Background: an optimization exercise with open tools, aiming at small area and a short achievable clock period. Do not read the settings as production practice.
Where RTL was checked, it was by simulation tests only, not by an equivalence proof against the original.
Some runs may be left out. An edit can pass the tests and still lose a function that they never use.
For runs 2, 3, 6 and 7, only the layout was checked, not whether the RTL still works.

[flow/run.sh]
#!/bin/bash
# synth_recipe.tcl (not shown) runs the flow's synth.tcl, then flattens the netlist and writes it again
# the make line also repeats each setting of config.mk as NAME=value (left out here)
make -C /OpenROAD-flow-scripts/flow DESIGN_CONFIG=/design/flow/config.mk WORK_HOME=/design/flow/orfs CLKGATE_MAP_FILE= SYNTH_SCRIPT=/design/flow/synth_recipe.tcl finish
[flow/config.mk]
export PLATFORM = sky130hd
export DESIGN_NAME = MatMul4x4_FP16
export DESIGN_NICKNAME = MatMul4x4_FP16
export VERILOG_FILES = /design/flow/design.v
export SDC_FILE = /design/flow/constraint.sdc
export NUM_CORES = 4
export LEC_CHECK = 0
export CAP_MARGIN = 20
export CORE_MARGIN = 2
export CORE_UTILIZATION = 40
export SLEW_MARGIN = 20
[flow/constraint.sdc]
create_clock -name core_clock -period 8.0 [get_ports {clk}]
set_input_delay 1.6000 -clock core_clock [delete_from_list [all_inputs] [get_ports {clk}]]
set_output_delay 1.6000 -clock core_clock [all_outputs]
set_load 0.01 [all_outputs]
[flow/design.v]
module MatMul4x4_FP16 (
    input clk,
    input rst,
    input [255:0] A,
    input [255:0] B,
    output [511:0] C
);
    reg signed [31:0] Cr [0:3][0:3];
    integer i, j, k;
    always @(posedge clk or posedge rst) begin
        if (rst) begin
            for (i = 0; i < 4; i = i + 1)
                for (j = 0; j < 4; j = j + 1)
                    Cr[i][j] <= 0;
        end else begin
            for (i = 0; i < 4; i = i + 1)
                for (j = 0; j < 4; j = j + 1)
                    for (k = 0; k < 4; k = k + 1)
                        Cr[i][j] <= Cr[i][j] + $signed(A[(i*4+k)*16 +: 16]) * $signed(B[(k*4+j)*16 +: 16]);
        end
    end
    genvar gi, gj;
    generate
        for (gi = 0; gi < 4; gi = gi + 1) begin : g_row
            for (gj = 0; gj < 4; gj = gj + 1) begin : g_col
                assign C[(gi*4+gj)*32 +: 32] = Cr[gi][gj];
            end
        end
    endgenerate
endmodule
==> key figures, run 1 <==
Detailed routing
  • Vias per cell: 4.847
  • Via count: 129700
  • Drt total wl: ~520 mm
  • TritonRoute pass-1 iters: 6
  • DR top layer: met5
  • Met3 WL: 33.71 mm
  • Drt wl/cell: approximately 19 µm
  • Iter 0 DRT Violations: 6453
  • Remaining antenna violation count: 0
  • Detail Route met2 WL: between 200 and 250 mm
  • Drt drc: 0
  • Routed length on met1: 224.4 mm

Min path
  • Worst hold path type: register to register
  • Hold Crit Depth: 1
  • Startpoint of the worst hold path: Cr[1][0]$_DFF_PP0_
  • Worst hold endpoint: Cr[1][0]$_DFF_PP0_

GRT
  • All-layer global routing usage: 0.2294
  • Vias in the first global route: 143100
  • GRT overflow: 0
  • M3 GR Usage: 0.04120
  • GRT Max-Usage Layer: met2
  • Antenna violations before repair: 64
  • GR Util met2: 0.3797
  • Global Route met1 Usage: 0.3129
  • First-pass GRT wire length: 833.8 mm

Place
  • Place WS: -229.1 ps
  • GPL Wtd Cong: 0.8657
  • Detail Placement HPWL: 444.6 mm
  • Inst Count DP: 26580
  • IO buf count: 641
  • Placed standard-cell area: around 0.21 mm²

Timing
  • Worst clock skew: roughly 75 ps
  • Max_slew headroom: 0.3808
  • Final slew viol count: 0
  • Worst-margin pin slew: 916.9 ps
  • Min Clock Period, post-route: 7364 ps
  • Final setup viols: 0
  • Setup ws final: 635.5 ps
  • Final Hold Violating Endpoints: 0
  • Achievable frequency: 0.1358 GHz

Setup path
  • Crit path capture: Cr[14][31]$_DFF_PP0_
  • Required time of the critical path: 8720 ps
  • Worst Setup End Kind: register
  • Reg2reg start: Cr[4][15]$_DFF_PP0_
  • CP most frequent cell: fa_1
  • Reg2reg path depth: 21
  • Crit Path Class: input pin to register
  • CP max stage delay: 530 ps
  • Crit path from: B[226]
  • Crit path DAT: between 8000 and 9000 ps
  • Levels on crit path: 25
  • CP delay by family, top: adder cells
  • WP buf/inv: 7
  • Startpoint types: input pin
  • Reg2reg end: Cr[4][30]$_DFF_PP0_

Clock tree
  • CTS tree: yes
  • Hold_buf cts: 0
  • Clk buf depth: 4
  • Clock latency on the worst-skew pair: ~890 ps
  • H-Tree Depth: 3
  • CTS buffer count: just over 90
  • Clk slew on worst S/H paths: 50 ps
  • CTS root buf: clkbuf_16
  • Clock sink total: 512
  • PostCTS Resize Cnt: 0
  • Setup Fix Bufs, Post-CTS: 0

Logic synthesis
  • Post-synthesis compound-gate area fraction: 0.03867
  • Post-synthesis mux area share: 0.0005969
  • EDFF count, synth: 0
  • XOR/XNOR Fraction of Synth Area: 0.02906
  • Syn Std Cell Area: ~0.19 mm²
  • Simple-Gate Fraction of Synth Area: 0.1303
  • Cells after Synth: 19660
  • Post-Synth Adder-Cell Area: 0.6065
  • Largest family of logic cells by synthesized area: adder cells
  • Synth Flop Type: dfrtp_1
  • Post-synth top area share: 0.5013
  • Async SR Flop Fraction: 1.000
  • Unique masters post-synth: 84
  • Synth Area per Inst: around 9.5 µm²
  • Flops & latches, synth: a little over 500
  • Yosys warning count: 2
  • Top cells by area, synth: fa_1 50%, inv_1 11%, ha_1 11%, dfrtp_1 6.9%, and2_1 6.5%
  • Post-synth top area cell: fa_1

Final layout
  • Fin nets: ~27000
  • Top flop regs: Cr: 512 flops
  • Final instance area: 0.2099 mm²
  • Most frequent cells in the layout: 5356 x inv_1, 4672 x fa_1, 2077 x nand2_1
  • Cell Count, Final, Fillers Out: 26760
  • Final core occ: 0.4522
  • Filler cells: 44720
  • Layout area overhead: 12.52%
  • Share of layout cells above drive strength 1: 0.06408

Floorplan
  • Row count: 250
  • Die area: 0.4719 mm²
  • Die W: 687.0 µm
  • Area of the core: 0.4642 mm²
  • Initial Utilization: 0.4019
  • I/O pin count: 1026

Outcome
  • Outcome: finished clean
## run 1: synth_stat cells, drive strengths merged, types with 11 or more instances
cell type	n
o21ai	192
a21o	199
ha	1568
o31ai	18
and3	31
nand2	2077
o2111ai	12
a21boi	17
xnor2	493
nand3	63
a211oi	39
nor2b	51
xor2	126
o21bai	52
fa	4672
nor2	411
o21a	69
a2111oi	14
nand2b	120
inv	5361
a21oi	330
or3	24
a31oi	30
o211ai	18
o41ai	11
dfrtp	512
clkbuf	894
nand4	28
nor3	77
buf	18
nor4	17
and2	1950
## run 1: metrics by stage
step,hold WS (ps),TNS [ps]
global route,522.3,0
global placement,488.4,-772.4
floorplan,545.3,-282790
detailed placement,496.5,-961.3
CTS,509.8,0
finish,506.7,0
## run 1: area by class of cell
class / instances / area (µm²) / area share
Clock inverter: 36 / 526.8 / 0.002509
Multi-Input combinational cell: 12870 / 150200 / 0.7155
Timing Repair Buffer: 1661 / 15910 / 0.07579
Tap cell: 6174 / 7725 / 0.03680
Inverter: 5362 / 20130 / 0.09590
Sequential cell: 512 / 12810 / 0.06103
Clock buffer: 124 / 2574 / 0.01226
Antenna cell: 16 / 40.04 / 0.0001907
==> run_1/power_grid.png <==
Pins as bars on the die edge. Tap cells in grey.
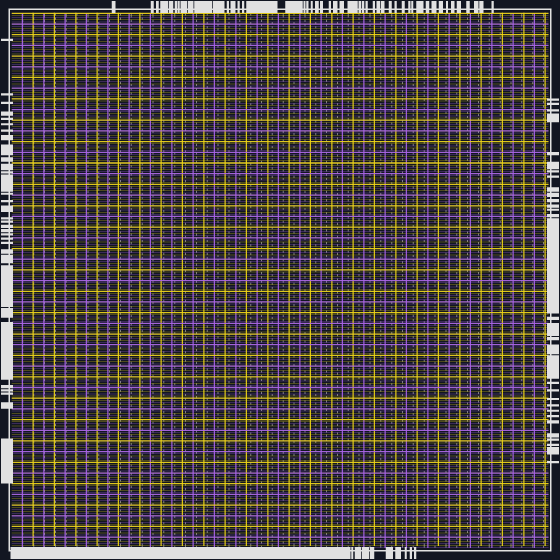
colour	net
purple	VSS
yellow	VDD
tap cells	6174
met1 rails	251
met4 straps	50
met5 straps	50
signal pins	1026

==> run_1/placement_by_type.png <==
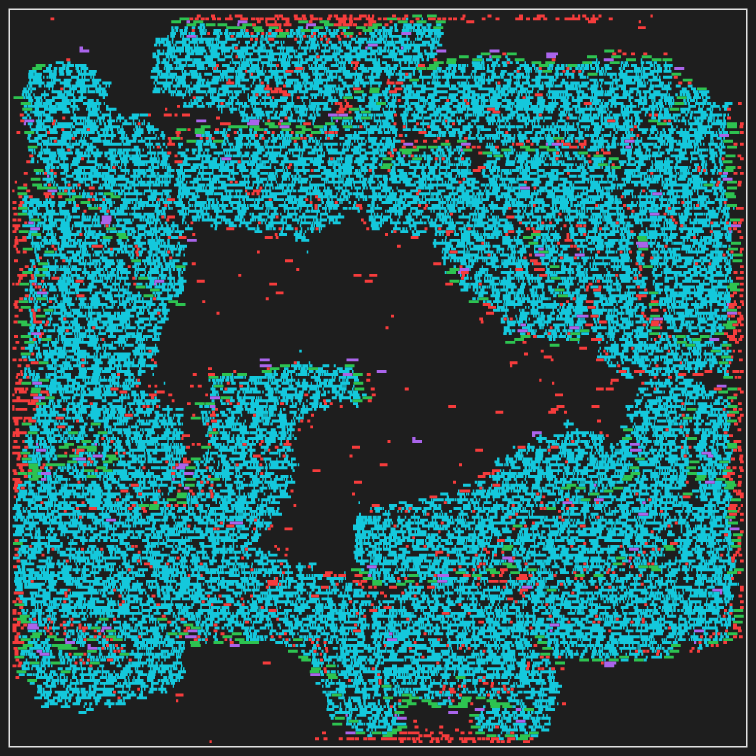
colour	class	cells
green	sequential cells	512
cyan	combinational and other logic	18235
purple	clock drivers and dummy loads	160
red	remaining buffers and delay cells	1661

==> run_1/clk_routes.png <==
Bar = 200 µm.
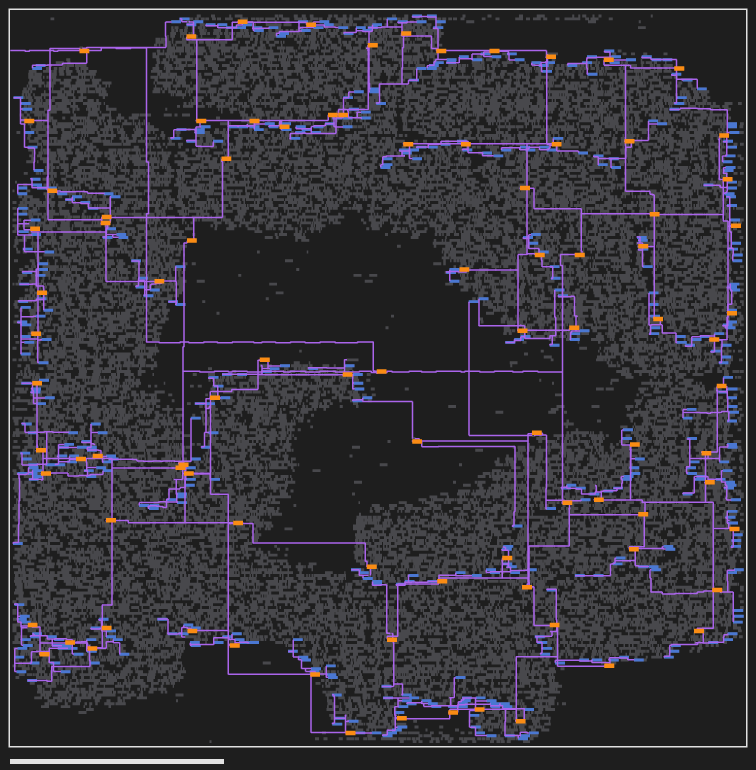
[purple] clock wires | length: 15200 µm
[orange] clock drivers | count: 91
[blue] flip-flops | count: 512
routed clock nets	92

--- run 2 (changed files replaced; the others as in run 1) ---
==> flow/design.v <==
module fa (input a, input b, input ci, output s, output co);
  assign s = a ^ b ^ ci;
  assign co = (a & b) | (a & ci) | (b & ci);
endmodule
module ha (input a, input b, output s, output co);
  assign s = a ^ b;
  assign co = a & b;
endmodule
module mac (
  input  [16:0] a,      
  input  [7:0] one, input [7:0] two, input [7:0] neg,
  input  [31:0] acc,
  output [31:0] sum
);
  wire [16:0] pp0;
  assign pp0 = (({17{one[0]}} & a) | ({17{two[0]}} & {a[15:0], 1'b0})) ^ {17{neg[0]}};
  wire [16:0] pp1;
  assign pp1 = (({17{one[1]}} & a) | ({17{two[1]}} & {a[15:0], 1'b0})) ^ {17{neg[1]}};
  wire [16:0] pp2;
  assign pp2 = (({17{one[2]}} & a) | ({17{two[2]}} & {a[15:0], 1'b0})) ^ {17{neg[2]}};
  wire [16:0] pp3;
  assign pp3 = (({17{one[3]}} & a) | ({17{two[3]}} & {a[15:0], 1'b0})) ^ {17{neg[3]}};
  wire [16:0] pp4;
  assign pp4 = (({17{one[4]}} & a) | ({17{two[4]}} & {a[15:0], 1'b0})) ^ {17{neg[4]}};
  wire [16:0] pp5;
  assign pp5 = (({17{one[5]}} & a) | ({17{two[5]}} & {a[15:0], 1'b0})) ^ {17{neg[5]}};
  wire [16:0] pp6;
  assign pp6 = (({17{one[6]}} & a) | ({17{two[6]}} & {a[15:0], 1'b0})) ^ {17{neg[6]}};
  wire [16:0] pp7;
  assign pp7 = (({17{one[7]}} & a) | ({17{two[7]}} & {a[15:0], 1'b0})) ^ {17{neg[7]}};
  wire s1;
  wire c2;
  wire s3;
  wire c4;
  wire s5;
  wire c6;
  wire s7;
  wire s8;
  wire c9;
  wire s10;
  wire c11;
  wire s12;
  wire c13;
  wire s14;
  wire c15;
  wire s16;
  wire c17;
  wire s18;
  wire c19;
  wire s20;
  wire c21;
  wire s22;
  wire c23;
  wire s24;
  wire c25;
  wire s26;
  wire c27;
  wire s28;
  wire c29;
  wire s30;
  wire c31;
  wire s32;
  wire c33;
  wire s34;
  wire c35;
  wire s36;
  wire c37;
  wire s38;
  wire c39;
  wire s40;
  wire c41;
  wire s42;
  wire c43;
  wire s44;
  wire c45;
  wire s46;
  wire c47;
  wire s48;
  wire c49;
  wire s50;
  wire c51;
  wire s52;
  wire c53;
  wire s54;
  wire c55;
  wire s56;
  wire c57;
  wire s58;
  wire c59;
  wire s60;
  wire c61;
  wire s62;
  wire c63;
  wire s64;
  wire c65;
  wire s66;
  wire c67;
  wire s68;
  wire c69;
  wire s70;
  wire c71;
  wire s72;
  wire c73;
  wire s74;
  wire c75;
  wire s76;
  wire c77;
  wire s78;
  wire s79;
  wire c80;
  wire s81;
  wire c82;
  wire s83;
  wire c84;
  wire s85;
  wire c86;
  wire s87;
  wire c88;
  wire s89;
  wire c90;
  wire s91;
  wire c92;
  wire s93;
  wire c94;
  wire s95;
  wire c96;
  wire s97;
  wire c98;
  wire s99;
  wire c100;
  wire s101;
  wire c102;
  wire s103;
  wire c104;
  wire s105;
  wire c106;
  wire s107;
  wire c108;
  wire s109;
  wire c110;
  wire s111;
  wire c112;
  wire s113;
  wire c114;
  wire s115;
  wire c116;
  wire s117;
  wire c118;
  wire s119;
  wire c120;
  wire s121;
  wire c122;
  wire s123;
  wire c124;
  wire s125;
  wire c126;
  wire s127;
  wire c128;
  wire s129;
  wire c130;
  wire s131;
  wire c132;
  wire s133;
  wire c134;
  wire s135;
  wire c136;
  wire s137;
  wire c138;
  wire s139;
  wire c140;
  wire s141;
  wire c142;
  wire s143;
  wire c144;
  wire s145;
  wire c146;
  wire s147;
  wire c148;
  wire s149;
  wire c150;
  wire s151;
  wire c152;
  wire s153;
  wire c154;
  wire s155;
  wire c156;
  wire s157;
  wire c158;
  wire s159;
  wire c160;
  wire s161;
  wire c162;
  wire s163;
  wire c164;
  wire s165;
  wire s166;
  wire c167;
  wire s168;
  wire c169;
  wire s170;
  wire c171;
  wire s172;
  wire c173;
  wire s174;
  wire c175;
  wire s176;
  wire c177;
  wire s178;
  wire c179;
  wire s180;
  wire c181;
  wire s182;
  wire c183;
  wire s184;
  wire c185;
  wire s186;
  wire c187;
  wire s188;
  wire c189;
  wire s190;
  wire c191;
  wire s192;
  wire c193;
  wire s194;
  wire c195;
  wire s196;
  wire c197;
  wire s198;
  wire c199;
  wire s200;
  wire c201;
  wire s202;
  wire c203;
  wire s204;
  wire c205;
  wire s206;
  wire c207;
  wire s208;
  wire c209;
  wire s210;
  wire c211;
  wire s212;
  wire c213;
  wire s214;
  wire c215;
  wire s216;
  wire c217;
  wire s218;
  wire c219;
  wire s220;
  wire s221;
  wire c222;
  wire s223;
  wire c224;
  wire s225;
  wire c226;
  wire s227;
  wire c228;
  wire s229;
  wire c230;
  wire s231;
  wire c232;
  wire s233;
  wire c234;
  wire s235;
  wire c236;
  wire s237;
  wire c238;
  wire s239;
  wire c240;
  wire s241;
  wire c242;
  wire s243;
  wire c244;
  wire s245;
  wire c246;
  wire s247;
  wire c248;
  wire s249;
  wire c250;
  wire s251;
  wire c252;
  wire s253;
  wire c254;
  wire s255;
  wire c256;
  wire s257;
  wire c258;
  wire s259;
  wire c260;
  wire s261;
  wire c262;
  wire s263;
  wire c264;
  wire s265;
  wire c266;
  wire s267;
  wire c268;
  wire s269;
  wire c270;
  wire s271;
  wire c272;
  wire s273;
  wire c274;
  wire s275;
  wire c276;
  wire s277;
  wire c278;
  wire s279;
  wire c280;
  wire s281;
  wire c282;
  wire s283;
  ha u_s1 (.a(acc[14]), .b(neg[7]), .s(s1), .co(c2));
  ha u_s3 (.a(acc[15]), .b(pp0[15]), .s(s3), .co(c4));
  assign s5 = ~(acc[16] ^ pp1[14]);
  assign c6 = acc[16] | pp1[14];
  assign s7 = ~acc[17];
  ha u_s8 (.a(acc[8]), .b(neg[4]), .s(s8), .co(c9));
  ha u_s10 (.a(acc[9]), .b(pp0[9]), .s(s10), .co(c11));
  fa u_s12 (.a(acc[10]), .b(neg[5]), .ci(pp0[10]), .s(s12), .co(c13));
  ha u_s14 (.a(pp1[8]), .b(pp2[6]), .s(s14), .co(c15));
  fa u_s16 (.a(acc[11]), .b(pp0[11]), .ci(pp1[9]), .s(s16), .co(c17));
  ha u_s18 (.a(pp2[7]), .b(pp3[5]), .s(s18), .co(c19));
  fa u_s20 (.a(acc[12]), .b(neg[6]), .ci(pp0[12]), .s(s20), .co(c21));
  fa u_s22 (.a(pp1[10]), .b(pp2[8]), .ci(pp3[6]), .s(s22), .co(c23));
  ha u_s24 (.a(pp4[4]), .b(pp5[2]), .s(s24), .co(c25));
  fa u_s26 (.a(acc[13]), .b(pp0[13]), .ci(pp1[11]), .s(s26), .co(c27));
  fa u_s28 (.a(pp2[9]), .b(pp3[7]), .ci(pp4[5]), .s(s28), .co(c29));
  ha u_s30 (.a(pp5[3]), .b(pp6[1]), .s(s30), .co(c31));
  fa u_s32 (.a(pp0[14]), .b(pp1[12]), .ci(pp2[10]), .s(s32), .co(c33));
  fa u_s34 (.a(pp3[8]), .b(pp4[6]), .ci(pp5[4]), .s(s34), .co(c35));
  fa u_s36 (.a(pp6[2]), .b(pp7[0]), .ci(s1), .s(s36), .co(c37));
  fa u_s38 (.a(c2), .b(pp1[13]), .ci(pp2[11]), .s(s38), .co(c39));
  fa u_s40 (.a(pp3[9]), .b(pp4[7]), .ci(pp5[5]), .s(s40), .co(c41));
  fa u_s42 (.a(pp6[3]), .b(pp7[1]), .ci(s3), .s(s42), .co(c43));
  fa u_s44 (.a(pp2[12]), .b(pp3[10]), .ci(pp4[8]), .s(s44), .co(c45));
  fa u_s46 (.a(pp5[6]), .b(pp6[4]), .ci(pp7[2]), .s(s46), .co(c47));
  fa u_s48 (.a(~pp0[16]), .b(c4), .ci(s5), .s(s48), .co(c49));
  fa u_s50 (.a(s7), .b(pp1[15]), .ci(pp2[13]), .s(s50), .co(c51));
  fa u_s52 (.a(pp3[11]), .b(pp4[9]), .ci(pp5[7]), .s(s52), .co(c53));
  fa u_s54 (.a(pp6[5]), .b(pp7[3]), .ci(c6), .s(s54), .co(c55));
  fa u_s56 (.a(acc[17]), .b(acc[18]), .ci(pp2[14]), .s(s56), .co(c57));
  fa u_s58 (.a(pp3[12]), .b(pp4[10]), .ci(pp5[8]), .s(s58), .co(c59));
  fa u_s60 (.a(pp6[6]), .b(pp7[4]), .ci(~pp1[16]), .s(s60), .co(c61));
  assign s62 = ~(acc[19] ^ pp2[15]);
  assign c63 = acc[19] | pp2[15];
  fa u_s64 (.a(pp3[13]), .b(pp4[11]), .ci(pp5[9]), .s(s64), .co(c65));
  ha u_s66 (.a(pp6[7]), .b(pp7[5]), .s(s66), .co(c67));
  fa u_s68 (.a(acc[20]), .b(pp3[14]), .ci(pp4[12]), .s(s68), .co(c69));
  fa u_s70 (.a(pp5[10]), .b(pp6[8]), .ci(pp7[6]), .s(s70), .co(c71));
  assign s72 = ~(acc[21] ^ pp3[15]);
  assign c73 = acc[21] | pp3[15];
  ha u_s74 (.a(pp4[13]), .b(pp5[11]), .s(s74), .co(c75));
  fa u_s76 (.a(acc[22]), .b(pp4[14]), .ci(pp5[12]), .s(s76), .co(c77));
  assign s78 = ~acc[23];
  ha u_s79 (.a(acc[4]), .b(neg[2]), .s(s79), .co(c80));
  ha u_s81 (.a(acc[5]), .b(pp0[5]), .s(s81), .co(c82));
  fa u_s83 (.a(acc[6]), .b(neg[3]), .ci(pp0[6]), .s(s83), .co(c84));
  ha u_s85 (.a(pp1[4]), .b(pp2[2]), .s(s85), .co(c86));
  fa u_s87 (.a(acc[7]), .b(pp0[7]), .ci(pp1[5]), .s(s87), .co(c88));
  ha u_s89 (.a(pp2[3]), .b(pp3[1]), .s(s89), .co(c90));
  fa u_s91 (.a(pp0[8]), .b(pp1[6]), .ci(pp2[4]), .s(s91), .co(c92));
  fa u_s93 (.a(pp3[2]), .b(pp4[0]), .ci(s8), .s(s93), .co(c94));
  fa u_s95 (.a(c9), .b(pp1[7]), .ci(pp2[5]), .s(s95), .co(c96));
  fa u_s97 (.a(pp3[3]), .b(pp4[1]), .ci(s10), .s(s97), .co(c98));
  fa u_s99 (.a(pp3[4]), .b(pp4[2]), .ci(pp5[0]), .s(s99), .co(c100));
  fa u_s101 (.a(c11), .b(s14), .ci(s12), .s(s101), .co(c102));
  fa u_s103 (.a(pp4[3]), .b(pp5[1]), .ci(c15), .s(s103), .co(c104));
  fa u_s105 (.a(s18), .b(c13), .ci(s16), .s(s105), .co(c106));
  fa u_s107 (.a(pp6[0]), .b(c19), .ci(s24), .s(s107), .co(c108));
  fa u_s109 (.a(c17), .b(s20), .ci(s22), .s(s109), .co(c110));
  fa u_s111 (.a(c25), .b(s30), .ci(c21), .s(s111), .co(c112));
  fa u_s113 (.a(c23), .b(s26), .ci(s28), .s(s113), .co(c114));
  fa u_s115 (.a(c31), .b(c27), .ci(c29), .s(s115), .co(c116));
  fa u_s117 (.a(s32), .b(s34), .ci(s36), .s(s117), .co(c118));
  fa u_s119 (.a(c33), .b(c35), .ci(c37), .s(s119), .co(c120));
  fa u_s121 (.a(s38), .b(s40), .ci(s42), .s(s121), .co(c122));
  fa u_s123 (.a(c39), .b(c41), .ci(s44), .s(s123), .co(c124));
  fa u_s125 (.a(s46), .b(c43), .ci(s48), .s(s125), .co(c126));
  fa u_s127 (.a(c45), .b(c47), .ci(s50), .s(s127), .co(c128));
  fa u_s129 (.a(s52), .b(s54), .ci(c49), .s(s129), .co(c130));
  fa u_s131 (.a(c51), .b(c53), .ci(s56), .s(s131), .co(c132));
  fa u_s133 (.a(s58), .b(s60), .ci(c55), .s(s133), .co(c134));
  fa u_s135 (.a(s62), .b(s66), .ci(c57), .s(s135), .co(c136));
  fa u_s137 (.a(c59), .b(c61), .ci(s64), .s(s137), .co(c138));
  fa u_s139 (.a(~pp2[16]), .b(c63), .ci(c67), .s(s139), .co(c140));
  fa u_s141 (.a(c65), .b(s68), .ci(s70), .s(s141), .co(c142));
  fa u_s143 (.a(pp6[9]), .b(pp7[7]), .ci(s72), .s(s143), .co(c144));
  fa u_s145 (.a(s74), .b(c69), .ci(c71), .s(s145), .co(c146));
  fa u_s147 (.a(pp6[10]), .b(pp7[8]), .ci(~pp3[16]), .s(s147), .co(c148));
  fa u_s149 (.a(c73), .b(c75), .ci(s76), .s(s149), .co(c150));
  fa u_s151 (.a(s78), .b(pp4[15]), .ci(pp5[13]), .s(s151), .co(c152));
  fa u_s153 (.a(pp6[11]), .b(pp7[9]), .ci(c77), .s(s153), .co(c154));
  fa u_s155 (.a(acc[23]), .b(acc[24]), .ci(pp5[14]), .s(s155), .co(c156));
  fa u_s157 (.a(pp6[12]), .b(pp7[10]), .ci(~pp4[16]), .s(s157), .co(c158));
  assign s159 = ~(acc[25] ^ pp5[15]);
  assign c160 = acc[25] | pp5[15];
  ha u_s161 (.a(pp6[13]), .b(pp7[11]), .s(s161), .co(c162));
  fa u_s163 (.a(acc[26]), .b(pp6[14]), .ci(pp7[12]), .s(s163), .co(c164));
  assign s165 = ~acc[27];
  ha u_s166 (.a(acc[2]), .b(neg[1]), .s(s166), .co(c167));
  ha u_s168 (.a(acc[3]), .b(pp0[3]), .s(s168), .co(c169));
  fa u_s170 (.a(pp0[4]), .b(pp1[2]), .ci(pp2[0]), .s(s170), .co(c171));
  fa u_s172 (.a(c80), .b(pp1[3]), .ci(pp2[1]), .s(s172), .co(c173));
  fa u_s174 (.a(pp3[0]), .b(c82), .ci(s85), .s(s174), .co(c175));
  fa u_s176 (.a(c86), .b(s89), .ci(c84), .s(s176), .co(c177));
  fa u_s178 (.a(c90), .b(c88), .ci(s91), .s(s178), .co(c179));
  fa u_s180 (.a(c92), .b(c94), .ci(s95), .s(s180), .co(c181));
  fa u_s182 (.a(c96), .b(s99), .ci(c98), .s(s182), .co(c183));
  fa u_s184 (.a(c100), .b(s103), .ci(c102), .s(s184), .co(c185));
  fa u_s186 (.a(c104), .b(s107), .ci(c106), .s(s186), .co(c187));
  fa u_s188 (.a(c108), .b(s111), .ci(c110), .s(s188), .co(c189));
  fa u_s190 (.a(c112), .b(s115), .ci(c114), .s(s190), .co(c191));
  fa u_s192 (.a(c116), .b(s119), .ci(c118), .s(s192), .co(c193));
  fa u_s194 (.a(c120), .b(s123), .ci(c122), .s(s194), .co(c195));
  fa u_s196 (.a(c124), .b(s127), .ci(c126), .s(s196), .co(c197));
  fa u_s198 (.a(c128), .b(s131), .ci(c130), .s(s198), .co(c199));
  fa u_s200 (.a(s135), .b(c132), .ci(s137), .s(s200), .co(c201));
  fa u_s202 (.a(s139), .b(c136), .ci(c138), .s(s202), .co(c203));
  fa u_s204 (.a(c140), .b(s143), .ci(s145), .s(s204), .co(c205));
  fa u_s206 (.a(s147), .b(c144), .ci(c146), .s(s206), .co(c207));
  fa u_s208 (.a(c148), .b(s151), .ci(s153), .s(s208), .co(c209));
  fa u_s210 (.a(c152), .b(s155), .ci(s157), .s(s210), .co(c211));
  fa u_s212 (.a(s159), .b(s161), .ci(c156), .s(s212), .co(c213));
  fa u_s214 (.a(~pp5[16]), .b(c160), .ci(c162), .s(s214), .co(c215));
  fa u_s216 (.a(s165), .b(pp6[15]), .ci(pp7[13]), .s(s216), .co(c217));
  fa u_s218 (.a(acc[27]), .b(acc[28]), .ci(pp7[14]), .s(s218), .co(c219));
  assign s220 = ~acc[29];
  ha u_s221 (.a(acc[0]), .b(neg[0]), .s(s221), .co(c222));
  ha u_s223 (.a(acc[1]), .b(pp0[1]), .s(s223), .co(c224));
  fa u_s225 (.a(pp0[2]), .b(pp1[0]), .ci(s166), .s(s225), .co(c226));
  fa u_s227 (.a(c167), .b(pp1[1]), .ci(s168), .s(s227), .co(c228));
  fa u_s229 (.a(s79), .b(c169), .ci(s170), .s(s229), .co(c230));
  fa u_s231 (.a(s81), .b(c171), .ci(s172), .s(s231), .co(c232));
  fa u_s233 (.a(c173), .b(s83), .ci(s174), .s(s233), .co(c234));
  fa u_s235 (.a(s87), .b(c175), .ci(s176), .s(s235), .co(c236));
  fa u_s237 (.a(s93), .b(c177), .ci(s178), .s(s237), .co(c238));
  fa u_s239 (.a(s97), .b(c179), .ci(s180), .s(s239), .co(c240));
  fa u_s241 (.a(c181), .b(s101), .ci(s182), .s(s241), .co(c242));
  fa u_s243 (.a(s105), .b(c183), .ci(s184), .s(s243), .co(c244));
  fa u_s245 (.a(s109), .b(c185), .ci(s186), .s(s245), .co(c246));
  fa u_s247 (.a(s113), .b(c187), .ci(s188), .s(s247), .co(c248));
  fa u_s249 (.a(s117), .b(c189), .ci(s190), .s(s249), .co(c250));
  fa u_s251 (.a(s121), .b(c191), .ci(s192), .s(s251), .co(c252));
  fa u_s253 (.a(s125), .b(c193), .ci(s194), .s(s253), .co(c254));
  fa u_s255 (.a(s129), .b(c195), .ci(s196), .s(s255), .co(c256));
  fa u_s257 (.a(s133), .b(c197), .ci(s198), .s(s257), .co(c258));
  fa u_s259 (.a(c134), .b(s200), .ci(c199), .s(s259), .co(c260));
  fa u_s261 (.a(s141), .b(c201), .ci(s202), .s(s261), .co(c262));
  fa u_s263 (.a(c142), .b(c203), .ci(s204), .s(s263), .co(c264));
  fa u_s265 (.a(s149), .b(c205), .ci(s206), .s(s265), .co(c266));
  fa u_s267 (.a(c150), .b(c207), .ci(s208), .s(s267), .co(c268));
  fa u_s269 (.a(c154), .b(s210), .ci(c209), .s(s269), .co(c270));
  fa u_s271 (.a(c158), .b(s212), .ci(c211), .s(s271), .co(c272));
  fa u_s273 (.a(s163), .b(s214), .ci(c213), .s(s273), .co(c274));
  fa u_s275 (.a(c164), .b(s216), .ci(c215), .s(s275), .co(c276));
  fa u_s277 (.a(~pp6[16]), .b(c217), .ci(s218), .s(s277), .co(c278));
  fa u_s279 (.a(s220), .b(pp7[15]), .ci(c219), .s(s279), .co(c280));
  fa u_s281 (.a(acc[29]), .b(acc[30]), .ci(~pp7[16]), .s(s281), .co(c282));
  assign s283 = ~acc[31];
  wire [31:0] x = {c282, c280, c278, c276, c274, c272, c270, c268, c266, c264, c262, c260, c258, c256, c254, c252, c250, c248, c246, c244, c242, c240, c238, c236, c234, c232, c230, c228, c226, c224, c222, s221};
  wire [31:0] y = {s283, s281, s279, s277, s275, s273, s271, s269, s267, s265, s263, s261, s259, s257, s255, s253, s251, s249, s247, s245, s243, s241, s239, s237, s235, s233, s231, s229, s227, s225, s223, pp0[0]};
  assign sum = x + y;
endmodule
module booth_enc (
  input  [15:0] b,
  output [7:0] one, output [7:0] two, output [7:0] neg
);
  wire [16:0] bb = {b, 1'b0};
  genvar k;
  generate for (k = 0; k < 8; k = k + 1) begin : g_d
    wire b0 = bb[2*k];
    wire b1 = bb[2*k+1];
    wire b2 = bb[2*k+2];
    assign one[k] = b1 ^ b0;
    assign two[k] = (b2 & ~b1 & ~b0) | (~b2 & b1 & b0);
    assign neg[k] = b2 & ~(b1 & b0);
  end endgenerate
endmodule
module MatMul4x4_FP16 (
    input clk,
    input rst,
    input [255:0] A,
    input [255:0] B,
    output [511:0] C
);
    wire [7:0] one [0:3];
    wire [7:0] two [0:3];
    wire [7:0] neg [0:3];
    reg  [31:0] Cr [0:3][0:3];
    wire [31:0] Cn [0:3][0:3];
    genvar gi, gj;
    generate
        for (gj = 0; gj < 4; gj = gj + 1) begin : g_enc
            booth_enc u_enc (.b(B[(12+gj)*16 +: 16]), .one(one[gj]), .two(two[gj]), .neg(neg[gj]));
        end
        for (gi = 0; gi < 4; gi = gi + 1) begin : g_row
            for (gj = 0; gj < 4; gj = gj + 1) begin : g_col
                wire [15:0] a = A[(gi*4+3)*16 +: 16];
                mac u_mac (.a({a[15], a}), .one(one[gj]), .two(two[gj]), .neg(neg[gj]),
                           .acc(Cr[gi][gj]), .sum(Cn[gi][gj]));
                always @(posedge clk or posedge rst) begin
                    if (rst) Cr[gi][gj] <= 32'd0;
                    else     Cr[gi][gj] <= Cn[gi][gj];
                end
                assign C[(gi*4+gj)*32 +: 32] = Cr[gi][gj];
            end
        end
    endgenerate
endmodule
==> flow/config.mk <==
export PLATFORM = sky130hd
export DESIGN_NAME = MatMul4x4_FP16
export DESIGN_NICKNAME = MatMul4x4_FP16
export VERILOG_FILES = /design/flow/design.v
export SDC_FILE = /design/flow/constraint.sdc
export NUM_CORES = 4
export LEC_CHECK = 0
export CAP_MARGIN = 20
export CORE_MARGIN = 2
export CORE_UTILIZATION = 40
export SLEW_MARGIN = 20
export SYNTH_HIERARCHICAL = 1
export SYNTH_MINIMUM_KEEP_SIZE = 0
==> run_2/wires.png <==
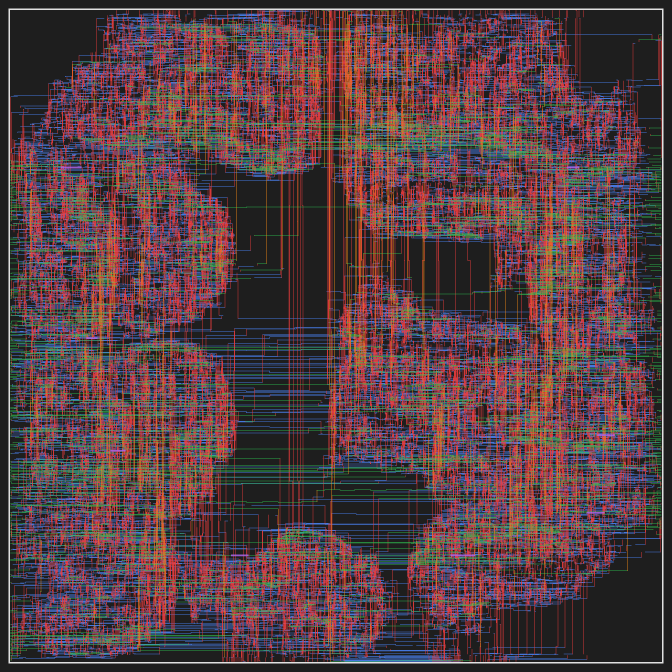
colour	layer	wire length
orange	metal 4	22.3 mm
blue	metal 1	201 mm
red	metal 2	213 mm
green	metal 3	55.7 mm
purple	metal 5	108 µm

==> run_2/placement.png <==
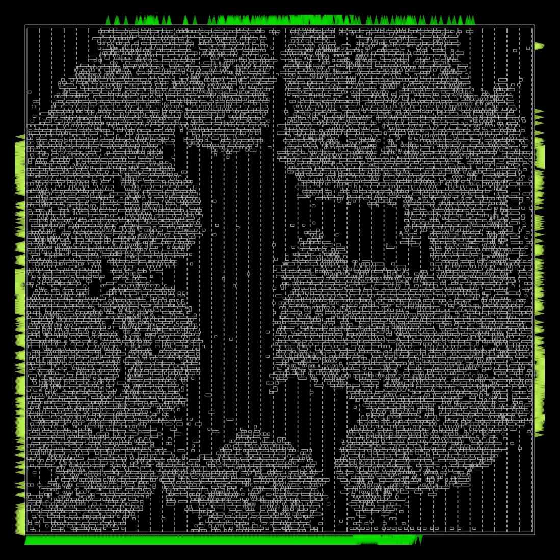
num sequential: 512
Well Taps: 4305
area of the core: 0.3209 mm²
row count: 208

==> key figures, run 2 <==
Logic synthesis
  • Post-synth top area cell: fa_1
  • Async SR Flop Fraction: 1.000
  • Flops & latches, synth: 512
  • EDFF count, synth: 0
  • Largest family of logic cells by synthesized area: adder cells
  • Unique masters post-synth: 62
  • Post-synthesis mux area share: 0.003884
  • Count leader, synth: xnor2_1
  • Top cells by area, synth: fa_1 29%, xnor2_1 15%, a22oi_1 12%, dfrtp_1 9.9%, ha_1 8.7%
  • Syn Std Cell Area: 0.1289 mm²
  • Sequential area share after synthesis: 0.09943
  • Most common library cells after synthesis: 2272 x xnor2_1, 2048 x a22oi_1, 1872 x fa_1
  • XOR/XNOR Fraction of Synth Area: 0.1740
  • Post-synth top area share: 0.2908
  • Synth Flop Type: dfrtp_1
  • Post-synthesis compound-gate area fraction: 0.2236
  • Simple-Gate Fraction of Synth Area: 0.06199
  • Cells after Synth: 13530
  • Yosys warning count: 9
  • Synth Area per Inst: 9.525 µm²
  • Post-Synth Adder-Cell Area: 0.3774

Place
  • Placed standard-cell area: 0.1416 mm²
  • IO buf count: 641
  • Place WS: 306.1 ps
  • Inst Count DP: 17550
  • Detail Placement HPWL: about 360 mm
  • GPL Wtd Cong: 0.9322

Floorplan
  • I/O pin count: 1026
  • Die W: ~570 µm
  • Die area: between 0.3 and 0.4 mm²
  • Initial Utilization: 0.4016
  • Chip height: about 570 µm

Setup path
  • Startpoint types: input pin
  • CP most frequent cell: fa_1
  • CP max stage delay: 750 ps
  • Crit path DAT: 7750 ps
  • Cell Chain, Critical Path: clkdlybuf4s50_1, nand2b_1, o21ai_4, a22oi_1, xnor2_1, fa_1, fa_1, fa_1, fa_1, ha_1, a21oi_1, o21ai_0, a21oi_1, a211oi_2, o21a_1, a311oi_1
  • Register-to-register setup slack: 2950 ps
  • Levels on crit path: 16
  • Crit path from: B[197]
  • Crit path capture: Cr[12][26]$_DFF_PP0_
  • Worst Setup End Kind: register
  • CP delay by family, top: compound AO/OA/AOI/OAI gates
  • Crit Path Class: input pin to register
  • Required time of the critical path: around 8700 ps
  • Reg2reg start: Cr[11][14]$_DFF_PP0_
  • Reg2reg end: Cr[11][26]$_DFF_PP0_
  • Reg2reg path depth: 12
  • WP buf/inv: 1

Final layout
  • Non-clk invs: around 450
  • Most frequent cells in the layout: 2272 x xnor2_1, 2048 x a22oi_1, 1872 x fa_1
  • Fin nets: 16620
  • Fraction of area in multi-input gates: 0.7543
  • Most flop-heavy register: Cr
  • Layout area overhead: 12.13%
  • Share of layout cells above drive strength 1: 0.08055
  • Non-clock buffering overhead: 0.08812
  • Filler cells: 30650
  • Final core occ: 0.4503
  • Sequential cell area share: 0.08868
  • CLK BUF: approximately 120
  • Top flop regs: Cr: 512 flops
  • Multi-input gate area: 0.1090 mm²
  • Register area: 0.01281 mm²
  • Buffers outside the clock class: 1249
  • N_diodes: 8
  • Cell Count, Final, Fillers Out: 17710
  • Layout clock area frac: 0.01979
  • Multi-Input Combinational: 11040
  • Leading cell type in the layout, fill and taps excluded: xnor2_1
  • Final instance area: ~0.14 mm²
  • Leading cell kind: multi-input combinational cells

Detailed routing
  • TritonRoute pass-1 iters: 7
  • Drt wl/cell: 27.80 µm
  • Drt drc: 0
  • Vias per cell: 6.198
  • Via count: around 110k
  • Iter 0 DRT Violations: 11730
  • Remaining antenna violation count: 0
  • Drt total wl: 492.2 mm

GRT
  • First-pass GRT wire length: roughly 740 mm
  • Vias in the first global route: around 110k
  • All-layer global routing usage: 0.2978
  • Antenna violations before repair: 30
  • Largest net degree at the start of global routing: 112
  • GRT overflow: 0

Clock tree
  • Setup Fix Bufs, Post-CTS: 0
  • Clk slew on worst S/H paths: around 60 ps
  • H-Tree Depth: 3
  • CTS tree: yes
  • Hold_buf cts: 0
  • Clock latency on the worst-skew pair: 810 ps
  • Clock sink total: ~500
  • PostCTS Resize Cnt: 0
  • Clk buf depth: 4
  • CTS root buf: clkbuf_16
  • CTS buffer count: 86

Timing
  • Achievable frequency: between 0.1 and 0.15 GHz
  • Worst clock skew: between 40 and 50 ps
  • Setup ws final: roughly 910 ps
  • RSZ-0062 raised after global routing: no
  • Final slew viol count: 0
  • Tcrit/Tclk final: 0.8857
  • Final setup viols: 0
  • Max_slew headroom: 0.3242
  • Hold_ws: 640.9 ps
  • Min Clock Period, post-route: ~7000 ps
  • Worst-margin pin slew: 1014 ps
  • Final Hold Violating Endpoints: 0
  • Setup tns final: 0 ps

Min path
  • Worst hold endpoint: Cr[5][0]$_DFF_PP0_
  • Worst hold path type: register to register
  • Startpoint of the worst hold path: Cr[5][0]$_DFF_PP0_
  • Hold Crit Depth: 2

Outcome
  • Outcome: finished clean

Flow run
  • MaxCap Viol Count: 0
-- run 2: per-module statistics from Yosys (local to each module, per instance) --
module	cell area [µm²]	flops+latches
MatMul4x4_FP16	12820	512
booth_enc	282.8	0
fa	20.02	0
ha	12.51	0
mac	4622	0
-- run 2: per-layer routing --
metal  routed length (µm)  global-route usage  vias up
met2               213300              0.4504     5824
met1               200900              0.3985    55650
met3                55650             0.08859      906
met4                22290              0.1151       16
met5                  107                   0        -
li1                     -                   -    47370
-- run 2: logic make-up (layout without fill, tap and decap cells) --
family | Yosys count | count (layout)
compound gates | 3980 | 3980
fa+ha+maj | 2764 | 2764
xor+xnor | 2560 | 2560
buf+inv | 1977 | 1844
simple gates | 1688 | 1688
flops | 512 | 512
mux | 48 | 48
other cells | 0 | 8
-- run 2: tightest hold or removal path, cell delays in order (launching register included) --
cell,delay (ps)
dfrtp_1,350
ha_1,140
ha_1,120
## Run 3: what changed since run 2
--- a/flow/config.mk
+++ b/flow/config.mk
@@ -10,2 +10,3 @@
 export CORE_UTILIZATION = 40
+export SETUP_SLACK_MARGIN = 1.5
 export SLEW_MARGIN = 20
==> run_3/chip.png <==
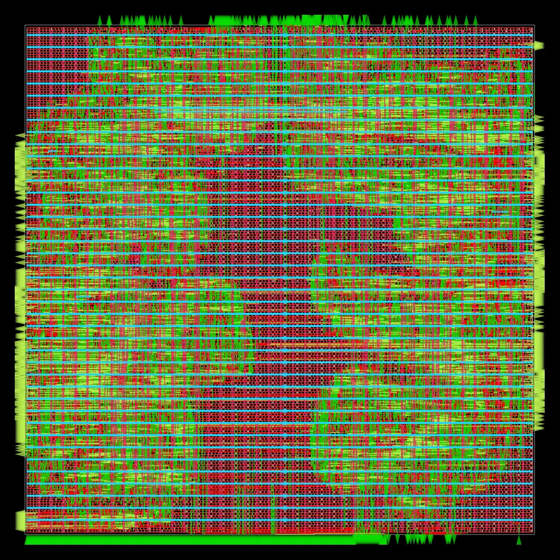
final core occ: 0.4551
Cell Count, Final, Fillers Out: 17740
Die W: 571.6 µm
chip height: 571.6 µm
I/O pin count: 1026

==> run_3/placement_by_type.png <==
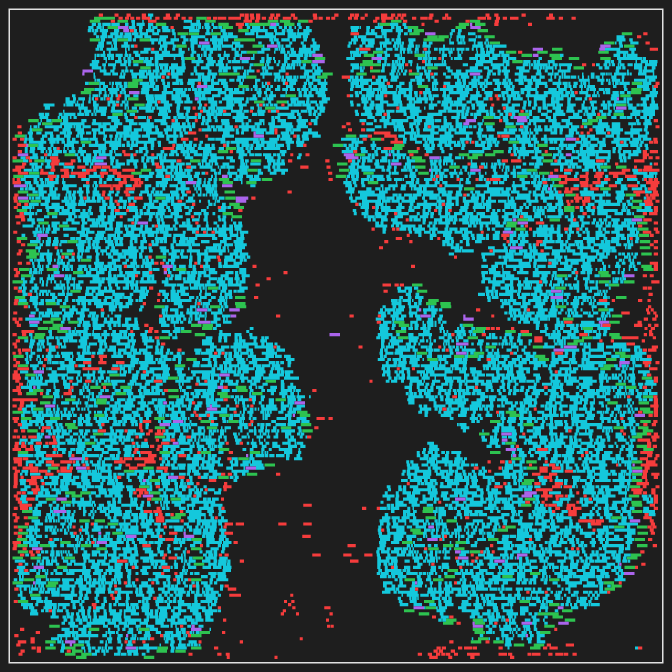
colour	class	cells
purple	clock drivers and dummy loads	153
red	remaining buffers and delay cells	1265
green	sequential cells	512
cyan	combinational and other logic	11489

==> key figures, run 3 <==
Logic synthesis
  • EDFF count, synth: 0
  • Most common library cells after synthesis: 2272 x xnor2_1, 2048 x a22oi_1, 1872 x fa_1
  • Synth Area per Inst: 9.525 µm²
  • Synth Flop Type: dfrtp_1
  • Yosys warning count: 9
  • Top cells by area, synth: fa_1 29%, xnor2_1 15%, a22oi_1 12%, dfrtp_1 9.9%, ha_1 8.7%
  • Post-synth top area cell: fa_1
  • Count leader, synth: xnor2_1
  • Unique masters post-synth: 62
  • Syn Std Cell Area: 0.1289 mm²
  • Cells after Synth: between 10000 and 15000
  • Post-synth top area share: 0.2908
  • Async SR Flop Fraction: 1.000
  • Sequential area share after synthesis: 0.09943

Clock tree
  • Clock sink total: ~500
  • Clock latency on the worst-skew pair: 870 ps
  • CTS buffer count: 87
  • Clk slew on worst S/H paths: 60 ps
  • Hold_buf cts: 0
  • CTS tree: yes
  • Clk buf depth: 4
  • CTS root buf: clkbuf_16
  • H-Tree Depth: 3

Setup path
  • Reg2reg end: Cr[13][25]$_DFF_PP0_
  • Reg2reg path depth: 12
  • Required time of the critical path: between 8000 and 9000 ps
  • CP most frequent cell: fa_1
  • Reg2reg start: Cr[13][15]$_DFF_PP0_
  • Worst Setup End Kind: register
  • WP buf/inv: 4
  • CP max stage delay: around 820 ps
  • Cell Chain, Critical Path: clkdlybuf4s50_1, ha_2, buf_12, buf_4, a22oi_1, xnor2_1, fa_1, fa_1, fa_1, ha_1, a2111oi_0, nor3_1, a21oi_1, o21ai_2, buf_4, o311ai_1, nor3_1
  • Crit path DAT: roughly 7100 ps
  • Startpoint types: input pin
  • Register-to-register setup slack: 3270 ps
  • CP delay by family, top: adder cells

Timing
  • Tcrit/Tclk final: 0.8046
  • Max_slew headroom: 0.2954
  • Final slew viol count: 0
  • Setup tns final: 0 ps
  • Worst clock skew: 52.21 ps
  • RSZ-0062 raised after global routing: yes
  • Hold_ws: 638.8 ps
  • Final Hold Violating Endpoints: 0
  • Final setup viols: 0
  • Worst-margin pin slew: around 1100 ps
  • Min Clock Period, post-route: roughly 6400 ps
  • Achievable frequency: ~0.16 GHz

Min path
  • Worst hold endpoint: Cr[6][0]$_DFF_PP0_
  • Hold Crit Depth: 2
  • Worst hold path type: register to register
  • Startpoint of the worst hold path: Cr[6][0]$_DFF_PP0_

Final layout
  • Layout clock area frac: 0.02067
  • Top flop regs: Cr: 512 flops
  • Leading cell kind: multi-input combinational cells
  • Multi-input gate area: 0.1096 mm²
  • Leading cell type in the layout, fill and taps excluded: xnor2_1
  • Most flop-heavy register: Cr
  • Layout area overhead: 13.33%
  • CLK BUF: 114
  • Buffers outside the clock class: 1265
  • Multi-Input Combinational: between 10000 and 15000
  • Final instance area: between 0.1 and 0.15 mm²
  • Register area: roughly 0.013 mm²
  • Non-clk invs: 449
  • N_diodes: 17
  • Filler cells: 30530
  • Sequential cell area share: 0.08773
  • Non-clock buffering overhead: 0.09237
  • Most frequent cells in the layout: 2272 x xnor2_1, 2048 x a22oi_1, 1872 x fa_1
  • Num sequential: 512
  • Fraction of area in multi-input gates: 0.7505
  • Share of layout cells above drive strength 1: 0.08816

Place
  • Detail Placement HPWL: 360.7 mm
  • Inst Count DP: 17490
  • GPL Wtd Cong: 0.9254
  • Placed standard-cell area: 0.1412 mm²
  • Place WS: 380.9 ps
  • IO buf count: about 640

Detailed routing
  • Vias per cell: 6.260
  • Remaining antenna violation count: 0
  • Via count: 111100
  • Detail Route met2 WL: 215.0 mm
  • Drt total wl: 505.3 mm
  • Drt wl/cell: 28.48 µm
  • Met3 WL: about 60 mm
  • Drt drc: 0
  • TritonRoute pass-1 iters: 7
  • Routed length on met1: 202.0 mm
  • Iter 0 DRT Violations: ~12000
  • DR top layer: met5

GRT
  • GRT Max-Usage Layer: met2
  • Vias in the first global route: 111600
  • M3 GR Usage: 0.08707
  • GR Util met2: 0.4422
  • Antenna violations before repair: 21
  • First-pass GRT wire length: 738.8 mm
  • All-layer global routing usage: 0.2989
  • GRT overflow: 0
  • Largest net degree at the start of global routing: 115

Floorplan
  • Row count: 208
  • Area of the core: between 0.3 and 0.4 mm²
  • Initial Utilization: 0.4016
  • Well Taps: 4305

Outcome
  • Outcome: finished clean

Flow run
  • MaxCap Viol Count: 0
## run 3: kinds of logic (layout without fill, tap and decap cells)
group,Yosys count,in the layout,synth area share
mux,48,48,0.003884
simple gates,1688,1688,0.06199
fa+ha+maj,2764,2764,0.3774
buf+inv,1977,1867,0.05969
flops,512,512,0.09943
other cells,0,17,0
xor+xnor,2560,2560,0.1740
compound gates,3980,3980,0.2236
## run 3: worst max-delay path by stage
stage / from / to / slack [ps] / depth (start not counted)
5_1_grt: B[232] / Cr[10][25]$_DFF_PP0_ / 1400 / 16
3_3_place_gp: B[201] / Cr[4][25]$_DFF_PP0_ / 410 / 16
2_1_floorplan: rst / Cr[0][0]$_DFF_PP0_ / -550 / 1
3_5_place_dp: B[217] / Cr[1][28]$_DFF_PP0_ / 380 / 16
4_1_cts: B[249] / Cr[11][26]$_DFF_PP0_ / 1460 / 15
6_report: B[248] / Cr[7][29]$_DFF_PP0_ / 1560 / 17
## run 3: Yosys stat by module, one instance, submodules excluded
module / cells / copies in the design
ha: 1 / 304
fa: 1 / 1856
mac: 669 / 16
MatMul4x4_FP16: 513 / 1
booth_enc: 38 / 4
==> run 4: a larger rewrite; changed files in full <==
==> flow/design.v <==
module mac (
  input  [15:0] a,
  input  [7:0] one, input [7:0] two, input [7:0] neg,
  input  [31:0] acc,
  output [31:0] sum
);
  wire pp1;
  wire pp2;
  wire pp3;
  wire pp4;
  wire pp5;
  wire pp6;
  wire pp7;
  wire pp8;
  wire pp9;
  wire pp10;
  wire pp11;
  wire pp12;
  wire pp13;
  wire pp14;
  wire pp15;
  wire pp16;
  wire pp17;
  wire pp18;
  wire pp19;
  wire pp20;
  wire pp21;
  wire pp22;
  wire pp23;
  wire pp24;
  wire pp25;
  wire pp26;
  wire pp27;
  wire pp28;
  wire pp29;
  wire pp30;
  wire pp31;
  wire pp32;
  wire pp33;
  wire pp34;
  wire pp35;
  wire pp36;
  wire pp37;
  wire pp38;
  wire pp39;
  wire pp40;
  wire pp41;
  wire pp42;
  wire pp43;
  wire pp44;
  wire pp45;
  wire pp46;
  wire pp47;
  wire pp48;
  wire pp49;
  wire pp50;
  wire pp51;
  wire pp52;
  wire pp53;
  wire pp54;
  wire pp55;
  wire pp56;
  wire pp57;
  wire pp58;
  wire pp59;
  wire pp60;
  wire pp61;
  wire pp62;
  wire pp63;
  wire pp64;
  wire pp65;
  wire pp66;
  wire pp67;
  wire pp68;
  wire pp69;
  wire pp70;
  wire pp71;
  wire pp72;
  wire pp73;
  wire pp74;
  wire pp75;
  wire pp76;
  wire pp77;
  wire pp78;
  wire pp79;
  wire pp80;
  wire pp81;
  wire pp82;
  wire pp83;
  wire pp84;
  wire pp85;
  wire pp86;
  wire pp87;
  wire pp88;
  wire pp89;
  wire pp90;
  wire pp91;
  wire pp92;
  wire pp93;
  wire pp94;
  wire pp95;
  wire pp96;
  wire pp97;
  wire pp98;
  wire pp99;
  wire pp100;
  wire pp101;
  wire pp102;
  wire pp103;
  wire pp104;
  wire pp105;
  wire pp106;
  wire pp107;
  wire pp108;
  wire pp109;
  wire pp110;
  wire pp111;
  wire pp112;
  wire pp113;
  wire pp114;
  wire pp115;
  wire pp116;
  wire pp117;
  wire pp118;
  wire pp119;
  wire pp120;
  wire pp121;
  wire pp122;
  wire pp123;
  wire pp124;
  wire pp125;
  wire pp126;
  wire pp127;
  wire pp128;
  wire pp129;
  wire pp130;
  wire pp131;
  wire pp132;
  wire pp133;
  wire pp134;
  wire pp135;
  wire pp136;
  wire s137;
  wire c138;
  wire s139;
  wire c140;
  wire s141;
  wire c142;
  wire s143;
  wire s144;
  wire c145;
  wire s146;
  wire c147;
  wire s148;
  wire c149;
  wire s150;
  wire c151;
  wire s152;
  wire c153;
  wire s154;
  wire c155;
  wire s156;
  wire c157;
  wire s158;
  wire c159;
  wire s160;
  wire c161;
  wire s162;
  wire c163;
  wire s164;
  wire c165;
  wire s166;
  wire c167;
  wire s168;
  wire c169;
  wire s170;
  wire c171;
  wire s172;
  wire c173;
  wire s174;
  wire c175;
  wire s176;
  wire c177;
  wire s178;
  wire c179;
  wire s180;
  wire c181;
  wire s182;
  wire c183;
  wire s184;
  wire c185;
  wire s186;
  wire c187;
  wire s188;
  wire c189;
  wire s190;
  wire c191;
  wire s192;
  wire c193;
  wire s194;
  wire c195;
  wire s196;
  wire c197;
  wire s198;
  wire c199;
  wire s200;
  wire c201;
  wire s202;
  wire c203;
  wire s204;
  wire c205;
  wire s206;
  wire c207;
  wire s208;
  wire c209;
  wire s210;
  wire c211;
  wire s212;
  wire c213;
  wire s214;
  wire s215;
  wire c216;
  wire s217;
  wire c218;
  wire s219;
  wire c220;
  wire s221;
  wire c222;
  wire s223;
  wire c224;
  wire s225;
  wire c226;
  wire s227;
  wire c228;
  wire s229;
  wire c230;
  wire s231;
  wire c232;
  wire s233;
  wire c234;
  wire s235;
  wire c236;
  wire s237;
  wire c238;
  wire s239;
  wire c240;
  wire s241;
  wire c242;
  wire s243;
  wire c244;
  wire s245;
  wire c246;
  wire s247;
  wire c248;
  wire s249;
  wire c250;
  wire s251;
  wire c252;
  wire s253;
  wire c254;
  wire s255;
  wire c256;
  wire s257;
  wire c258;
  wire s259;
  wire c260;
  wire s261;
  wire c262;
  wire s263;
  wire c264;
  wire s265;
  wire c266;
  wire s267;
  wire c268;
  wire s269;
  wire c270;
  wire s271;
  wire c272;
  wire s273;
  wire c274;
  wire s275;
  wire c276;
  wire s277;
  wire c278;
  wire s279;
  wire c280;
  wire s281;
  wire c282;
  wire s283;
  wire c284;
  wire s285;
  wire c286;
  wire s287;
  wire c288;
  wire s289;
  wire c290;
  wire s291;
  wire c292;
  wire s293;
  wire c294;
  wire s295;
  wire c296;
  wire s297;
  wire c298;
  wire s299;
  wire c300;
  wire s301;
  wire s302;
  wire c303;
  wire s304;
  wire c305;
  wire s306;
  wire c307;
  wire s308;
  wire c309;
  wire s310;
  wire c311;
  wire s312;
  wire c313;
  wire s314;
  wire c315;
  wire s316;
  wire c317;
  wire s318;
  wire c319;
  wire s320;
  wire c321;
  wire s322;
  wire c323;
  wire s324;
  wire c325;
  wire s326;
  wire c327;
  wire s328;
  wire c329;
  wire s330;
  wire c331;
  wire s332;
  wire c333;
  wire s334;
  wire c335;
  wire s336;
  wire c337;
  wire s338;
  wire c339;
  wire s340;
  wire c341;
  wire s342;
  wire c343;
  wire s344;
  wire c345;
  wire s346;
  wire c347;
  wire s348;
  wire c349;
  wire s350;
  wire c351;
  wire s352;
  wire c353;
  wire s354;
  wire c355;
  wire s356;
  wire s357;
  wire c358;
  wire s359;
  wire c360;
  wire s361;
  wire c362;
  wire s363;
  wire c364;
  wire s365;
  wire c366;
  wire s367;
  wire c368;
  wire s369;
  wire c370;
  wire s371;
  wire c372;
  wire s373;
  wire c374;
  wire s375;
  wire c376;
  wire s377;
  wire c378;
  wire s379;
  wire c380;
  wire s381;
  wire c382;
  wire s383;
  wire c384;
  wire s385;
  wire c386;
  wire s387;
  wire c388;
  wire s389;
  wire c390;
  wire s391;
  wire c392;
  wire s393;
  wire c394;
  wire s395;
  wire c396;
  wire s397;
  wire c398;
  wire s399;
  wire c400;
  wire s401;
  wire c402;
  wire s403;
  wire c404;
  wire s405;
  wire c406;
  wire s407;
  wire c408;
  wire s409;
  wire c410;
  wire s411;
  wire c412;
  wire s413;
  wire c414;
  wire s415;
  wire c416;
  wire s417;
  wire c418;
  wire s419;
  assign pp1 = (one[0] & a[0]) ^ neg[0];
  assign pp2 = (((one[0] & a[1]) | (two[0] & a[0])) ^ neg[0]);
  assign pp3 = (((one[0] & a[2]) | (two[0] & a[1])) ^ neg[0]);
  assign pp4 = (((one[0] & a[3]) | (two[0] & a[2])) ^ neg[0]);
  assign pp5 = (((one[0] & a[4]) | (two[0] & a[3])) ^ neg[0]);
  assign pp6 = (((one[0] & a[5]) | (two[0] & a[4])) ^ neg[0]);
  assign pp7 = (((one[0] & a[6]) | (two[0] & a[5])) ^ neg[0]);
  assign pp8 = (((one[0] & a[7]) | (two[0] & a[6])) ^ neg[0]);
  assign pp9 = (((one[0] & a[8]) | (two[0] & a[7])) ^ neg[0]);
  assign pp10 = (((one[0] & a[9]) | (two[0] & a[8])) ^ neg[0]);
  assign pp11 = (((one[0] & a[10]) | (two[0] & a[9])) ^ neg[0]);
  assign pp12 = (((one[0] & a[11]) | (two[0] & a[10])) ^ neg[0]);
  assign pp13 = (((one[0] & a[12]) | (two[0] & a[11])) ^ neg[0]);
  assign pp14 = (((one[0] & a[13]) | (two[0] & a[12])) ^ neg[0]);
  assign pp15 = (((one[0] & a[14]) | (two[0] & a[13])) ^ neg[0]);
  assign pp16 = (((one[0] & a[15]) | (two[0] & a[14])) ^ neg[0]);
  assign pp17 = ~(((one[0] & a[15]) | (two[0] & a[15])) ^ neg[0]);
  assign pp18 = (one[1] & a[0]) ^ neg[1];
  assign pp19 = (((one[1] & a[1]) | (two[1] & a[0])) ^ neg[1]);
  assign pp20 = (((one[1] & a[2]) | (two[1] & a[1])) ^ neg[1]);
  assign pp21 = (((one[1] & a[3]) | (two[1] & a[2])) ^ neg[1]);
  assign pp22 = (((one[1] & a[4]) | (two[1] & a[3])) ^ neg[1]);
  assign pp23 = (((one[1] & a[5]) | (two[1] & a[4])) ^ neg[1]);
  assign pp24 = (((one[1] & a[6]) | (two[1] & a[5])) ^ neg[1]);
  assign pp25 = (((one[1] & a[7]) | (two[1] & a[6])) ^ neg[1]);
  assign pp26 = (((one[1] & a[8]) | (two[1] & a[7])) ^ neg[1]);
  assign pp27 = (((one[1] & a[9]) | (two[1] & a[8])) ^ neg[1]);
  assign pp28 = (((one[1] & a[10]) | (two[1] & a[9])) ^ neg[1]);
  assign pp29 = (((one[1] & a[11]) | (two[1] & a[10])) ^ neg[1]);
  assign pp30 = (((one[1] & a[12]) | (two[1] & a[11])) ^ neg[1]);
  assign pp31 = (((one[1] & a[13]) | (two[1] & a[12])) ^ neg[1]);
  assign pp32 = (((one[1] & a[14]) | (two[1] & a[13])) ^ neg[1]);
  assign pp33 = (((one[1] & a[15]) | (two[1] & a[14])) ^ neg[1]);
  assign pp34 = ~(((one[1] & a[15]) | (two[1] & a[15])) ^ neg[1]);
  assign pp35 = (one[2] & a[0]) ^ neg[2];
  assign pp36 = (((one[2] & a[1]) | (two[2] & a[0])) ^ neg[2]);
  assign pp37 = (((one[2] & a[2]) | (two[2] & a[1])) ^ neg[2]);
  assign pp38 = (((one[2] & a[3]) | (two[2] & a[2])) ^ neg[2]);
  assign pp39 = (((one[2] & a[4]) | (two[2] & a[3])) ^ neg[2]);
  assign pp40 = (((one[2] & a[5]) | (two[2] & a[4])) ^ neg[2]);
  assign pp41 = (((one[2] & a[6]) | (two[2] & a[5])) ^ neg[2]);
  assign pp42 = (((one[2] & a[7]) | (two[2] & a[6])) ^ neg[2]);
  assign pp43 = (((one[2] & a[8]) | (two[2] & a[7])) ^ neg[2]);
  assign pp44 = (((one[2] & a[9]) | (two[2] & a[8])) ^ neg[2]);
  assign pp45 = (((one[2] & a[10]) | (two[2] & a[9])) ^ neg[2]);
  assign pp46 = (((one[2] & a[11]) | (two[2] & a[10])) ^ neg[2]);
  assign pp47 = (((one[2] & a[12]) | (two[2] & a[11])) ^ neg[2]);
  assign pp48 = (((one[2] & a[13]) | (two[2] & a[12])) ^ neg[2]);
  assign pp49 = (((one[2] & a[14]) | (two[2] & a[13])) ^ neg[2]);
  assign pp50 = (((one[2] & a[15]) | (two[2] & a[14])) ^ neg[2]);
  assign pp51 = ~(((one[2] & a[15]) | (two[2] & a[15])) ^ neg[2]);
  assign pp52 = (one[3] & a[0]) ^ neg[3];
  assign pp53 = (((one[3] & a[1]) | (two[3] & a[0])) ^ neg[3]);
  assign pp54 = (((one[3] & a[2]) | (two[3] & a[1])) ^ neg[3]);
  assign pp55 = (((one[3] & a[3]) | (two[3] & a[2])) ^ neg[3]);
  assign pp56 = (((one[3] & a[4]) | (two[3] & a[3])) ^ neg[3]);
  assign pp57 = (((one[3] & a[5]) | (two[3] & a[4])) ^ neg[3]);
  assign pp58 = (((one[3] & a[6]) | (two[3] & a[5])) ^ neg[3]);
  assign pp59 = (((one[3] & a[7]) | (two[3] & a[6])) ^ neg[3]);
  assign pp60 = (((one[3] & a[8]) | (two[3] & a[7])) ^ neg[3]);
  assign pp61 = (((one[3] & a[9]) | (two[3] & a[8])) ^ neg[3]);
  assign pp62 = (((one[3] & a[10]) | (two[3] & a[9])) ^ neg[3]);
  assign pp63 = (((one[3] & a[11]) | (two[3] & a[10])) ^ neg[3]);
  assign pp64 = (((one[3] & a[12]) | (two[3] & a[11])) ^ neg[3]);
  assign pp65 = (((one[3] & a[13]) | (two[3] & a[12])) ^ neg[3]);
  assign pp66 = (((one[3] & a[14]) | (two[3] & a[13])) ^ neg[3]);
  assign pp67 = (((one[3] & a[15]) | (two[3] & a[14])) ^ neg[3]);
  assign pp68 = ~(((one[3] & a[15]) | (two[3] & a[15])) ^ neg[3]);
  assign pp69 = (one[4] & a[0]) ^ neg[4];
  assign pp70 = (((one[4] & a[1]) | (two[4] & a[0])) ^ neg[4]);
  assign pp71 = (((one[4] & a[2]) | (two[4] & a[1])) ^ neg[4]);
  assign pp72 = (((one[4] & a[3]) | (two[4] & a[2])) ^ neg[4]);
  assign pp73 = (((one[4] & a[4]) | (two[4] & a[3])) ^ neg[4]);
  assign pp74 = (((one[4] & a[5]) | (two[4] & a[4])) ^ neg[4]);
  assign pp75 = (((one[4] & a[6]) | (two[4] & a[5])) ^ neg[4]);
  assign pp76 = (((one[4] & a[7]) | (two[4] & a[6])) ^ neg[4]);
  assign pp77 = (((one[4] & a[8]) | (two[4] & a[7])) ^ neg[4]);
  assign pp78 = (((one[4] & a[9]) | (two[4] & a[8])) ^ neg[4]);
  assign pp79 = (((one[4] & a[10]) | (two[4] & a[9])) ^ neg[4]);
  assign pp80 = (((one[4] & a[11]) | (two[4] & a[10])) ^ neg[4]);
  assign pp81 = (((one[4] & a[12]) | (two[4] & a[11])) ^ neg[4]);
  assign pp82 = (((one[4] & a[13]) | (two[4] & a[12])) ^ neg[4]);
  assign pp83 = (((one[4] & a[14]) | (two[4] & a[13])) ^ neg[4]);
  assign pp84 = (((one[4] & a[15]) | (two[4] & a[14])) ^ neg[4]);
  assign pp85 = ~(((one[4] & a[15]) | (two[4] & a[15])) ^ neg[4]);
  assign pp86 = (one[5] & a[0]) ^ neg[5];
  assign pp87 = (((one[5] & a[1]) | (two[5] & a[0])) ^ neg[5]);
  assign pp88 = (((one[5] & a[2]) | (two[5] & a[1])) ^ neg[5]);
  assign pp89 = (((one[5] & a[3]) | (two[5] & a[2])) ^ neg[5]);
  assign pp90 = (((one[5] & a[4]) | (two[5] & a[3])) ^ neg[5]);
  assign pp91 = (((one[5] & a[5]) | (two[5] & a[4])) ^ neg[5]);
  assign pp92 = (((one[5] & a[6]) | (two[5] & a[5])) ^ neg[5]);
  assign pp93 = (((one[5] & a[7]) | (two[5] & a[6])) ^ neg[5]);
  assign pp94 = (((one[5] & a[8]) | (two[5] & a[7])) ^ neg[5]);
  assign pp95 = (((one[5] & a[9]) | (two[5] & a[8])) ^ neg[5]);
  assign pp96 = (((one[5] & a[10]) | (two[5] & a[9])) ^ neg[5]);
  assign pp97 = (((one[5] & a[11]) | (two[5] & a[10])) ^ neg[5]);
  assign pp98 = (((one[5] & a[12]) | (two[5] & a[11])) ^ neg[5]);
  assign pp99 = (((one[5] & a[13]) | (two[5] & a[12])) ^ neg[5]);
  assign pp100 = (((one[5] & a[14]) | (two[5] & a[13])) ^ neg[5]);
  assign pp101 = (((one[5] & a[15]) | (two[5] & a[14])) ^ neg[5]);
  assign pp102 = ~(((one[5] & a[15]) | (two[5] & a[15])) ^ neg[5]);
  assign pp103 = (one[6] & a[0]) ^ neg[6];
  assign pp104 = (((one[6] & a[1]) | (two[6] & a[0])) ^ neg[6]);
  assign pp105 = (((one[6] & a[2]) | (two[6] & a[1])) ^ neg[6]);
  assign pp106 = (((one[6] & a[3]) | (two[6] & a[2])) ^ neg[6]);
  assign pp107 = (((one[6] & a[4]) | (two[6] & a[3])) ^ neg[6]);
  assign pp108 = (((one[6] & a[5]) | (two[6] & a[4])) ^ neg[6]);
  assign pp109 = (((one[6] & a[6]) | (two[6] & a[5])) ^ neg[6]);
  assign pp110 = (((one[6] & a[7]) | (two[6] & a[6])) ^ neg[6]);
  assign pp111 = (((one[6] & a[8]) | (two[6] & a[7])) ^ neg[6]);
  assign pp112 = (((one[6] & a[9]) | (two[6] & a[8])) ^ neg[6]);
  assign pp113 = (((one[6] & a[10]) | (two[6] & a[9])) ^ neg[6]);
  assign pp114 = (((one[6] & a[11]) | (two[6] & a[10])) ^ neg[6]);
  assign pp115 = (((one[6] & a[12]) | (two[6] & a[11])) ^ neg[6]);
  assign pp116 = (((one[6] & a[13]) | (two[6] & a[12])) ^ neg[6]);
  assign pp117 = (((one[6] & a[14]) | (two[6] & a[13])) ^ neg[6]);
  assign pp118 = (((one[6] & a[15]) | (two[6] & a[14])) ^ neg[6]);
  assign pp119 = ~(((one[6] & a[15]) | (two[6] & a[15])) ^ neg[6]);
  assign pp120 = (one[7] & a[0]) ^ neg[7];
  assign pp121 = (((one[7] & a[1]) | (two[7] & a[0])) ^ neg[7]);
  assign pp122 = (((one[7] & a[2]) | (two[7] & a[1])) ^ neg[7]);
  assign pp123 = (((one[7] & a[3]) | (two[7] & a[2])) ^ neg[7]);
  assign pp124 = (((one[7] & a[4]) | (two[7] & a[3])) ^ neg[7]);
  assign pp125 = (((one[7] & a[5]) | (two[7] & a[4])) ^ neg[7]);
  assign pp126 = (((one[7] & a[6]) | (two[7] & a[5])) ^ neg[7]);
  assign pp127 = (((one[7] & a[7]) | (two[7] & a[6])) ^ neg[7]);
  assign pp128 = (((one[7] & a[8]) | (two[7] & a[7])) ^ neg[7]);
  assign pp129 = (((one[7] & a[9]) | (two[7] & a[8])) ^ neg[7]);
  assign pp130 = (((one[7] & a[10]) | (two[7] & a[9])) ^ neg[7]);
  assign pp131 = (((one[7] & a[11]) | (two[7] & a[10])) ^ neg[7]);
  assign pp132 = (((one[7] & a[12]) | (two[7] & a[11])) ^ neg[7]);
  assign pp133 = (((one[7] & a[13]) | (two[7] & a[12])) ^ neg[7]);
  assign pp134 = (((one[7] & a[14]) | (two[7] & a[13])) ^ neg[7]);
  assign pp135 = (((one[7] & a[15]) | (two[7] & a[14])) ^ neg[7]);
  assign pp136 = ~(((one[7] & a[15]) | (two[7] & a[15])) ^ neg[7]);
  ha u_s137 (.a(acc[14]), .b(neg[7]), .s(s137), .co(c138));
  ha u_s139 (.a(acc[15]), .b(pp106), .s(s139), .co(c140));
  fa u_s141 (.a(acc[16]), .b(pp107), .ci(1'b1), .s(s141), .co(c142));
  assign s143 = ~acc[17];
  ha u_s144 (.a(acc[8]), .b(neg[4]), .s(s144), .co(c145));
  ha u_s146 (.a(acc[9]), .b(pp10), .s(s146), .co(c147));
  fa u_s148 (.a(acc[10]), .b(neg[5]), .ci(pp11), .s(s148), .co(c149));
  ha u_s150 (.a(pp26), .b(pp41), .s(s150), .co(c151));
  fa u_s152 (.a(acc[11]), .b(pp12), .ci(pp27), .s(s152), .co(c153));
  ha u_s154 (.a(pp42), .b(pp57), .s(s154), .co(c155));
  fa u_s156 (.a(acc[12]), .b(neg[6]), .ci(pp103), .s(s156), .co(c157));
  fa u_s158 (.a(pp13), .b(pp28), .ci(pp43), .s(s158), .co(c159));
  ha u_s160 (.a(pp58), .b(pp73), .s(s160), .co(c161));
  fa u_s162 (.a(acc[13]), .b(pp104), .ci(pp14), .s(s162), .co(c163));
  fa u_s164 (.a(pp29), .b(pp44), .ci(pp59), .s(s164), .co(c165));
  ha u_s166 (.a(pp74), .b(pp89), .s(s166), .co(c167));
  fa u_s168 (.a(pp105), .b(pp120), .ci(pp15), .s(s168), .co(c169));
  fa u_s170 (.a(pp30), .b(pp45), .ci(pp60), .s(s170), .co(c171));
  fa u_s172 (.a(pp75), .b(pp90), .ci(s137), .s(s172), .co(c173));
  fa u_s174 (.a(c138), .b(pp121), .ci(pp16), .s(s174), .co(c175));
  fa u_s176 (.a(pp31), .b(pp46), .ci(pp61), .s(s176), .co(c177));
  fa u_s178 (.a(pp76), .b(pp91), .ci(s139), .s(s178), .co(c179));
  fa u_s180 (.a(pp122), .b(pp17), .ci(pp32), .s(s180), .co(c181));
  fa u_s182 (.a(pp47), .b(pp62), .ci(pp77), .s(s182), .co(c183));
  fa u_s184 (.a(pp92), .b(c140), .ci(s141), .s(s184), .co(c185));
  fa u_s186 (.a(s143), .b(pp108), .ci(pp123), .s(s186), .co(c187));
  fa u_s188 (.a(pp33), .b(pp48), .ci(pp63), .s(s188), .co(c189));
  fa u_s190 (.a(pp78), .b(pp93), .ci(c142), .s(s190), .co(c191));
  fa u_s192 (.a(acc[17]), .b(acc[18]), .ci(pp109), .s(s192), .co(c193));
  fa u_s194 (.a(pp124), .b(pp34), .ci(pp49), .s(s194), .co(c195));
  fa u_s196 (.a(pp64), .b(pp79), .ci(pp94), .s(s196), .co(c197));
  fa u_s198 (.a(acc[19]), .b(pp110), .ci(1'b1), .s(s198), .co(c199));
  fa u_s200 (.a(pp125), .b(pp50), .ci(pp65), .s(s200), .co(c201));
  ha u_s202 (.a(pp80), .b(pp95), .s(s202), .co(c203));
  fa u_s204 (.a(acc[20]), .b(pp111), .ci(pp126), .s(s204), .co(c205));
  fa u_s206 (.a(pp51), .b(pp66), .ci(pp81), .s(s206), .co(c207));
  fa u_s208 (.a(acc[21]), .b(pp112), .ci(1'b1), .s(s208), .co(c209));
  ha u_s210 (.a(pp127), .b(pp67), .s(s210), .co(c211));
  fa u_s212 (.a(acc[22]), .b(pp113), .ci(pp128), .s(s212), .co(c213));
  assign s214 = ~acc[23];
  ha u_s215 (.a(acc[4]), .b(neg[2]), .s(s215), .co(c216));
  ha u_s217 (.a(acc[5]), .b(pp21), .s(s217), .co(c218));
  fa u_s219 (.a(acc[6]), .b(neg[3]), .ci(pp22), .s(s219), .co(c220));
  ha u_s221 (.a(pp37), .b(pp52), .s(s221), .co(c222));
  fa u_s223 (.a(acc[7]), .b(pp23), .ci(pp38), .s(s223), .co(c224));
  ha u_s225 (.a(pp53), .b(pp8), .s(s225), .co(c226));
  fa u_s227 (.a(pp24), .b(pp39), .ci(pp54), .s(s227), .co(c228));
  fa u_s229 (.a(pp69), .b(pp9), .ci(s144), .s(s229), .co(c230));
  fa u_s231 (.a(c145), .b(pp25), .ci(pp40), .s(s231), .co(c232));
  fa u_s233 (.a(pp55), .b(pp70), .ci(s146), .s(s233), .co(c234));
  fa u_s235 (.a(pp56), .b(pp71), .ci(pp86), .s(s235), .co(c236));
  fa u_s237 (.a(c147), .b(s150), .ci(s148), .s(s237), .co(c238));
  fa u_s239 (.a(pp72), .b(pp87), .ci(c151), .s(s239), .co(c240));
  fa u_s241 (.a(s154), .b(c149), .ci(s152), .s(s241), .co(c242));
  fa u_s243 (.a(pp88), .b(c155), .ci(s160), .s(s243), .co(c244));
  fa u_s245 (.a(c153), .b(s156), .ci(s158), .s(s245), .co(c246));
  fa u_s247 (.a(c161), .b(s166), .ci(c157), .s(s247), .co(c248));
  fa u_s249 (.a(c159), .b(s162), .ci(s164), .s(s249), .co(c250));
  fa u_s251 (.a(c167), .b(c163), .ci(c165), .s(s251), .co(c252));
  fa u_s253 (.a(s168), .b(s170), .ci(s172), .s(s253), .co(c254));
  fa u_s255 (.a(c169), .b(c171), .ci(c173), .s(s255), .co(c256));
  fa u_s257 (.a(s174), .b(s176), .ci(s178), .s(s257), .co(c258));
  fa u_s259 (.a(c175), .b(c177), .ci(s180), .s(s259), .co(c260));
  fa u_s261 (.a(s182), .b(c179), .ci(s184), .s(s261), .co(c262));
  fa u_s263 (.a(c181), .b(c183), .ci(s186), .s(s263), .co(c264));
  fa u_s265 (.a(s188), .b(s190), .ci(c185), .s(s265), .co(c266));
  fa u_s267 (.a(c187), .b(c189), .ci(s192), .s(s267), .co(c268));
  fa u_s269 (.a(s194), .b(s196), .ci(c191), .s(s269), .co(c270));
  fa u_s271 (.a(s202), .b(c193), .ci(c195), .s(s271), .co(c272));
  fa u_s273 (.a(c197), .b(s198), .ci(s200), .s(s273), .co(c274));
  fa u_s275 (.a(pp96), .b(c203), .ci(c199), .s(s275), .co(c276));
  fa u_s277 (.a(c201), .b(s204), .ci(s206), .s(s277), .co(c278));
  fa u_s279 (.a(pp82), .b(pp97), .ci(s210), .s(s279), .co(c280));
  fa u_s281 (.a(c205), .b(c207), .ci(s208), .s(s281), .co(c282));
  fa u_s283 (.a(pp68), .b(pp83), .ci(pp98), .s(s283), .co(c284));
  fa u_s285 (.a(c211), .b(c209), .ci(s212), .s(s285), .co(c286));
  fa u_s287 (.a(s214), .b(pp114), .ci(pp129), .s(s287), .co(c288));
  fa u_s289 (.a(pp84), .b(pp99), .ci(c213), .s(s289), .co(c290));
  fa u_s291 (.a(acc[23]), .b(acc[24]), .ci(pp100), .s(s291), .co(c292));
  fa u_s293 (.a(pp115), .b(pp130), .ci(pp85), .s(s293), .co(c294));
  fa u_s295 (.a(acc[25]), .b(pp101), .ci(1'b1), .s(s295), .co(c296));
  ha u_s297 (.a(pp116), .b(pp131), .s(s297), .co(c298));
  fa u_s299 (.a(acc[26]), .b(pp102), .ci(pp117), .s(s299), .co(c300));
  assign s301 = ~acc[27];
  ha u_s302 (.a(acc[2]), .b(neg[1]), .s(s302), .co(c303));
  ha u_s304 (.a(acc[3]), .b(pp19), .s(s304), .co(c305));
  fa u_s306 (.a(pp20), .b(pp35), .ci(pp5), .s(s306), .co(c307));
  fa u_s308 (.a(c216), .b(pp36), .ci(pp6), .s(s308), .co(c309));
  fa u_s310 (.a(pp7), .b(c218), .ci(s221), .s(s310), .co(c311));
  fa u_s312 (.a(c222), .b(s225), .ci(c220), .s(s312), .co(c313));
  fa u_s314 (.a(c226), .b(c224), .ci(s227), .s(s314), .co(c315));
  fa u_s316 (.a(c228), .b(c230), .ci(s231), .s(s316), .co(c317));
  fa u_s318 (.a(c232), .b(s235), .ci(c234), .s(s318), .co(c319));
  fa u_s320 (.a(c236), .b(s239), .ci(c238), .s(s320), .co(c321));
  fa u_s322 (.a(c240), .b(s243), .ci(c242), .s(s322), .co(c323));
  fa u_s324 (.a(c244), .b(s247), .ci(c246), .s(s324), .co(c325));
  fa u_s326 (.a(c248), .b(s251), .ci(c250), .s(s326), .co(c327));
  fa u_s328 (.a(c252), .b(s255), .ci(c254), .s(s328), .co(c329));
  fa u_s330 (.a(c256), .b(s259), .ci(c258), .s(s330), .co(c331));
  fa u_s332 (.a(c260), .b(s263), .ci(c262), .s(s332), .co(c333));
  fa u_s334 (.a(c264), .b(s267), .ci(c266), .s(s334), .co(c335));
  fa u_s336 (.a(s271), .b(c268), .ci(s273), .s(s336), .co(c337));
  fa u_s338 (.a(c272), .b(s275), .ci(c274), .s(s338), .co(c339));
  fa u_s340 (.a(s279), .b(c276), .ci(c278), .s(s340), .co(c341));
  fa u_s342 (.a(s283), .b(c280), .ci(c282), .s(s342), .co(c343));
  fa u_s344 (.a(c284), .b(s287), .ci(s289), .s(s344), .co(c345));
  fa u_s346 (.a(c288), .b(s291), .ci(s293), .s(s346), .co(c347));
  fa u_s348 (.a(s297), .b(c292), .ci(c294), .s(s348), .co(c349));
  fa u_s350 (.a(pp132), .b(c298), .ci(c296), .s(s350), .co(c351));
  fa u_s352 (.a(s301), .b(pp118), .ci(pp133), .s(s352), .co(c353));
  fa u_s354 (.a(acc[27]), .b(acc[28]), .ci(pp119), .s(s354), .co(c355));
  assign s356 = ~acc[29];
  ha u_s357 (.a(acc[0]), .b(neg[0]), .s(s357), .co(c358));
  ha u_s359 (.a(acc[1]), .b(pp2), .s(s359), .co(c360));
  fa u_s361 (.a(pp18), .b(pp3), .ci(s302), .s(s361), .co(c362));
  fa u_s363 (.a(c303), .b(pp4), .ci(s304), .s(s363), .co(c364));
  fa u_s365 (.a(s215), .b(c305), .ci(s306), .s(s365), .co(c366));
  fa u_s367 (.a(s217), .b(c307), .ci(s308), .s(s367), .co(c368));
  fa u_s369 (.a(c309), .b(s219), .ci(s310), .s(s369), .co(c370));
  fa u_s371 (.a(s223), .b(c311), .ci(s312), .s(s371), .co(c372));
  fa u_s373 (.a(s229), .b(c313), .ci(s314), .s(s373), .co(c374));
  fa u_s375 (.a(s233), .b(c315), .ci(s316), .s(s375), .co(c376));
  fa u_s377 (.a(c317), .b(s237), .ci(s318), .s(s377), .co(c378));
  fa u_s379 (.a(s241), .b(c319), .ci(s320), .s(s379), .co(c380));
  fa u_s381 (.a(s245), .b(c321), .ci(s322), .s(s381), .co(c382));
  fa u_s383 (.a(s249), .b(c323), .ci(s324), .s(s383), .co(c384));
  fa u_s385 (.a(s253), .b(c325), .ci(s326), .s(s385), .co(c386));
  fa u_s387 (.a(s257), .b(c327), .ci(s328), .s(s387), .co(c388));
  fa u_s389 (.a(c329), .b(s261), .ci(s330), .s(s389), .co(c390));
  fa u_s391 (.a(s265), .b(c331), .ci(s332), .s(s391), .co(c392));
  fa u_s393 (.a(s269), .b(c333), .ci(s334), .s(s393), .co(c394));
  fa u_s395 (.a(c270), .b(s336), .ci(c335), .s(s395), .co(c396));
  fa u_s397 (.a(s277), .b(c337), .ci(s338), .s(s397), .co(c398));
  fa u_s399 (.a(s281), .b(c339), .ci(s340), .s(s399), .co(c400));
  fa u_s401 (.a(s285), .b(c341), .ci(s342), .s(s401), .co(c402));
  fa u_s403 (.a(c286), .b(c343), .ci(s344), .s(s403), .co(c404));
  fa u_s405 (.a(c290), .b(s346), .ci(c345), .s(s405), .co(c406));
  fa u_s407 (.a(s295), .b(s348), .ci(c347), .s(s407), .co(c408));
  fa u_s409 (.a(s299), .b(c349), .ci(s350), .s(s409), .co(c410));
  fa u_s411 (.a(c300), .b(s352), .ci(c351), .s(s411), .co(c412));
  fa u_s413 (.a(pp134), .b(c353), .ci(s354), .s(s413), .co(c414));
  fa u_s415 (.a(s356), .b(pp135), .ci(c355), .s(s415), .co(c416));
  fa u_s417 (.a(acc[29]), .b(acc[30]), .ci(pp136), .s(s417), .co(c418));
  assign s419 = ~acc[31];
  wire [31:0] x = {c418, c416, c414, c412, c410, c408, c406, c404, c402, c400, c398, c396, c394, c392, c390, c388, c386, c384, c382, c380, c378, c376, c374, c372, c370, c368, c366, c364, c362, c360, c358, s357};
  wire [31:0] y = {s419, s417, s415, s413, s411, s409, s407, s405, s403, s401, s399, s397, s395, s393, s391, s389, s387, s385, s383, s381, s379, s377, s375, s373, s371, s369, s367, s365, s363, s361, s359, pp1};
  wire [31:0] p = x ^ y;
  wire [31:0] g = x & y;
  wire G1 = g[1] | (p[1] & g[0]);
  wire G2 = g[3] | (p[3] & g[2]);
  wire P2 = p[3] & p[2];
  wire G3 = g[5] | (p[5] & g[4]);
  wire P3 = p[5] & p[4];
  wire G4 = g[7] | (p[7] & g[6]);
  wire P4 = p[7] & p[6];
  wire G5 = g[9] | (p[9] & g[8]);
  wire P5 = p[9] & p[8];
  wire G6 = g[11] | (p[11] & g[10]);
  wire P6 = p[11] & p[10];
  wire G7 = g[13] | (p[13] & g[12]);
  wire P7 = p[13] & p[12];
  wire G8 = g[15] | (p[15] & g[14]);
  wire P8 = p[15] & p[14];
  wire G9 = g[17] | (p[17] & g[16]);
  wire P9 = p[17] & p[16];
  wire G10 = g[19] | (p[19] & g[18]);
  wire P10 = p[19] & p[18];
  wire G11 = g[21] | (p[21] & g[20]);
  wire P11 = p[21] & p[20];
  wire G12 = g[23] | (p[23] & g[22]);
  wire P12 = p[23] & p[22];
  wire G13 = g[25] | (p[25] & g[24]);
  wire P13 = p[25] & p[24];
  wire G14 = g[27] | (p[27] & g[26]);
  wire P14 = p[27] & p[26];
  wire G15 = g[29] | (p[29] & g[28]);
  wire P15 = p[29] & p[28];
  wire G16 = g[31] | (p[31] & g[30]);
  wire P16 = p[31] & p[30];
  wire G17 = G2 | (P2 & G1);
  wire G18 = G4 | (P4 & G3);
  wire P18 = P4 & P3;
  wire G19 = G6 | (P6 & G5);
  wire P19 = P6 & P5;
  wire G20 = G8 | (P8 & G7);
  wire P20 = P8 & P7;
  wire G21 = G10 | (P10 & G9);
  wire P21 = P10 & P9;
  wire G22 = G12 | (P12 & G11);
  wire P22 = P12 & P11;
  wire G23 = G14 | (P14 & G13);
  wire P23 = P14 & P13;
  wire G24 = G16 | (P16 & G15);
  wire P24 = P16 & P15;
  wire G25 = G18 | (P18 & G17);
  wire G26 = G20 | (P20 & G19);
  wire P26 = P20 & P19;
  wire G27 = G22 | (P22 & G21);
  wire P27 = P22 & P21;
  wire G28 = G24 | (P24 & G23);
  wire P28 = P24 & P23;
  wire G29 = G26 | (P26 & G25);
  wire G30 = G28 | (P28 & G27);
  wire P30 = P28 & P27;
  wire G31 = G30 | (P30 & G29);
  wire G32 = G27 | (P27 & G29);
  wire G33 = G19 | (P19 & G25);
  wire G34 = G21 | (P21 & G29);
  wire G35 = G23 | (P23 & G32);
  wire G36 = G3 | (P3 & G17);
  wire G37 = G5 | (P5 & G25);
  wire G38 = G7 | (P7 & G33);
  wire G39 = G9 | (P9 & G29);
  wire G40 = G11 | (P11 & G34);
  wire G41 = G13 | (P13 & G32);
  wire G42 = G15 | (P15 & G35);
  wire G43 = g[2] | (p[2] & G1);
  wire G44 = g[4] | (p[4] & G17);
  wire G45 = g[6] | (p[6] & G36);
  wire G46 = g[8] | (p[8] & G25);
  wire G47 = g[10] | (p[10] & G37);
  wire G48 = g[12] | (p[12] & G33);
  wire G49 = g[14] | (p[14] & G38);
  wire G50 = g[16] | (p[16] & G29);
  wire G51 = g[18] | (p[18] & G39);
  wire G52 = g[20] | (p[20] & G34);
  wire G53 = g[22] | (p[22] & G40);
  wire G54 = g[24] | (p[24] & G32);
  wire G55 = g[26] | (p[26] & G41);
  wire G56 = g[28] | (p[28] & G35);
  wire G57 = g[30] | (p[30] & G42);
  assign sum[0] = p[0];
  assign sum[1] = p[1] ^ g[0];
  assign sum[2] = p[2] ^ G1;
  assign sum[3] = p[3] ^ G43;
  assign sum[4] = p[4] ^ G17;
  assign sum[5] = p[5] ^ G44;
  assign sum[6] = p[6] ^ G36;
  assign sum[7] = p[7] ^ G45;
  assign sum[8] = p[8] ^ G25;
  assign sum[9] = p[9] ^ G46;
  assign sum[10] = p[10] ^ G37;
  assign sum[11] = p[11] ^ G47;
  assign sum[12] = p[12] ^ G33;
  assign sum[13] = p[13] ^ G48;
  assign sum[14] = p[14] ^ G38;
  assign sum[15] = p[15] ^ G49;
  assign sum[16] = p[16] ^ G29;
  assign sum[17] = p[17] ^ G50;
  assign sum[18] = p[18] ^ G39;
  assign sum[19] = p[19] ^ G51;
  assign sum[20] = p[20] ^ G34;
  assign sum[21] = p[21] ^ G52;
  assign sum[22] = p[22] ^ G40;
  assign sum[23] = p[23] ^ G53;
  assign sum[24] = p[24] ^ G32;
  assign sum[25] = p[25] ^ G54;
  assign sum[26] = p[26] ^ G41;
  assign sum[27] = p[27] ^ G55;
  assign sum[28] = p[28] ^ G35;
  assign sum[29] = p[29] ^ G56;
  assign sum[30] = p[30] ^ G42;
  assign sum[31] = p[31] ^ G57;
endmodule
module fa (input a, input b, input ci, output s, output co);
  assign s = a ^ b ^ ci;
  assign co = (a & b) | (a & ci) | (b & ci);
endmodule
module ha (input a, input b, output s, output co);
  assign s = a ^ b;
  assign co = a & b;
endmodule
module ha1 (input a, input b, output s, output co);
  assign s = ~(a ^ b);
  assign co = a | b;
endmodule
module bsel (input one, input two, input neg, input a0, input a1, output p);
  assign p = ((one & a0) | (two & a1)) ^ neg;
endmodule
module bseln (input one, input two, input neg, input a0, input a1, output pn);
  assign pn = ~(((one & a0) | (two & a1)) ^ neg);
endmodule
module booth_enc (
  input  [15:0] b,
  output [7:0] one, output [7:0] two, output [7:0] neg
);
  wire [16:0] bb = {b, 1'b0};
  genvar k;
  generate for (k = 0; k < 8; k = k + 1) begin : g_d
    wire b0 = bb[2*k];
    wire b1 = bb[2*k+1];
    wire b2 = bb[2*k+2];
    assign one[k] = b1 ^ b0;
    assign two[k] = (b2 & ~b1 & ~b0) | (~b2 & b1 & b0);
    assign neg[k] = b2 & ~(b1 & b0);
  end endgenerate
endmodule
module MatMul4x4_FP16 (
    input clk,
    input rst,
    input [255:0] A,
    input [255:0] B,
    output [511:0] C
);
    wire [7:0] one [0:3];
    wire [7:0] two [0:3];
    wire [7:0] neg [0:3];
    reg  [31:0] Cr [0:3][0:3];
    wire [31:0] Cn [0:3][0:3];
    genvar gi, gj;
    generate
        for (gj = 0; gj < 4; gj = gj + 1) begin : g_enc
            booth_enc u_enc (.b(B[(12+gj)*16 +: 16]), .one(one[gj]), .two(two[gj]), .neg(neg[gj]));
        end
        for (gi = 0; gi < 4; gi = gi + 1) begin : g_row
            for (gj = 0; gj < 4; gj = gj + 1) begin : g_col
                mac u_mac (.a(A[(gi*4+3)*16 +: 16]), .one(one[gj]), .two(two[gj]), .neg(neg[gj]),
                           .acc(Cr[gi][gj]), .sum(Cn[gi][gj]));
                always @(posedge clk or posedge rst) begin
                    if (rst) Cr[gi][gj] <= 32'd0;
                    else     Cr[gi][gj] <= Cn[gi][gj];
                end
                assign C[(gi*4+gj)*32 +: 32] = Cr[gi][gj];
            end
        end
    endgenerate
endmodule
==> key figures, run 4 <==
Logic synthesis
  • Async SR Flop Fraction: 1.000
  • Post-synth top area cell: fa_1
  • EDFF count, synth: 0
  • Largest family of logic cells by synthesized area: adder cells
  • Sequential area share after synthesis: 0.1096
  • Most common library cells after synthesis: 2176 x fa_1, 2144 x xnor2_1, 1920 x a22oi_1
  • Post-synthesis compound-gate area fraction: 0.1736
  • Post-synthesis mux area share: 0
  • Flops & latches, synth: 512
  • Yosys warning count: 9

Timing
  • Worst-margin pin slew: ~1100 ps
  • Final Hold Violating Endpoints: 0
  • Tcrit/Tclk final: 0.8020
  • Final setup viols: 0
  • Min Clock Period, post-route: ~6400 ps
  • Setup ws final: around 1600 ps

Setup path
  • Crit path from: B[254]
  • Crit path capture: Cr[11][30]$_DFF_PP0_
  • Reg2reg path depth: 15
  • CP max stage delay: 570 ps
  • Worst Setup End Kind: register
  • Reg2reg end: Cr[5][27]$_DFF_PP0_
  • WP buf/inv: 3
  • Required time of the critical path: just under 9000 ps
  • Cell Chain, Critical Path: clkdlybuf4s50_1, nand2b_1, o21ai_4, buf_4, clkbuf_16, a22oi_1, xnor2_1, fa_1, fa_1, fa_1, fa_1, ha_1, nand4_1, o22ai_2, nor2_1, a22o_1, a21o_4, o21ai_4, a31o_1, fa_2
  • Reg2reg start: Cr[5][14]$_DFF_PP0_

Detailed routing
  • Routed length on met1: about 180 mm
  • Vias per cell: 6.159
  • DR top layer: met5
  • Drt wl/cell: 30.37 µm

Min path
  • Worst hold path type: register to register
  • Startpoint of the worst hold path: Cr[4][31]$_DFF_PP0_
  • Worst hold endpoint: Cr[4][31]$_DFF_PP0_
  • Hold Crit Depth: 2

Clock tree
  • Setup Fix Bufs, Post-CTS: 67
  • PostCTS Resize Cnt: 85
  • Clock sink total: 512
  • Clk buf depth: 4
  • Clock latency on the worst-skew pair: 860 ps
  • Clk slew on worst S/H paths: 50 ps
  • CTS buffer count: slightly below 90
  • CTS root buf: clkbuf_16
  • Hold_buf cts: 0
  • H-Tree Depth: 3

Final layout
  • Share of layout cells above drive strength 1: 0.1313
  • Top flop regs: Cr: 512 flops
  • Leading cell type in the layout, fill and taps excluded: xnor2_1
  • Layout area overhead: 18.51%
  • Fin nets: 14710

GRT
  • M3 GR Usage: 0.09294
  • Vias in the first global route: about 100k
  • GRT overflow: 0
  • All-layer global routing usage: 0.3035

Place
  • Detail Placement HPWL: 318.8 mm
  • IO buf count: about 640

Floorplan
  • Chip height: between 500 and 600 µm
  • Initial Utilization: 0.4020

Outcome
  • Outcome: finished clean
[run 4: cell types whose count changed after synthesis, moves of 128 or more]
cell	change
nor2_1	-368
fa_1	+304
a21oi_1	-352
xnor2_1	-128
clkbuf_1	-288
a22oi_1	-128
nand3_1	-176
nor3_1	-160
nand2_1	-240
[run 4: cells by family (layout without fill, tap and decap cells)]
family	Yosys count	count (layout)
buf+inv	1593	2032
compound gates	2732	2734
xor+xnor	2432	2432
simple gates	536	537
fa+ha+maj	2972	2972
flops	512	512
other cells	16	79
[run 4: area by class of cell]
cell class,count,area (µm²)
Fill cell,26330,152300
Multi-Input combinational cell,8739,100300
Timing Repair Buffer,1430,15800
Antenna cell,15,37.54
Clock buffer,118,2529
Clock inverter,35,454.2
Inverter,449,1689
Sequential cell,512,12810
Tap cell,3900,4880
[run 4: metrics by stage]
step	util	instances	hold slack [ps]	TNS [ps]	instance area [µm²]
4_1_cts	0.4674	15060	600.5	0	135900
6_report	0.4763	15200	601.7	0	138500
3_3_place_gp	0.4513	14820	579.4	0	131200
5_1_grt	0.4763	15190	617.9	0	138500
3_5_place_dp	0.4513	14820	579.5	0	131200
2_1_floorplan	-	10840	620.4	-282790	118900
==> run_4/placement_by_type.png <==
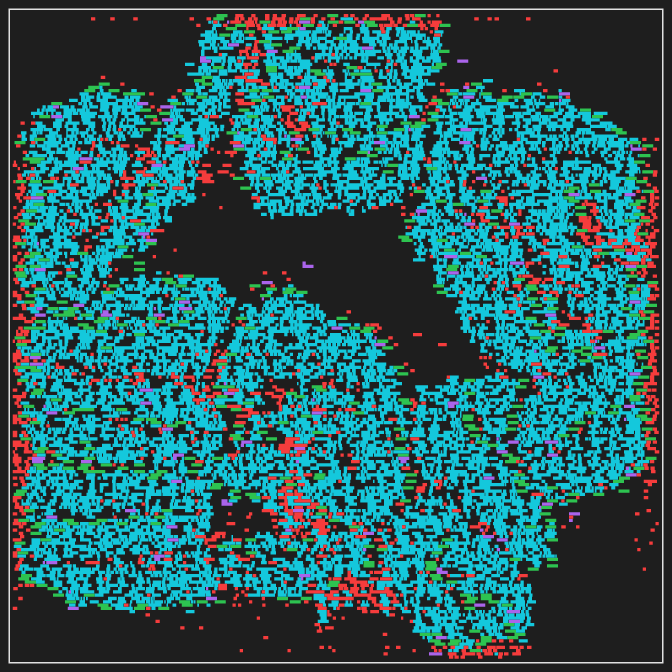
colour	class	cells
green	sequential cells	512
purple	clock drivers and dummy loads	153
cyan	combinational and other logic	9188
red	remaining buffers and delay cells	1430

==> run_4/placement.png <==
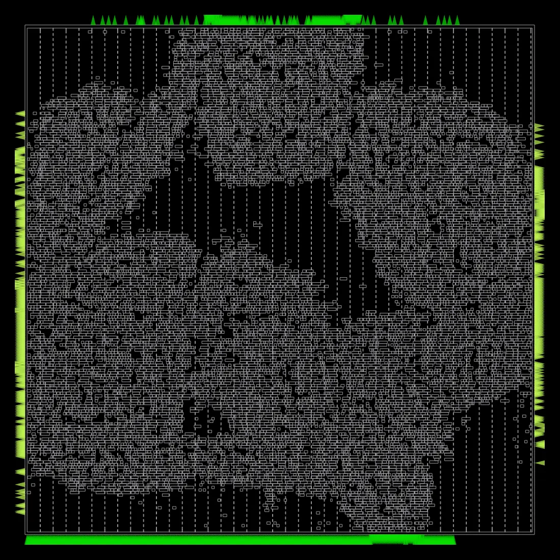
Well Taps: 3900
Filler cells: 26330
sequential cell area share: 0.09248
area of the core: 0.2908 mm²

## Run 5: what changed since run 4
==> flow/flow/run.sh (new file) <==
#!/bin/bash
# Own layout flow: the standard ORFS flow (standard.sh), with the port
# buffers that buffer_ports inserts made plain sky130 buffers (buf_1, which
# repair_design/repair_timing may then upsize) instead of the default
# clkdlybuf4s50_1 delay cells. Everything else is the standard flow.
set -euo pipefail
cd "$(dirname "$0")/.."
export BUFFER_PORTS_ARGS="-buffer_cell sky130_fd_sc_hd__buf_1"
if [[ -f flow/extra.env ]]; then
  set -a; source flow/extra.env; set +a
fi
bash standard.sh finish > flow_standard.log 2>&1
==> flow/standard.sh (new file) <==
#!/bin/bash
# synth_recipe.tcl (not shown) runs the flow's synth.tcl, then flattens the netlist and writes it again
# the make line also repeats each setting of config.mk as NAME=value (left out here)
make -C /OpenROAD-flow-scripts/flow DESIGN_CONFIG=/design/flow/config.mk WORK_HOME=/design/flow/orfs CLKGATE_MAP_FILE= SYNTH_SCRIPT=/design/flow/synth_recipe.tcl "${@:-finish}"
removed: flow/run.sh
==> run_5/chip.png <==
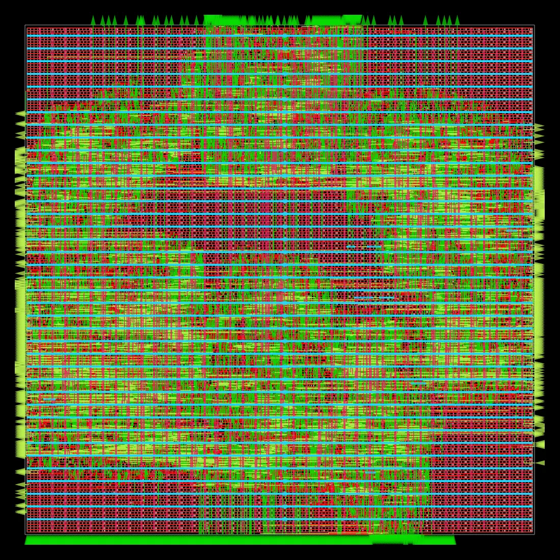
final core occ: 0.4511
chip height: 544.6 µm

==> run_5/power_grid.png <==
Pins as bars on the die edge. Tap cells in grey.
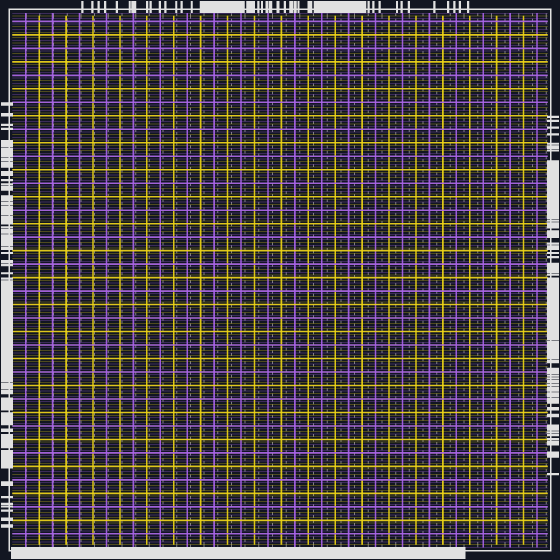
colour	net
yellow	VDD
purple	VSS
met4 straps	39
met5 straps	39
tap cells	3900

==> key figures, run 5 <==
Timing
  • RSZ-0062 raised after global routing: yes
  • Final slew viol count: 0
  • Final Hold Violating Endpoints: 0
  • Max_slew headroom: 0.3044
  • Worst-margin pin slew: 1043 ps
  • Final setup viols: 0
  • Hold_ws: 598.9 ps
  • Tcrit/Tclk final: 0.8000
  • Setup ws final: approximately 1600 ps
  • Achievable frequency: 0.1562 GHz
  • Min Clock Period, post-route: ~6400 ps

Setup path
  • Cell Chain, Critical Path: clkbuf_4, a22oi_1, xnor2_2, fa_1, fa_1, fa_1, fa_1, fa_1, ha_1, a21oi_2, o22ai_2, nor2_2, a22o_1, a21o_4, o21ai_2, a31o_1, fa_1, xnor2_1
  • Crit Path Class: input pin to register
  • Startpoint types: input pin
  • Reg2reg start: Cr[6][16]$_DFF_PP0_
  • Levels on crit path: 18
  • Crit path capture: Cr[9][31]$_DFF_PP0_
  • Required time of the critical path: 8710 ps
  • WP buf/inv: 1
  • CP most frequent cell: fa_1
  • Register-to-register setup slack: 2940 ps
  • Reg2reg end: Cr[6][31]$_DFF_PP0_
  • Reg2reg path depth: 15
  • Worst Setup End Kind: register

Detailed routing
  • Drt drc: 0
  • Via count: roughly 91000
  • Drt total wl: 444.0 mm
  • Vias per cell: 6.098
  • Drt wl/cell: 29.66 µm
  • Iter 0 DRT Violations: between 9000 and 10000
  • Remaining antenna violation count: 0
  • TritonRoute pass-1 iters: 7

Final layout
  • Non-clock buffering overhead: 0.06972
  • Leading cell kind: multi-input combinational cells
  • Num sequential: 512
  • Most frequent cells in the layout: 2143 x fa_1, 2140 x xnor2_1, 1914 x a22oi_1
  • Fraction of area in multi-input gates: 0.7596
  • Fin nets: between 10000 and 15000
  • CLK BUF: 126
  • Final instance area: 0.1312 mm²
  • Share of layout cells above drive strength 1: 0.1069
  • Register area: about 0.013 mm²
  • Multi-Input Combinational: 8738
  • Layout area overhead: 12.23%
  • Buffers outside the clock class: 1198
  • Layout clock area frac: 0.02266
  • Leading cell type in the layout, fill and taps excluded: fa_1
  • Top flop regs: Cr: 512 flops
  • Multi-input gate area: ~0.1 mm²
  • N_diodes: 18
  • Most flop-heavy register: Cr
  • Non-clk invs: 449
  • Filler cells: 27010

Logic synthesis
  • Post-synthesis compound-gate area fraction: 0.1736
  • Simple-Gate Fraction of Synth Area: 0.02346
  • Largest family of logic cells by synthesized area: adder cells
  • Count leader, synth: fa_1
  • Syn Std Cell Area: approximately 0.12 mm²
  • Unique masters post-synth: 36
  • Flops & latches, synth: a little over 500
  • Post-synthesis mux area share: 0
  • Yosys warning count: 9
  • Post-synth top area cell: fa_1
  • Async SR Flop Fraction: 1.000
  • Post-synth top area share: 0.3726
  • Cells after Synth: 10790
  • Synth Area per Inst: between 10 and 15 µm²
  • Post-Synth Adder-Cell Area: 0.4578

Clock tree
  • Clk buf depth: 4
  • Clock latency on the worst-skew pair: 840 ps
  • CTS buffer count: 88
  • Clock sink total: about 510
  • CTS tree: yes
  • H-Tree Depth: 3

Min path
  • Worst hold endpoint: Cr[9][31]$_DFF_PP0_
  • Startpoint of the worst hold path: Cr[9][31]$_DFF_PP0_
  • Hold Crit Depth: 2
  • Worst hold path type: register to register

Place
  • Inst Count DP: about 15000
  • Place WS: roughly 220 ps
  • Detail Placement HPWL: ~320 mm
  • IO buf count: about 640
  • Placed standard-cell area: 0.1266 mm²
  • GPL Wtd Cong: a little over 0.9

GRT
  • Antenna violations before repair: 37
  • All-layer global routing usage: 0.2954
  • Largest net degree at the start of global routing: around 120
  • Vias in the first global route: ~100000
  • First-pass GRT wire length: around 660 mm

Floorplan
  • Row count: 198
  • Die area: 0.2966 mm²
  • Well Taps: 3900
  • Die W: 544.6 µm
  • Area of the core: 0.2908 mm²
  • I/O pin count: 1026

Flow run
  • MaxCap Viol Count: 0

Outcome
  • Outcome: finished clean
run 5: cell types whose count changed in the layout (fill, tap and decap cells not counted), sizes merged:
cell	before	now
clkdlybuf4s50	518	0
buf	818	1104
clkbuf	167	220
dlymetal6s2s	26	0
bufbuf	14	0
clkinvlp	8	5
diode	15	18
dlygate4sd2	3	0
clkdlybuf4s15	2	0
bufinv	10	9
clkinv	17	16
inv	449	448
o21ai	226	225
run 5: metal layers:
layer / vias to the layer above / wire (µm) / part of all wire / track usage
met5: - / 95 / 0.00021 / 0
met4: 16 / 23030 / 0.052 / 0.1415
met3: 1020 / 58420 / 0.13 / 0.1005
met2: 5480 / 194100 / 0.44 / 0.4470
met1: 47660 / 168300 / 0.38 / 0.3779
li1: 37110 / - / - / -
run 5: what timing repair did:
item	CTS	global route
endpoints found under the setup margin	64	105
setup buffers	32	42
hold endpoints to repair	0	0
gates resized for setup	14	94
pin swaps	14	37
cloned	1	15
hold buffers	0	0
run 5: worst min-delay path: stages (launching register included):
cell and delay (ps):
dfrtp_1 360, xor2_1 80, xnor2_1 110
==> run_5/placement_by_type.png <==
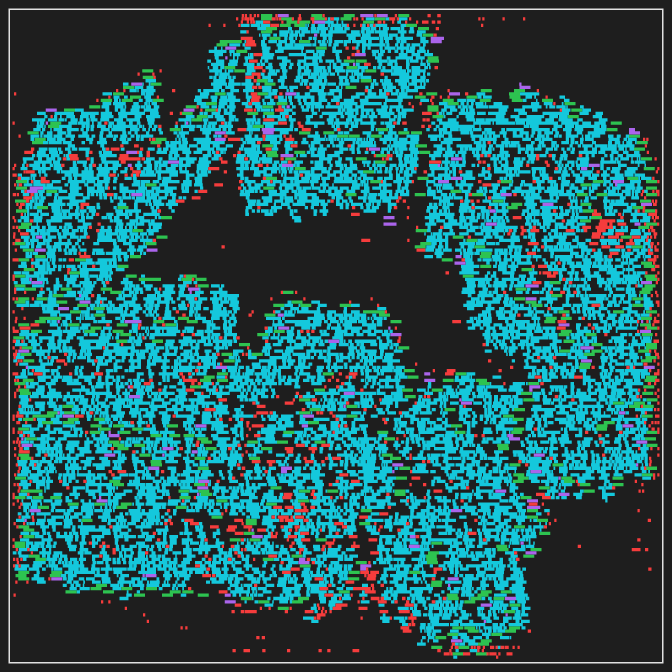

--- run 6: outline of the changes from run 5 ---
flow/design.v: 888 -> 1006 lines; modules unchanged: 6
  mac: edited, 825 -> 817 lines
  outadd: new, 110 lines
  MatMul4x4_FP16: edited, 30 -> 46 lines
==> module MatMul4x4_FP16 as of run 6 <==
module MatMul4x4_FP16 (
    input clk,
    input rst,
    input [255:0] A,
    input [255:0] B,
    output [511:0] C
);
    localparam [31:0] KMASK = 32'b11111111111111111111111100000000;
    wire [7:0] one [0:3];
    wire [7:0] two [0:3];
    wire [7:0] neg [0:3];
    reg  [31:0] Sr [0:3][0:3];
    reg  [31:0] Kr [0:3][0:3];
    reg         Kc [0:3][0:3];
    wire        Kcn [0:3][0:3];
    wire [31:0] Sn [0:3][0:3];
    wire [31:0] Kn [0:3][0:3];
    genvar gi, gj;
    generate
        for (gj = 0; gj < 4; gj = gj + 1) begin : g_enc
            booth_enc u_enc (.b(B[(12+gj)*16 +: 16]), .one(one[gj]), .two(two[gj]), .neg(neg[gj]));
        end
        for (gi = 0; gi < 4; gi = gi + 1) begin : g_row
            for (gj = 0; gj < 4; gj = gj + 1) begin : g_col
                mac u_mac (.a(A[(gi*4+3)*16 +: 16]), .one(one[gj]), .two(two[gj]), .neg(neg[gj]),
                           .accs(Sr[gi][gj]), .acck(Kr[gi][gj] & KMASK), .kc(Kc[gi][gj]),
                           .sn(Sn[gi][gj]), .kn(Kn[gi][gj]), .kcn(Kcn[gi][gj]));
                always @(posedge clk or posedge rst) begin
                    if (rst) begin
                        Sr[gi][gj] <= 32'd0;
                        Kr[gi][gj] <= 32'd0;
                        Kc[gi][gj] <= 1'b0;
                    end else begin
                        Sr[gi][gj] <= Sn[gi][gj];
                        Kr[gi][gj] <= Kn[gi][gj] & KMASK;
                        Kc[gi][gj] <= Kcn[gi][gj];
                    end
                end
                wire [31:0] kk = Kr[gi][gj] & KMASK;
                assign C[(gi*4+gj)*32 +: 8] = Sr[gi][gj][7:0];
                outadd u_out (.x(Sr[gi][gj][31:8]), .y(kk[31:8]), .ci(Kc[gi][gj]),
                              .s(C[(gi*4+gj)*32+8 +: 24]));
            end
        end
    endgenerate
endmodule
==> module outadd as of run 6 <==
module outadd (input [23:0] x, input [23:0] y, input ci, output [23:0] s);
  wire [23:0] p = x ^ y;
  wire [23:0] g = x & y;
  wire g0c = g[0] | (p[0] & ci);
  wire G1 = g[1] | (p[1] & g0c);
  wire G2 = g[3] | (p[3] & g[2]);
  wire P2 = p[3] & p[2];
  wire G3 = g[5] | (p[5] & g[4]);
  wire P3 = p[5] & p[4];
  wire G4 = g[7] | (p[7] & g[6]);
  wire P4 = p[7] & p[6];
  wire G5 = g[9] | (p[9] & g[8]);
  wire P5 = p[9] & p[8];
  wire G6 = g[11] | (p[11] & g[10]);
  wire P6 = p[11] & p[10];
  wire G7 = g[13] | (p[13] & g[12]);
  wire P7 = p[13] & p[12];
  wire G8 = g[15] | (p[15] & g[14]);
  wire P8 = p[15] & p[14];
  wire G9 = g[17] | (p[17] & g[16]);
  wire P9 = p[17] & p[16];
  wire G10 = g[19] | (p[19] & g[18]);
  wire P10 = p[19] & p[18];
  wire G11 = g[21] | (p[21] & g[20]);
  wire P11 = p[21] & p[20];
  wire G12 = g[23] | (p[23] & g[22]);
  wire P12 = p[23] & p[22];
  wire G13 = g[2] | (p[2] & G1);
  wire G14 = G2 | (P2 & G1);
  wire G15 = g[6] | (p[6] & G3);
  wire P15 = p[6] & P3;
  wire G16 = G4 | (P4 & G3);
  wire P16 = P4 & P3;
  wire G17 = g[10] | (p[10] & G5);
  wire P17 = p[10] & P5;
  wire G18 = G6 | (P6 & G5);
  wire P18 = P6 & P5;
  wire G19 = g[14] | (p[14] & G7);
  wire P19 = p[14] & P7;
  wire G20 = G8 | (P8 & G7);
  wire P20 = P8 & P7;
  wire G21 = g[18] | (p[18] & G9);
  wire P21 = p[18] & P9;
  wire G22 = G10 | (P10 & G9);
  wire P22 = P10 & P9;
  wire G23 = g[22] | (p[22] & G11);
  wire P23 = p[22] & P11;
  wire G24 = G12 | (P12 & G11);
  wire P24 = P12 & P11;
  wire G25 = g[4] | (p[4] & G14);
  wire G26 = G3 | (P3 & G14);
  wire G27 = G15 | (P15 & G14);
  wire G28 = G16 | (P16 & G14);
  wire G29 = g[12] | (p[12] & G18);
  wire P29 = p[12] & P18;
  wire G30 = G7 | (P7 & G18);
  wire P30 = P7 & P18;
  wire G31 = G19 | (P19 & G18);
  wire P31 = P19 & P18;
  wire G32 = G20 | (P20 & G18);
  wire P32 = P20 & P18;
  wire G33 = g[20] | (p[20] & G22);
  wire P33 = p[20] & P22;
  wire G34 = G11 | (P11 & G22);
  wire P34 = P11 & P22;
  wire G35 = G23 | (P23 & G22);
  wire P35 = P23 & P22;
  wire G36 = G24 | (P24 & G22);
  wire P36 = P24 & P22;
  wire G37 = g[8] | (p[8] & G28);
  wire G38 = G5 | (P5 & G28);
  wire G39 = G17 | (P17 & G28);
  wire G40 = G18 | (P18 & G28);
  wire G41 = G29 | (P29 & G28);
  wire G42 = G30 | (P30 & G28);
  wire G43 = G31 | (P31 & G28);
  wire G44 = G32 | (P32 & G28);
  wire G45 = g[16] | (p[16] & G44);
  wire G46 = G9 | (P9 & G44);
  wire G47 = G21 | (P21 & G44);
  wire G48 = G22 | (P22 & G44);
  wire G49 = G33 | (P33 & G44);
  wire G50 = G34 | (P34 & G44);
  wire G51 = G35 | (P35 & G44);
  wire G52 = G36 | (P36 & G44);
  assign s[0] = p[0] ^ ci;
  assign s[1] = p[1] ^ g0c;
  assign s[2] = p[2] ^ G1;
  assign s[3] = p[3] ^ G13;
  assign s[4] = p[4] ^ G14;
  assign s[5] = p[5] ^ G25;
  assign s[6] = p[6] ^ G26;
  assign s[7] = p[7] ^ G27;
  assign s[8] = p[8] ^ G28;
  assign s[9] = p[9] ^ G37;
  assign s[10] = p[10] ^ G38;
  assign s[11] = p[11] ^ G39;
  assign s[12] = p[12] ^ G40;
  assign s[13] = p[13] ^ G41;
  assign s[14] = p[14] ^ G42;
  assign s[15] = p[15] ^ G43;
  assign s[16] = p[16] ^ G44;
  assign s[17] = p[17] ^ G45;
  assign s[18] = p[18] ^ G46;
  assign s[19] = p[19] ^ G47;
  assign s[20] = p[20] ^ G48;
  assign s[21] = p[21] ^ G49;
  assign s[22] = p[22] ^ G50;
  assign s[23] = p[23] ^ G51;
endmodule
--- a/flow/config.mk
+++ b/flow/config.mk
@@ -8,6 +8,6 @@
 export CAP_MARGIN = 20
 export CORE_MARGIN = 2
-export CORE_UTILIZATION = 40
-export SETUP_SLACK_MARGIN = 1.5
+export CORE_UTILIZATION = 50
+export SETUP_SLACK_MARGIN = 2.5
 export SLEW_MARGIN = 20
 export SYNTH_HIERARCHICAL = 1
==> run_6/placement_by_type.png <==
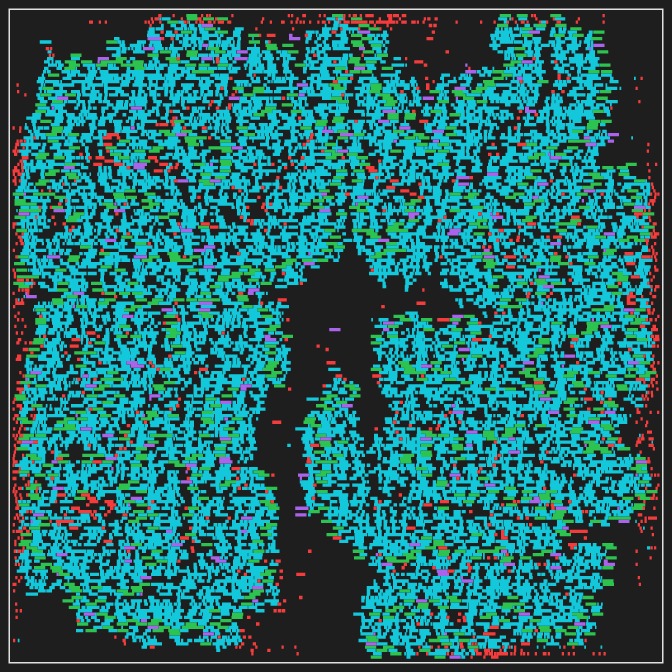
colour	class	cells
red	remaining buffers and delay cells	1081
green	sequential cells	912
purple	clock drivers and dummy loads	231
cyan	combinational and other logic	9779

==> run_6/power_grid.png <==
Pins as bars on the die edge. Tap cells in grey.
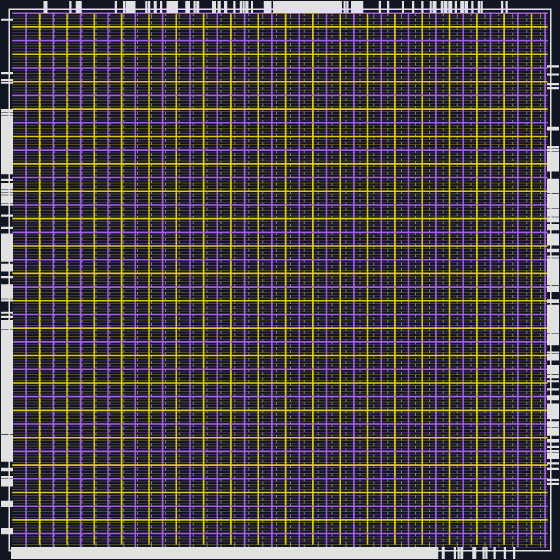
colour	net
purple	VSS
yellow	VDD
met1 rails	196
rows	195
met4 straps	39
signal pins	1026
tap cells	3743

==> key figures, run 6 <==
Final layout
  • Most frequent cells in the layout: 2399 x fa_1, 2268 x xnor2_1, 1920 x a22oi_1
  • Non-clock buffering overhead: 0.04771
  • Filler cells: 24550
  • Share of layout cells above drive strength 1: 0.1016
  • Most flop-heavy register: Sr
  • Layout area overhead: 4.781%
  • Multi-input gate area: 0.1078 mm²
  • Layout clock area frac: 0.02978
  • Fraction of area in multi-input gates: 0.7261
  • Leading cell kind: multi-input combinational cells
  • Multi-Input Combinational: ~9300
  • Non-clk invs: 433
  • Buffers outside the clock class: 1081
  • Sequential cell area share: 0.1537
  • Cell Count, Final, Fillers Out: 15750
  • CLK BUF: 194
  • Final instance area: 0.1485 mm²
  • Leading cell type in the layout, fill and taps excluded: fa_1
  • Register area: ~0.023 mm²
  • Top flop regs: Sr: 512 flops, Kr: 384 flops, Kc: 16 flops
  • N_diodes: 8
  • Num sequential: between 900 and 1000
  • Number of flip-flops in the largest register: 512
  • Fin nets: 15650

Clock tree
  • CTS buffer count: approximately 130
  • Setup Fix Bufs, Post-CTS: 66
  • Clock sink total: 912
  • Hold_buf cts: 0
  • PostCTS Resize Cnt: 278
  • CTS root buf: clkbuf_16
  • Clk slew on worst S/H paths: ~60 ps
  • Clock latency on the worst-skew pair: 860 ps
  • Clk buf depth: 4
  • H-Tree Depth: 4
  • CTS tree: yes

GRT
  • Global Route met1 Usage: 0.4463
  • GR Util met2: 0.4855
  • GRT Max-Usage Layer: met2
  • Vias in the first global route: 108600
  • Antenna violations before repair: 25
  • First-pass GRT wire length: 707.0 mm
  • GRT overflow: 0
  • Largest net degree at the start of global routing: 135
  • All-layer global routing usage: 0.3275
  • M3 GR Usage: 0.09367

Timing
  • Worst-margin pin slew: 1254 ps
  • Final slew viol count: 0
  • Achievable frequency: 0.1795 GHz
  • Min Clock Period, post-route: 5573 ps
  • Final setup viols: 0
  • Final Hold Violating Endpoints: 0
  • RSZ-0062 raised after global routing: yes
  • Tcrit/Tclk final: 0.6966
  • Setup tns final: 0 ps
  • Setup ws final: 2428 ps
  • Worst clock skew: slightly below 40 ps
  • Max_slew headroom: 0.1639

Place
  • GPL Wtd Cong: 0.9290
  • Inst Count DP: approximately 15000
  • Detail Placement HPWL: 329.2 mm
  • Place WS: 1659 ps
  • IO buf count: 641
  • Placed standard-cell area: 0.1413 mm²

Flow run
  • MaxCap Viol Count: 0

Detailed routing
  • Drt wl/cell: 29.70 µm
  • TritonRoute pass-1 iters: 6
  • Routed length on met1: 185.8 mm
  • Drt drc: 0
  • DR top layer: met5
  • Remaining antenna violation count: 0
  • Detail Route met2 WL: 205.2 mm
  • Met3 WL: 53.35 mm
  • Drt total wl: 467.9 mm
  • Via count: slightly below 100k
  • Iter 0 DRT Violations: 9688
  • Vias per cell: about 6.3

Setup path
  • CP Max Fanout: 3
  • Crit Path Class: register to output pin
  • Crit path DAT: 3970 ps
  • Startpoint types: register
  • Required time of the critical path: 6400 ps
  • Worst Setup End Kind: output pin

Floorplan
  • Die W: about 540 µm
  • Well Taps: between 3000 and 4000
  • Row count: 195
  • Area of the core: 0.2820 mm²
  • Die area: 0.2877 mm²
  • Chip height: 536.3 µm
  • I/O pin count: 1026
  • Initial Utilization: 0.5024

Logic synthesis
  • Yosys warning count: 13
  • Syn Std Cell Area: 0.1417 mm²
  • Cells after Synth: 12670
  • Synth Area per Inst: 11.19 µm²

Outcome
  • Outcome: finished clean

Min path
  • Worst hold path type: register to register
[run 6: worst max-delay path: stages, from the launching register on]
cell	delay [ps]
dfrtp_1	370
inv_2	50
fa_2	380
fa_2	370
nand2b_4	170
a211oi_4	250
buf_12	160
o2111ai_4	150
and3_4	230
fa_2	560
clkinvlp_4	230
buf_6	200
[run 6: path summary, 6_finish.rpt]
kind | startpoint | to | slack, ps | depth (start not counted)
worst max-delay path | Kr[3][8]$_DFF_PP0_ | C[120] | 2430 | 11
worst min-delay path | Sr[11][31]$_DFF_PP0_ | Kr[11][31]$_DFF_PP0_ | 480 | 1
worst max register to register | Kr[5][16]$_DFF_PP0_ | Kr[5][16]$_DFF_PP0_ | 4810 | 5
worst min register to register | Sr[11][31]$_DFF_PP0_ | Kr[11][31]$_DFF_PP0_ | 480 | 1
max in group asynchronous | rst | Kc[4]$_DFF_PP0_ | 5740 | 4
min in group asynchronous | rst | Sr[3][1]$_DFF_PP0_ | 680 | 2
[run 6: metrics by stage]
step,util,hold slack [ps]
global route,0.5263,502.3
floorplan,-,580.9
CTS,0.5242,489.7
detailed placement,0.5011,479.5
finish,0.5264,484.0
global placement,0.5011,473.3
## Run 7: what changed since run 6
--- a/flow/design.v
+++ b/flow/design.v
@@ -786,4 +786,11 @@
   wire [7:0] ls;
-  wire [7:0] lp = lx ^ ly;
-  wire [7:0] lg = lx & ly;
+  wire [7:0] lp, lg;
+  pg u_lpg0 (.x(lx[0]), .y(ly[0]), .p(lp[0]), .g(lg[0]));
+  pg u_lpg1 (.x(lx[1]), .y(ly[1]), .p(lp[1]), .g(lg[1]));
+  pg u_lpg2 (.x(lx[2]), .y(ly[2]), .p(lp[2]), .g(lg[2]));
+  pg u_lpg3 (.x(lx[3]), .y(ly[3]), .p(lp[3]), .g(lg[3]));
+  pg u_lpg4 (.x(lx[4]), .y(ly[4]), .p(lp[4]), .g(lg[4]));
+  pg u_lpg5 (.x(lx[5]), .y(ly[5]), .p(lp[5]), .g(lg[5]));
+  pg u_lpg6 (.x(lx[6]), .y(ly[6]), .p(lp[6]), .g(lg[6]));
+  pg u_lpg7 (.x(lx[7]), .y(ly[7]), .p(lp[7]), .g(lg[7]));
   wire lG1 = lg[1] | (lp[1] & lg[0]);
@@ -829,2 +836,6 @@
 endmodule
+module pg (input x, input y, output p, output g);
+  assign p = x ^ y;
+  assign g = x & y;
+endmodule
 module bsel (input one, input two, input neg, input a0, input a1, output p);
@@ -851,4 +862,27 @@
 module outadd (input [23:0] x, input [23:0] y, input ci, output [23:0] s);
-  wire [23:0] p = x ^ y;
-  wire [23:0] g = x & y;
+  wire [23:0] p, g;
+  pg u_pg0 (.x(x[0]), .y(y[0]), .p(p[0]), .g(g[0]));
+  pg u_pg1 (.x(x[1]), .y(y[1]), .p(p[1]), .g(g[1]));
+  pg u_pg2 (.x(x[2]), .y(y[2]), .p(p[2]), .g(g[2]));
+  pg u_pg3 (.x(x[3]), .y(y[3]), .p(p[3]), .g(g[3]));
+  pg u_pg4 (.x(x[4]), .y(y[4]), .p(p[4]), .g(g[4]));
+  pg u_pg5 (.x(x[5]), .y(y[5]), .p(p[5]), .g(g[5]));
+  pg u_pg6 (.x(x[6]), .y(y[6]), .p(p[6]), .g(g[6]));
+  pg u_pg7 (.x(x[7]), .y(y[7]), .p(p[7]), .g(g[7]));
+  pg u_pg8 (.x(x[8]), .y(y[8]), .p(p[8]), .g(g[8]));
+  pg u_pg9 (.x(x[9]), .y(y[9]), .p(p[9]), .g(g[9]));
+  pg u_pg10 (.x(x[10]), .y(y[10]), .p(p[10]), .g(g[10]));
+  pg u_pg11 (.x(x[11]), .y(y[11]), .p(p[11]), .g(g[11]));
+  pg u_pg12 (.x(x[12]), .y(y[12]), .p(p[12]), .g(g[12]));
+  pg u_pg13 (.x(x[13]), .y(y[13]), .p(p[13]), .g(g[13]));
+  pg u_pg14 (.x(x[14]), .y(y[14]), .p(p[14]), .g(g[14]));
+  pg u_pg15 (.x(x[15]), .y(y[15]), .p(p[15]), .g(g[15]));
+  pg u_pg16 (.x(x[16]), .y(y[16]), .p(p[16]), .g(g[16]));
+  pg u_pg17 (.x(x[17]), .y(y[17]), .p(p[17]), .g(g[17]));
+  pg u_pg18 (.x(x[18]), .y(y[18]), .p(p[18]), .g(g[18]));
+  pg u_pg19 (.x(x[19]), .y(y[19]), .p(p[19]), .g(g[19]));
+  pg u_pg20 (.x(x[20]), .y(y[20]), .p(p[20]), .g(g[20]));
+  pg u_pg21 (.x(x[21]), .y(y[21]), .p(p[21]), .g(g[21]));
+  pg u_pg22 (.x(x[22]), .y(y[22]), .p(p[22]), .g(g[22]));
+  pg u_pg23 (.x(x[23]), .y(y[23]), .p(p[23]), .g(g[23]));
   wire g0c = g[0] | (p[0] & ci);
@@ -968,5 +1002,2 @@
     localparam [31:0] KMASK = 32'b11111111111111111111111100000000;
-    wire [7:0] one [0:3];
-    wire [7:0] two [0:3];
-    wire [7:0] neg [0:3];
     reg  [31:0] Sr [0:3][0:3];
@@ -979,8 +1010,7 @@
     generate
-        for (gj = 0; gj < 4; gj = gj + 1) begin : g_enc
-            booth_enc u_enc (.b(B[(12+gj)*16 +: 16]), .one(one[gj]), .two(two[gj]), .neg(neg[gj]));
-        end
         for (gi = 0; gi < 4; gi = gi + 1) begin : g_row
             for (gj = 0; gj < 4; gj = gj + 1) begin : g_col
-                mac u_mac (.a(A[(gi*4+3)*16 +: 16]), .one(one[gj]), .two(two[gj]), .neg(neg[gj]),
+                wire [7:0] one, two, neg;
+                booth_enc u_enc (.b(B[(12+gj)*16 +: 16]), .one(one), .two(two), .neg(neg));
+                mac u_mac (.a(A[(gi*4+3)*16 +: 16]), .one(one), .two(two), .neg(neg),
                            .accs(Sr[gi][gj]), .acck(Kr[gi][gj] & KMASK), .kc(Kc[gi][gj]),
==> run_7/placement.png <==
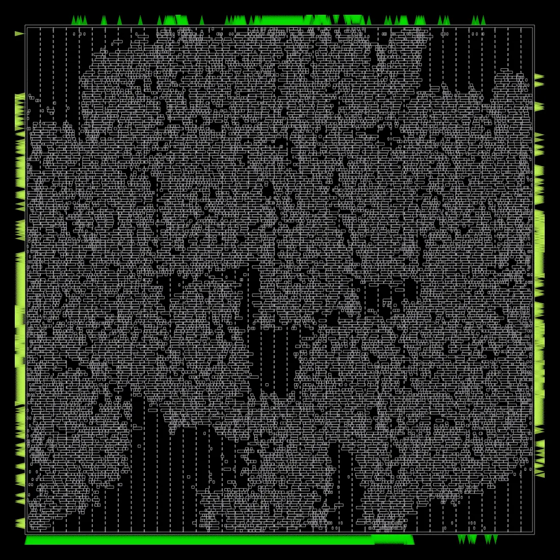
Cell Count, Final, Fillers Out: 16270
num sequential: 912
Well Taps: 3781
Filler cells: 25130
row count: 197

==> run_7/chip.png <==
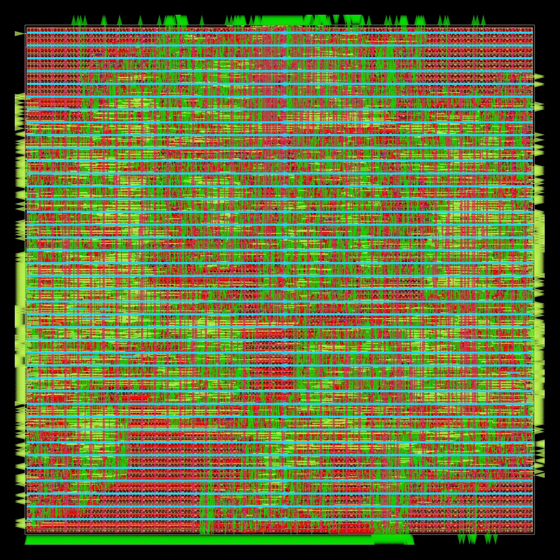
chip height: 541.3 µm
final instance area: 0.1501 mm²
Die W: 541.3 µm
drt total wl: 456.7 mm
die area: 0.2930 mm²

==> key figures, run 7 <==
Floorplan
  • Initial Utilization: 0.5018

Setup path
  • Required time of the critical path: 6400 ps
  • Crit-path slowest cell: dfrtp_1
  • CP Max Fanout: 4
  • Crit Path Class: register to output pin
  • WP buf/inv: 2
  • CP delay by family, top: compound AO/OA/AOI/OAI gates
  • Cell Chain, Critical Path: ha_1, ha_2, or2_4, ha_4, o211ai_1, a21o_1, and2_4, o31ai_4, a221oi_4, buf_4, o21a_4, xnor2_4, buf_2
  • Crit path from: Kr[2][8]$_DFF_PP0_
  • Levels on crit path: 13
  • Reg2reg path depth: 5
  • Startpoint types: register
  • Reg2reg start: Kr[9][16]$_DFF_PP0_
  • CP max stage delay: 380 ps
  • Crit path capture: C[94]
  • Register-to-register setup slack: 4870 ps
  • Crit path DAT: approximately 3900 ps
  • Worst Setup End Kind: output pin
  • Reg2reg end: Kr[9][16]$_DFF_PP0_

Final layout
  • Most frequent cells in the layout: 2288 x fa_1, 2259 x xnor2_1, 1920 x a22oi_1
  • Most flop-heavy register: Sr
  • Fin nets: 16270
  • Number of flip-flops in the largest register: about 500
  • Layout area overhead: 4.022%
  • Leading cell type in the layout, fill and taps excluded: fa_1
  • Share of layout cells above drive strength 1: 0.1044
  • Top flop regs: Sr: 512 flops, Kr: 384 flops, Kc: 16 flops

Clock tree
  • Clock latency on the worst-skew pair: 860 ps
  • Clk slew on worst S/H paths: 60 ps
  • CTS root buf: clkbuf_16
  • PostCTS Resize Cnt: 86
  • Setup Fix Bufs, Post-CTS: 45
  • Clock sink total: 912
  • Hold_buf cts: 0
  • CTS buffer count: 138
  • Clk buf depth: 4
  • CTS tree: yes
  • H-Tree Depth: 4

Timing
  • Worst-margin pin slew: 1222 ps
  • Final setup viols: 0
  • Achievable frequency: 0.1807 GHz
  • Max_slew headroom: 0.1817
  • Worst clock skew: 31.67 ps
  • RSZ-0062 raised after global routing: yes
  • Setup ws final: about 2500 ps
  • Final slew viol count: 0
  • Min Clock Period, post-route: roughly 5500 ps
  • Tcrit/Tclk final: 0.6916
  • Final Hold Violating Endpoints: 0

Logic synthesis
  • Synth Area per Inst: 11.00 µm²
  • Syn Std Cell Area: 0.1443 mm²
  • Yosys warning count: 13
  • Cells after Synth: 13120

Detailed routing
  • Iter 0 DRT Violations: between 8000 and 9000
  • Remaining antenna violation count: 0
  • Drt drc: 0
  • Vias per cell: 6.180
  • Drt wl/cell: 28.06 µm
  • Via count: 100600

GRT
  • Largest net degree at the start of global routing: 133
  • Vias in the first global route: 109300
  • All-layer global routing usage: 0.3133
  • GRT overflow: 0
  • First-pass GRT wire length: 698.2 mm
  • Antenna violations before repair: 20

Place
  • Place WS: between 1500 and 2000 ps
  • Detail Placement HPWL: 336.7 mm
  • Inst Count DP: 15930
  • GPL Wtd Cong: 0.9357
  • IO buf count: approximately 640
  • Placed standard-cell area: 0.1438 mm²

Min path
  • Startpoint of the worst hold path: Sr[0][31]$_DFF_PP0_
  • Worst hold path type: register to register
  • Worst hold endpoint: Kr[0][31]$_DFF_PP0_
  • Hold Crit Depth: 1

Outcome
  • Outcome: finished clean

Flow run
  • MaxCap Viol Count: 0
run 7: changes by cell type in the layout (fill, tap and decap cells not counted), sizes merged, moves of 64 or more:
cell | before | now
nand2 | 300 | 384
nor2 | 96 | 192
nor3 | 16 | 80
ha | 796 | 1088
o21ai | 208 | 288
nor2b | 64 | 192
nand2b | 92 | 160
fa | 2432 | 2288
inv | 436 | 119
run 7: metrics by stage:
step	setup TNS, ps	hold WS (ps)	utilization
after detailed placement	0	469.9	0.5000
after CTS	0	473.7	0.5187
after global routing	0	495.3	0.5219
after floorplan	-5606370	566.0	-
final	0	472.3	0.5220
after global placement	0	460.5	0.4998
run 7: layout make-up:
| cell class | count | area (µm²) |
|---|---|---|
| antenna | 12 | 30.03 |
| clock buffer | 192 | 4023 |
| clock inverter | 53 | 649.4 |
| fill | 25130 | 137500 |
| inverter | 113 | 427.9 |
| multi-input combinational | 10080 | 110700 |
| sequential | 912 | 22820 |
| tap | 3781 | 4731 |
| timing repair buffer | 1131 | 6744 |
run 7: layer usage:
metal,routed length (µm),GRT usage
met5,81,0
met4,20720,0.1346
met1,185500,0.4230
met3,49710,0.09451
met2,200600,0.4664

## re-timing with driven ports
In the flow no input, the clock included, has a driving cell. The finished layouts below were timed again as built, in two steps.
Step 1: set_driving_cell puts a clkbuf_16 on clk and a buf_2 on each other input, an assumption about the parent block.
Step 2 adds t to the input delays and takes it off the output delays; t is the mean of the earliest and latest rising clock arrival at the registers after step 1. Input paths then give back, and output paths get back, about the clock's delay inside the block.
a / b / c = ideal ports / drivers / drivers and shift; a / b = the first two.
run	t (ns)	slack for setup (ns)	worst setup path after step 2	pins driven straight from the clock port
run 1	0.958	0.636 / 0.647 / -0.311	input to register	1
run 2	0.894	0.914 / 0.980 / 0.086	input to register	1
run 3	0.918	1.563 / 1.619 / 0.701	input to register	1
run 4	0.936	1.584 / 1.651 / 0.715	input to register	1
run 5	0.926	1.600 / 1.660 / 0.734	input to register	1
run 6	0.953	2.428 / 2.315 / 1.705	input to register	1
run 7	0.960	2.467 / 2.355 / 1.707	input to register	1
Met with ideal ports but missed after step 2: setup timing in run 1. For run 1, which loses most, drivers alone change the setup slack by +0.011 ns; drivers and shift together by -0.947 ns.
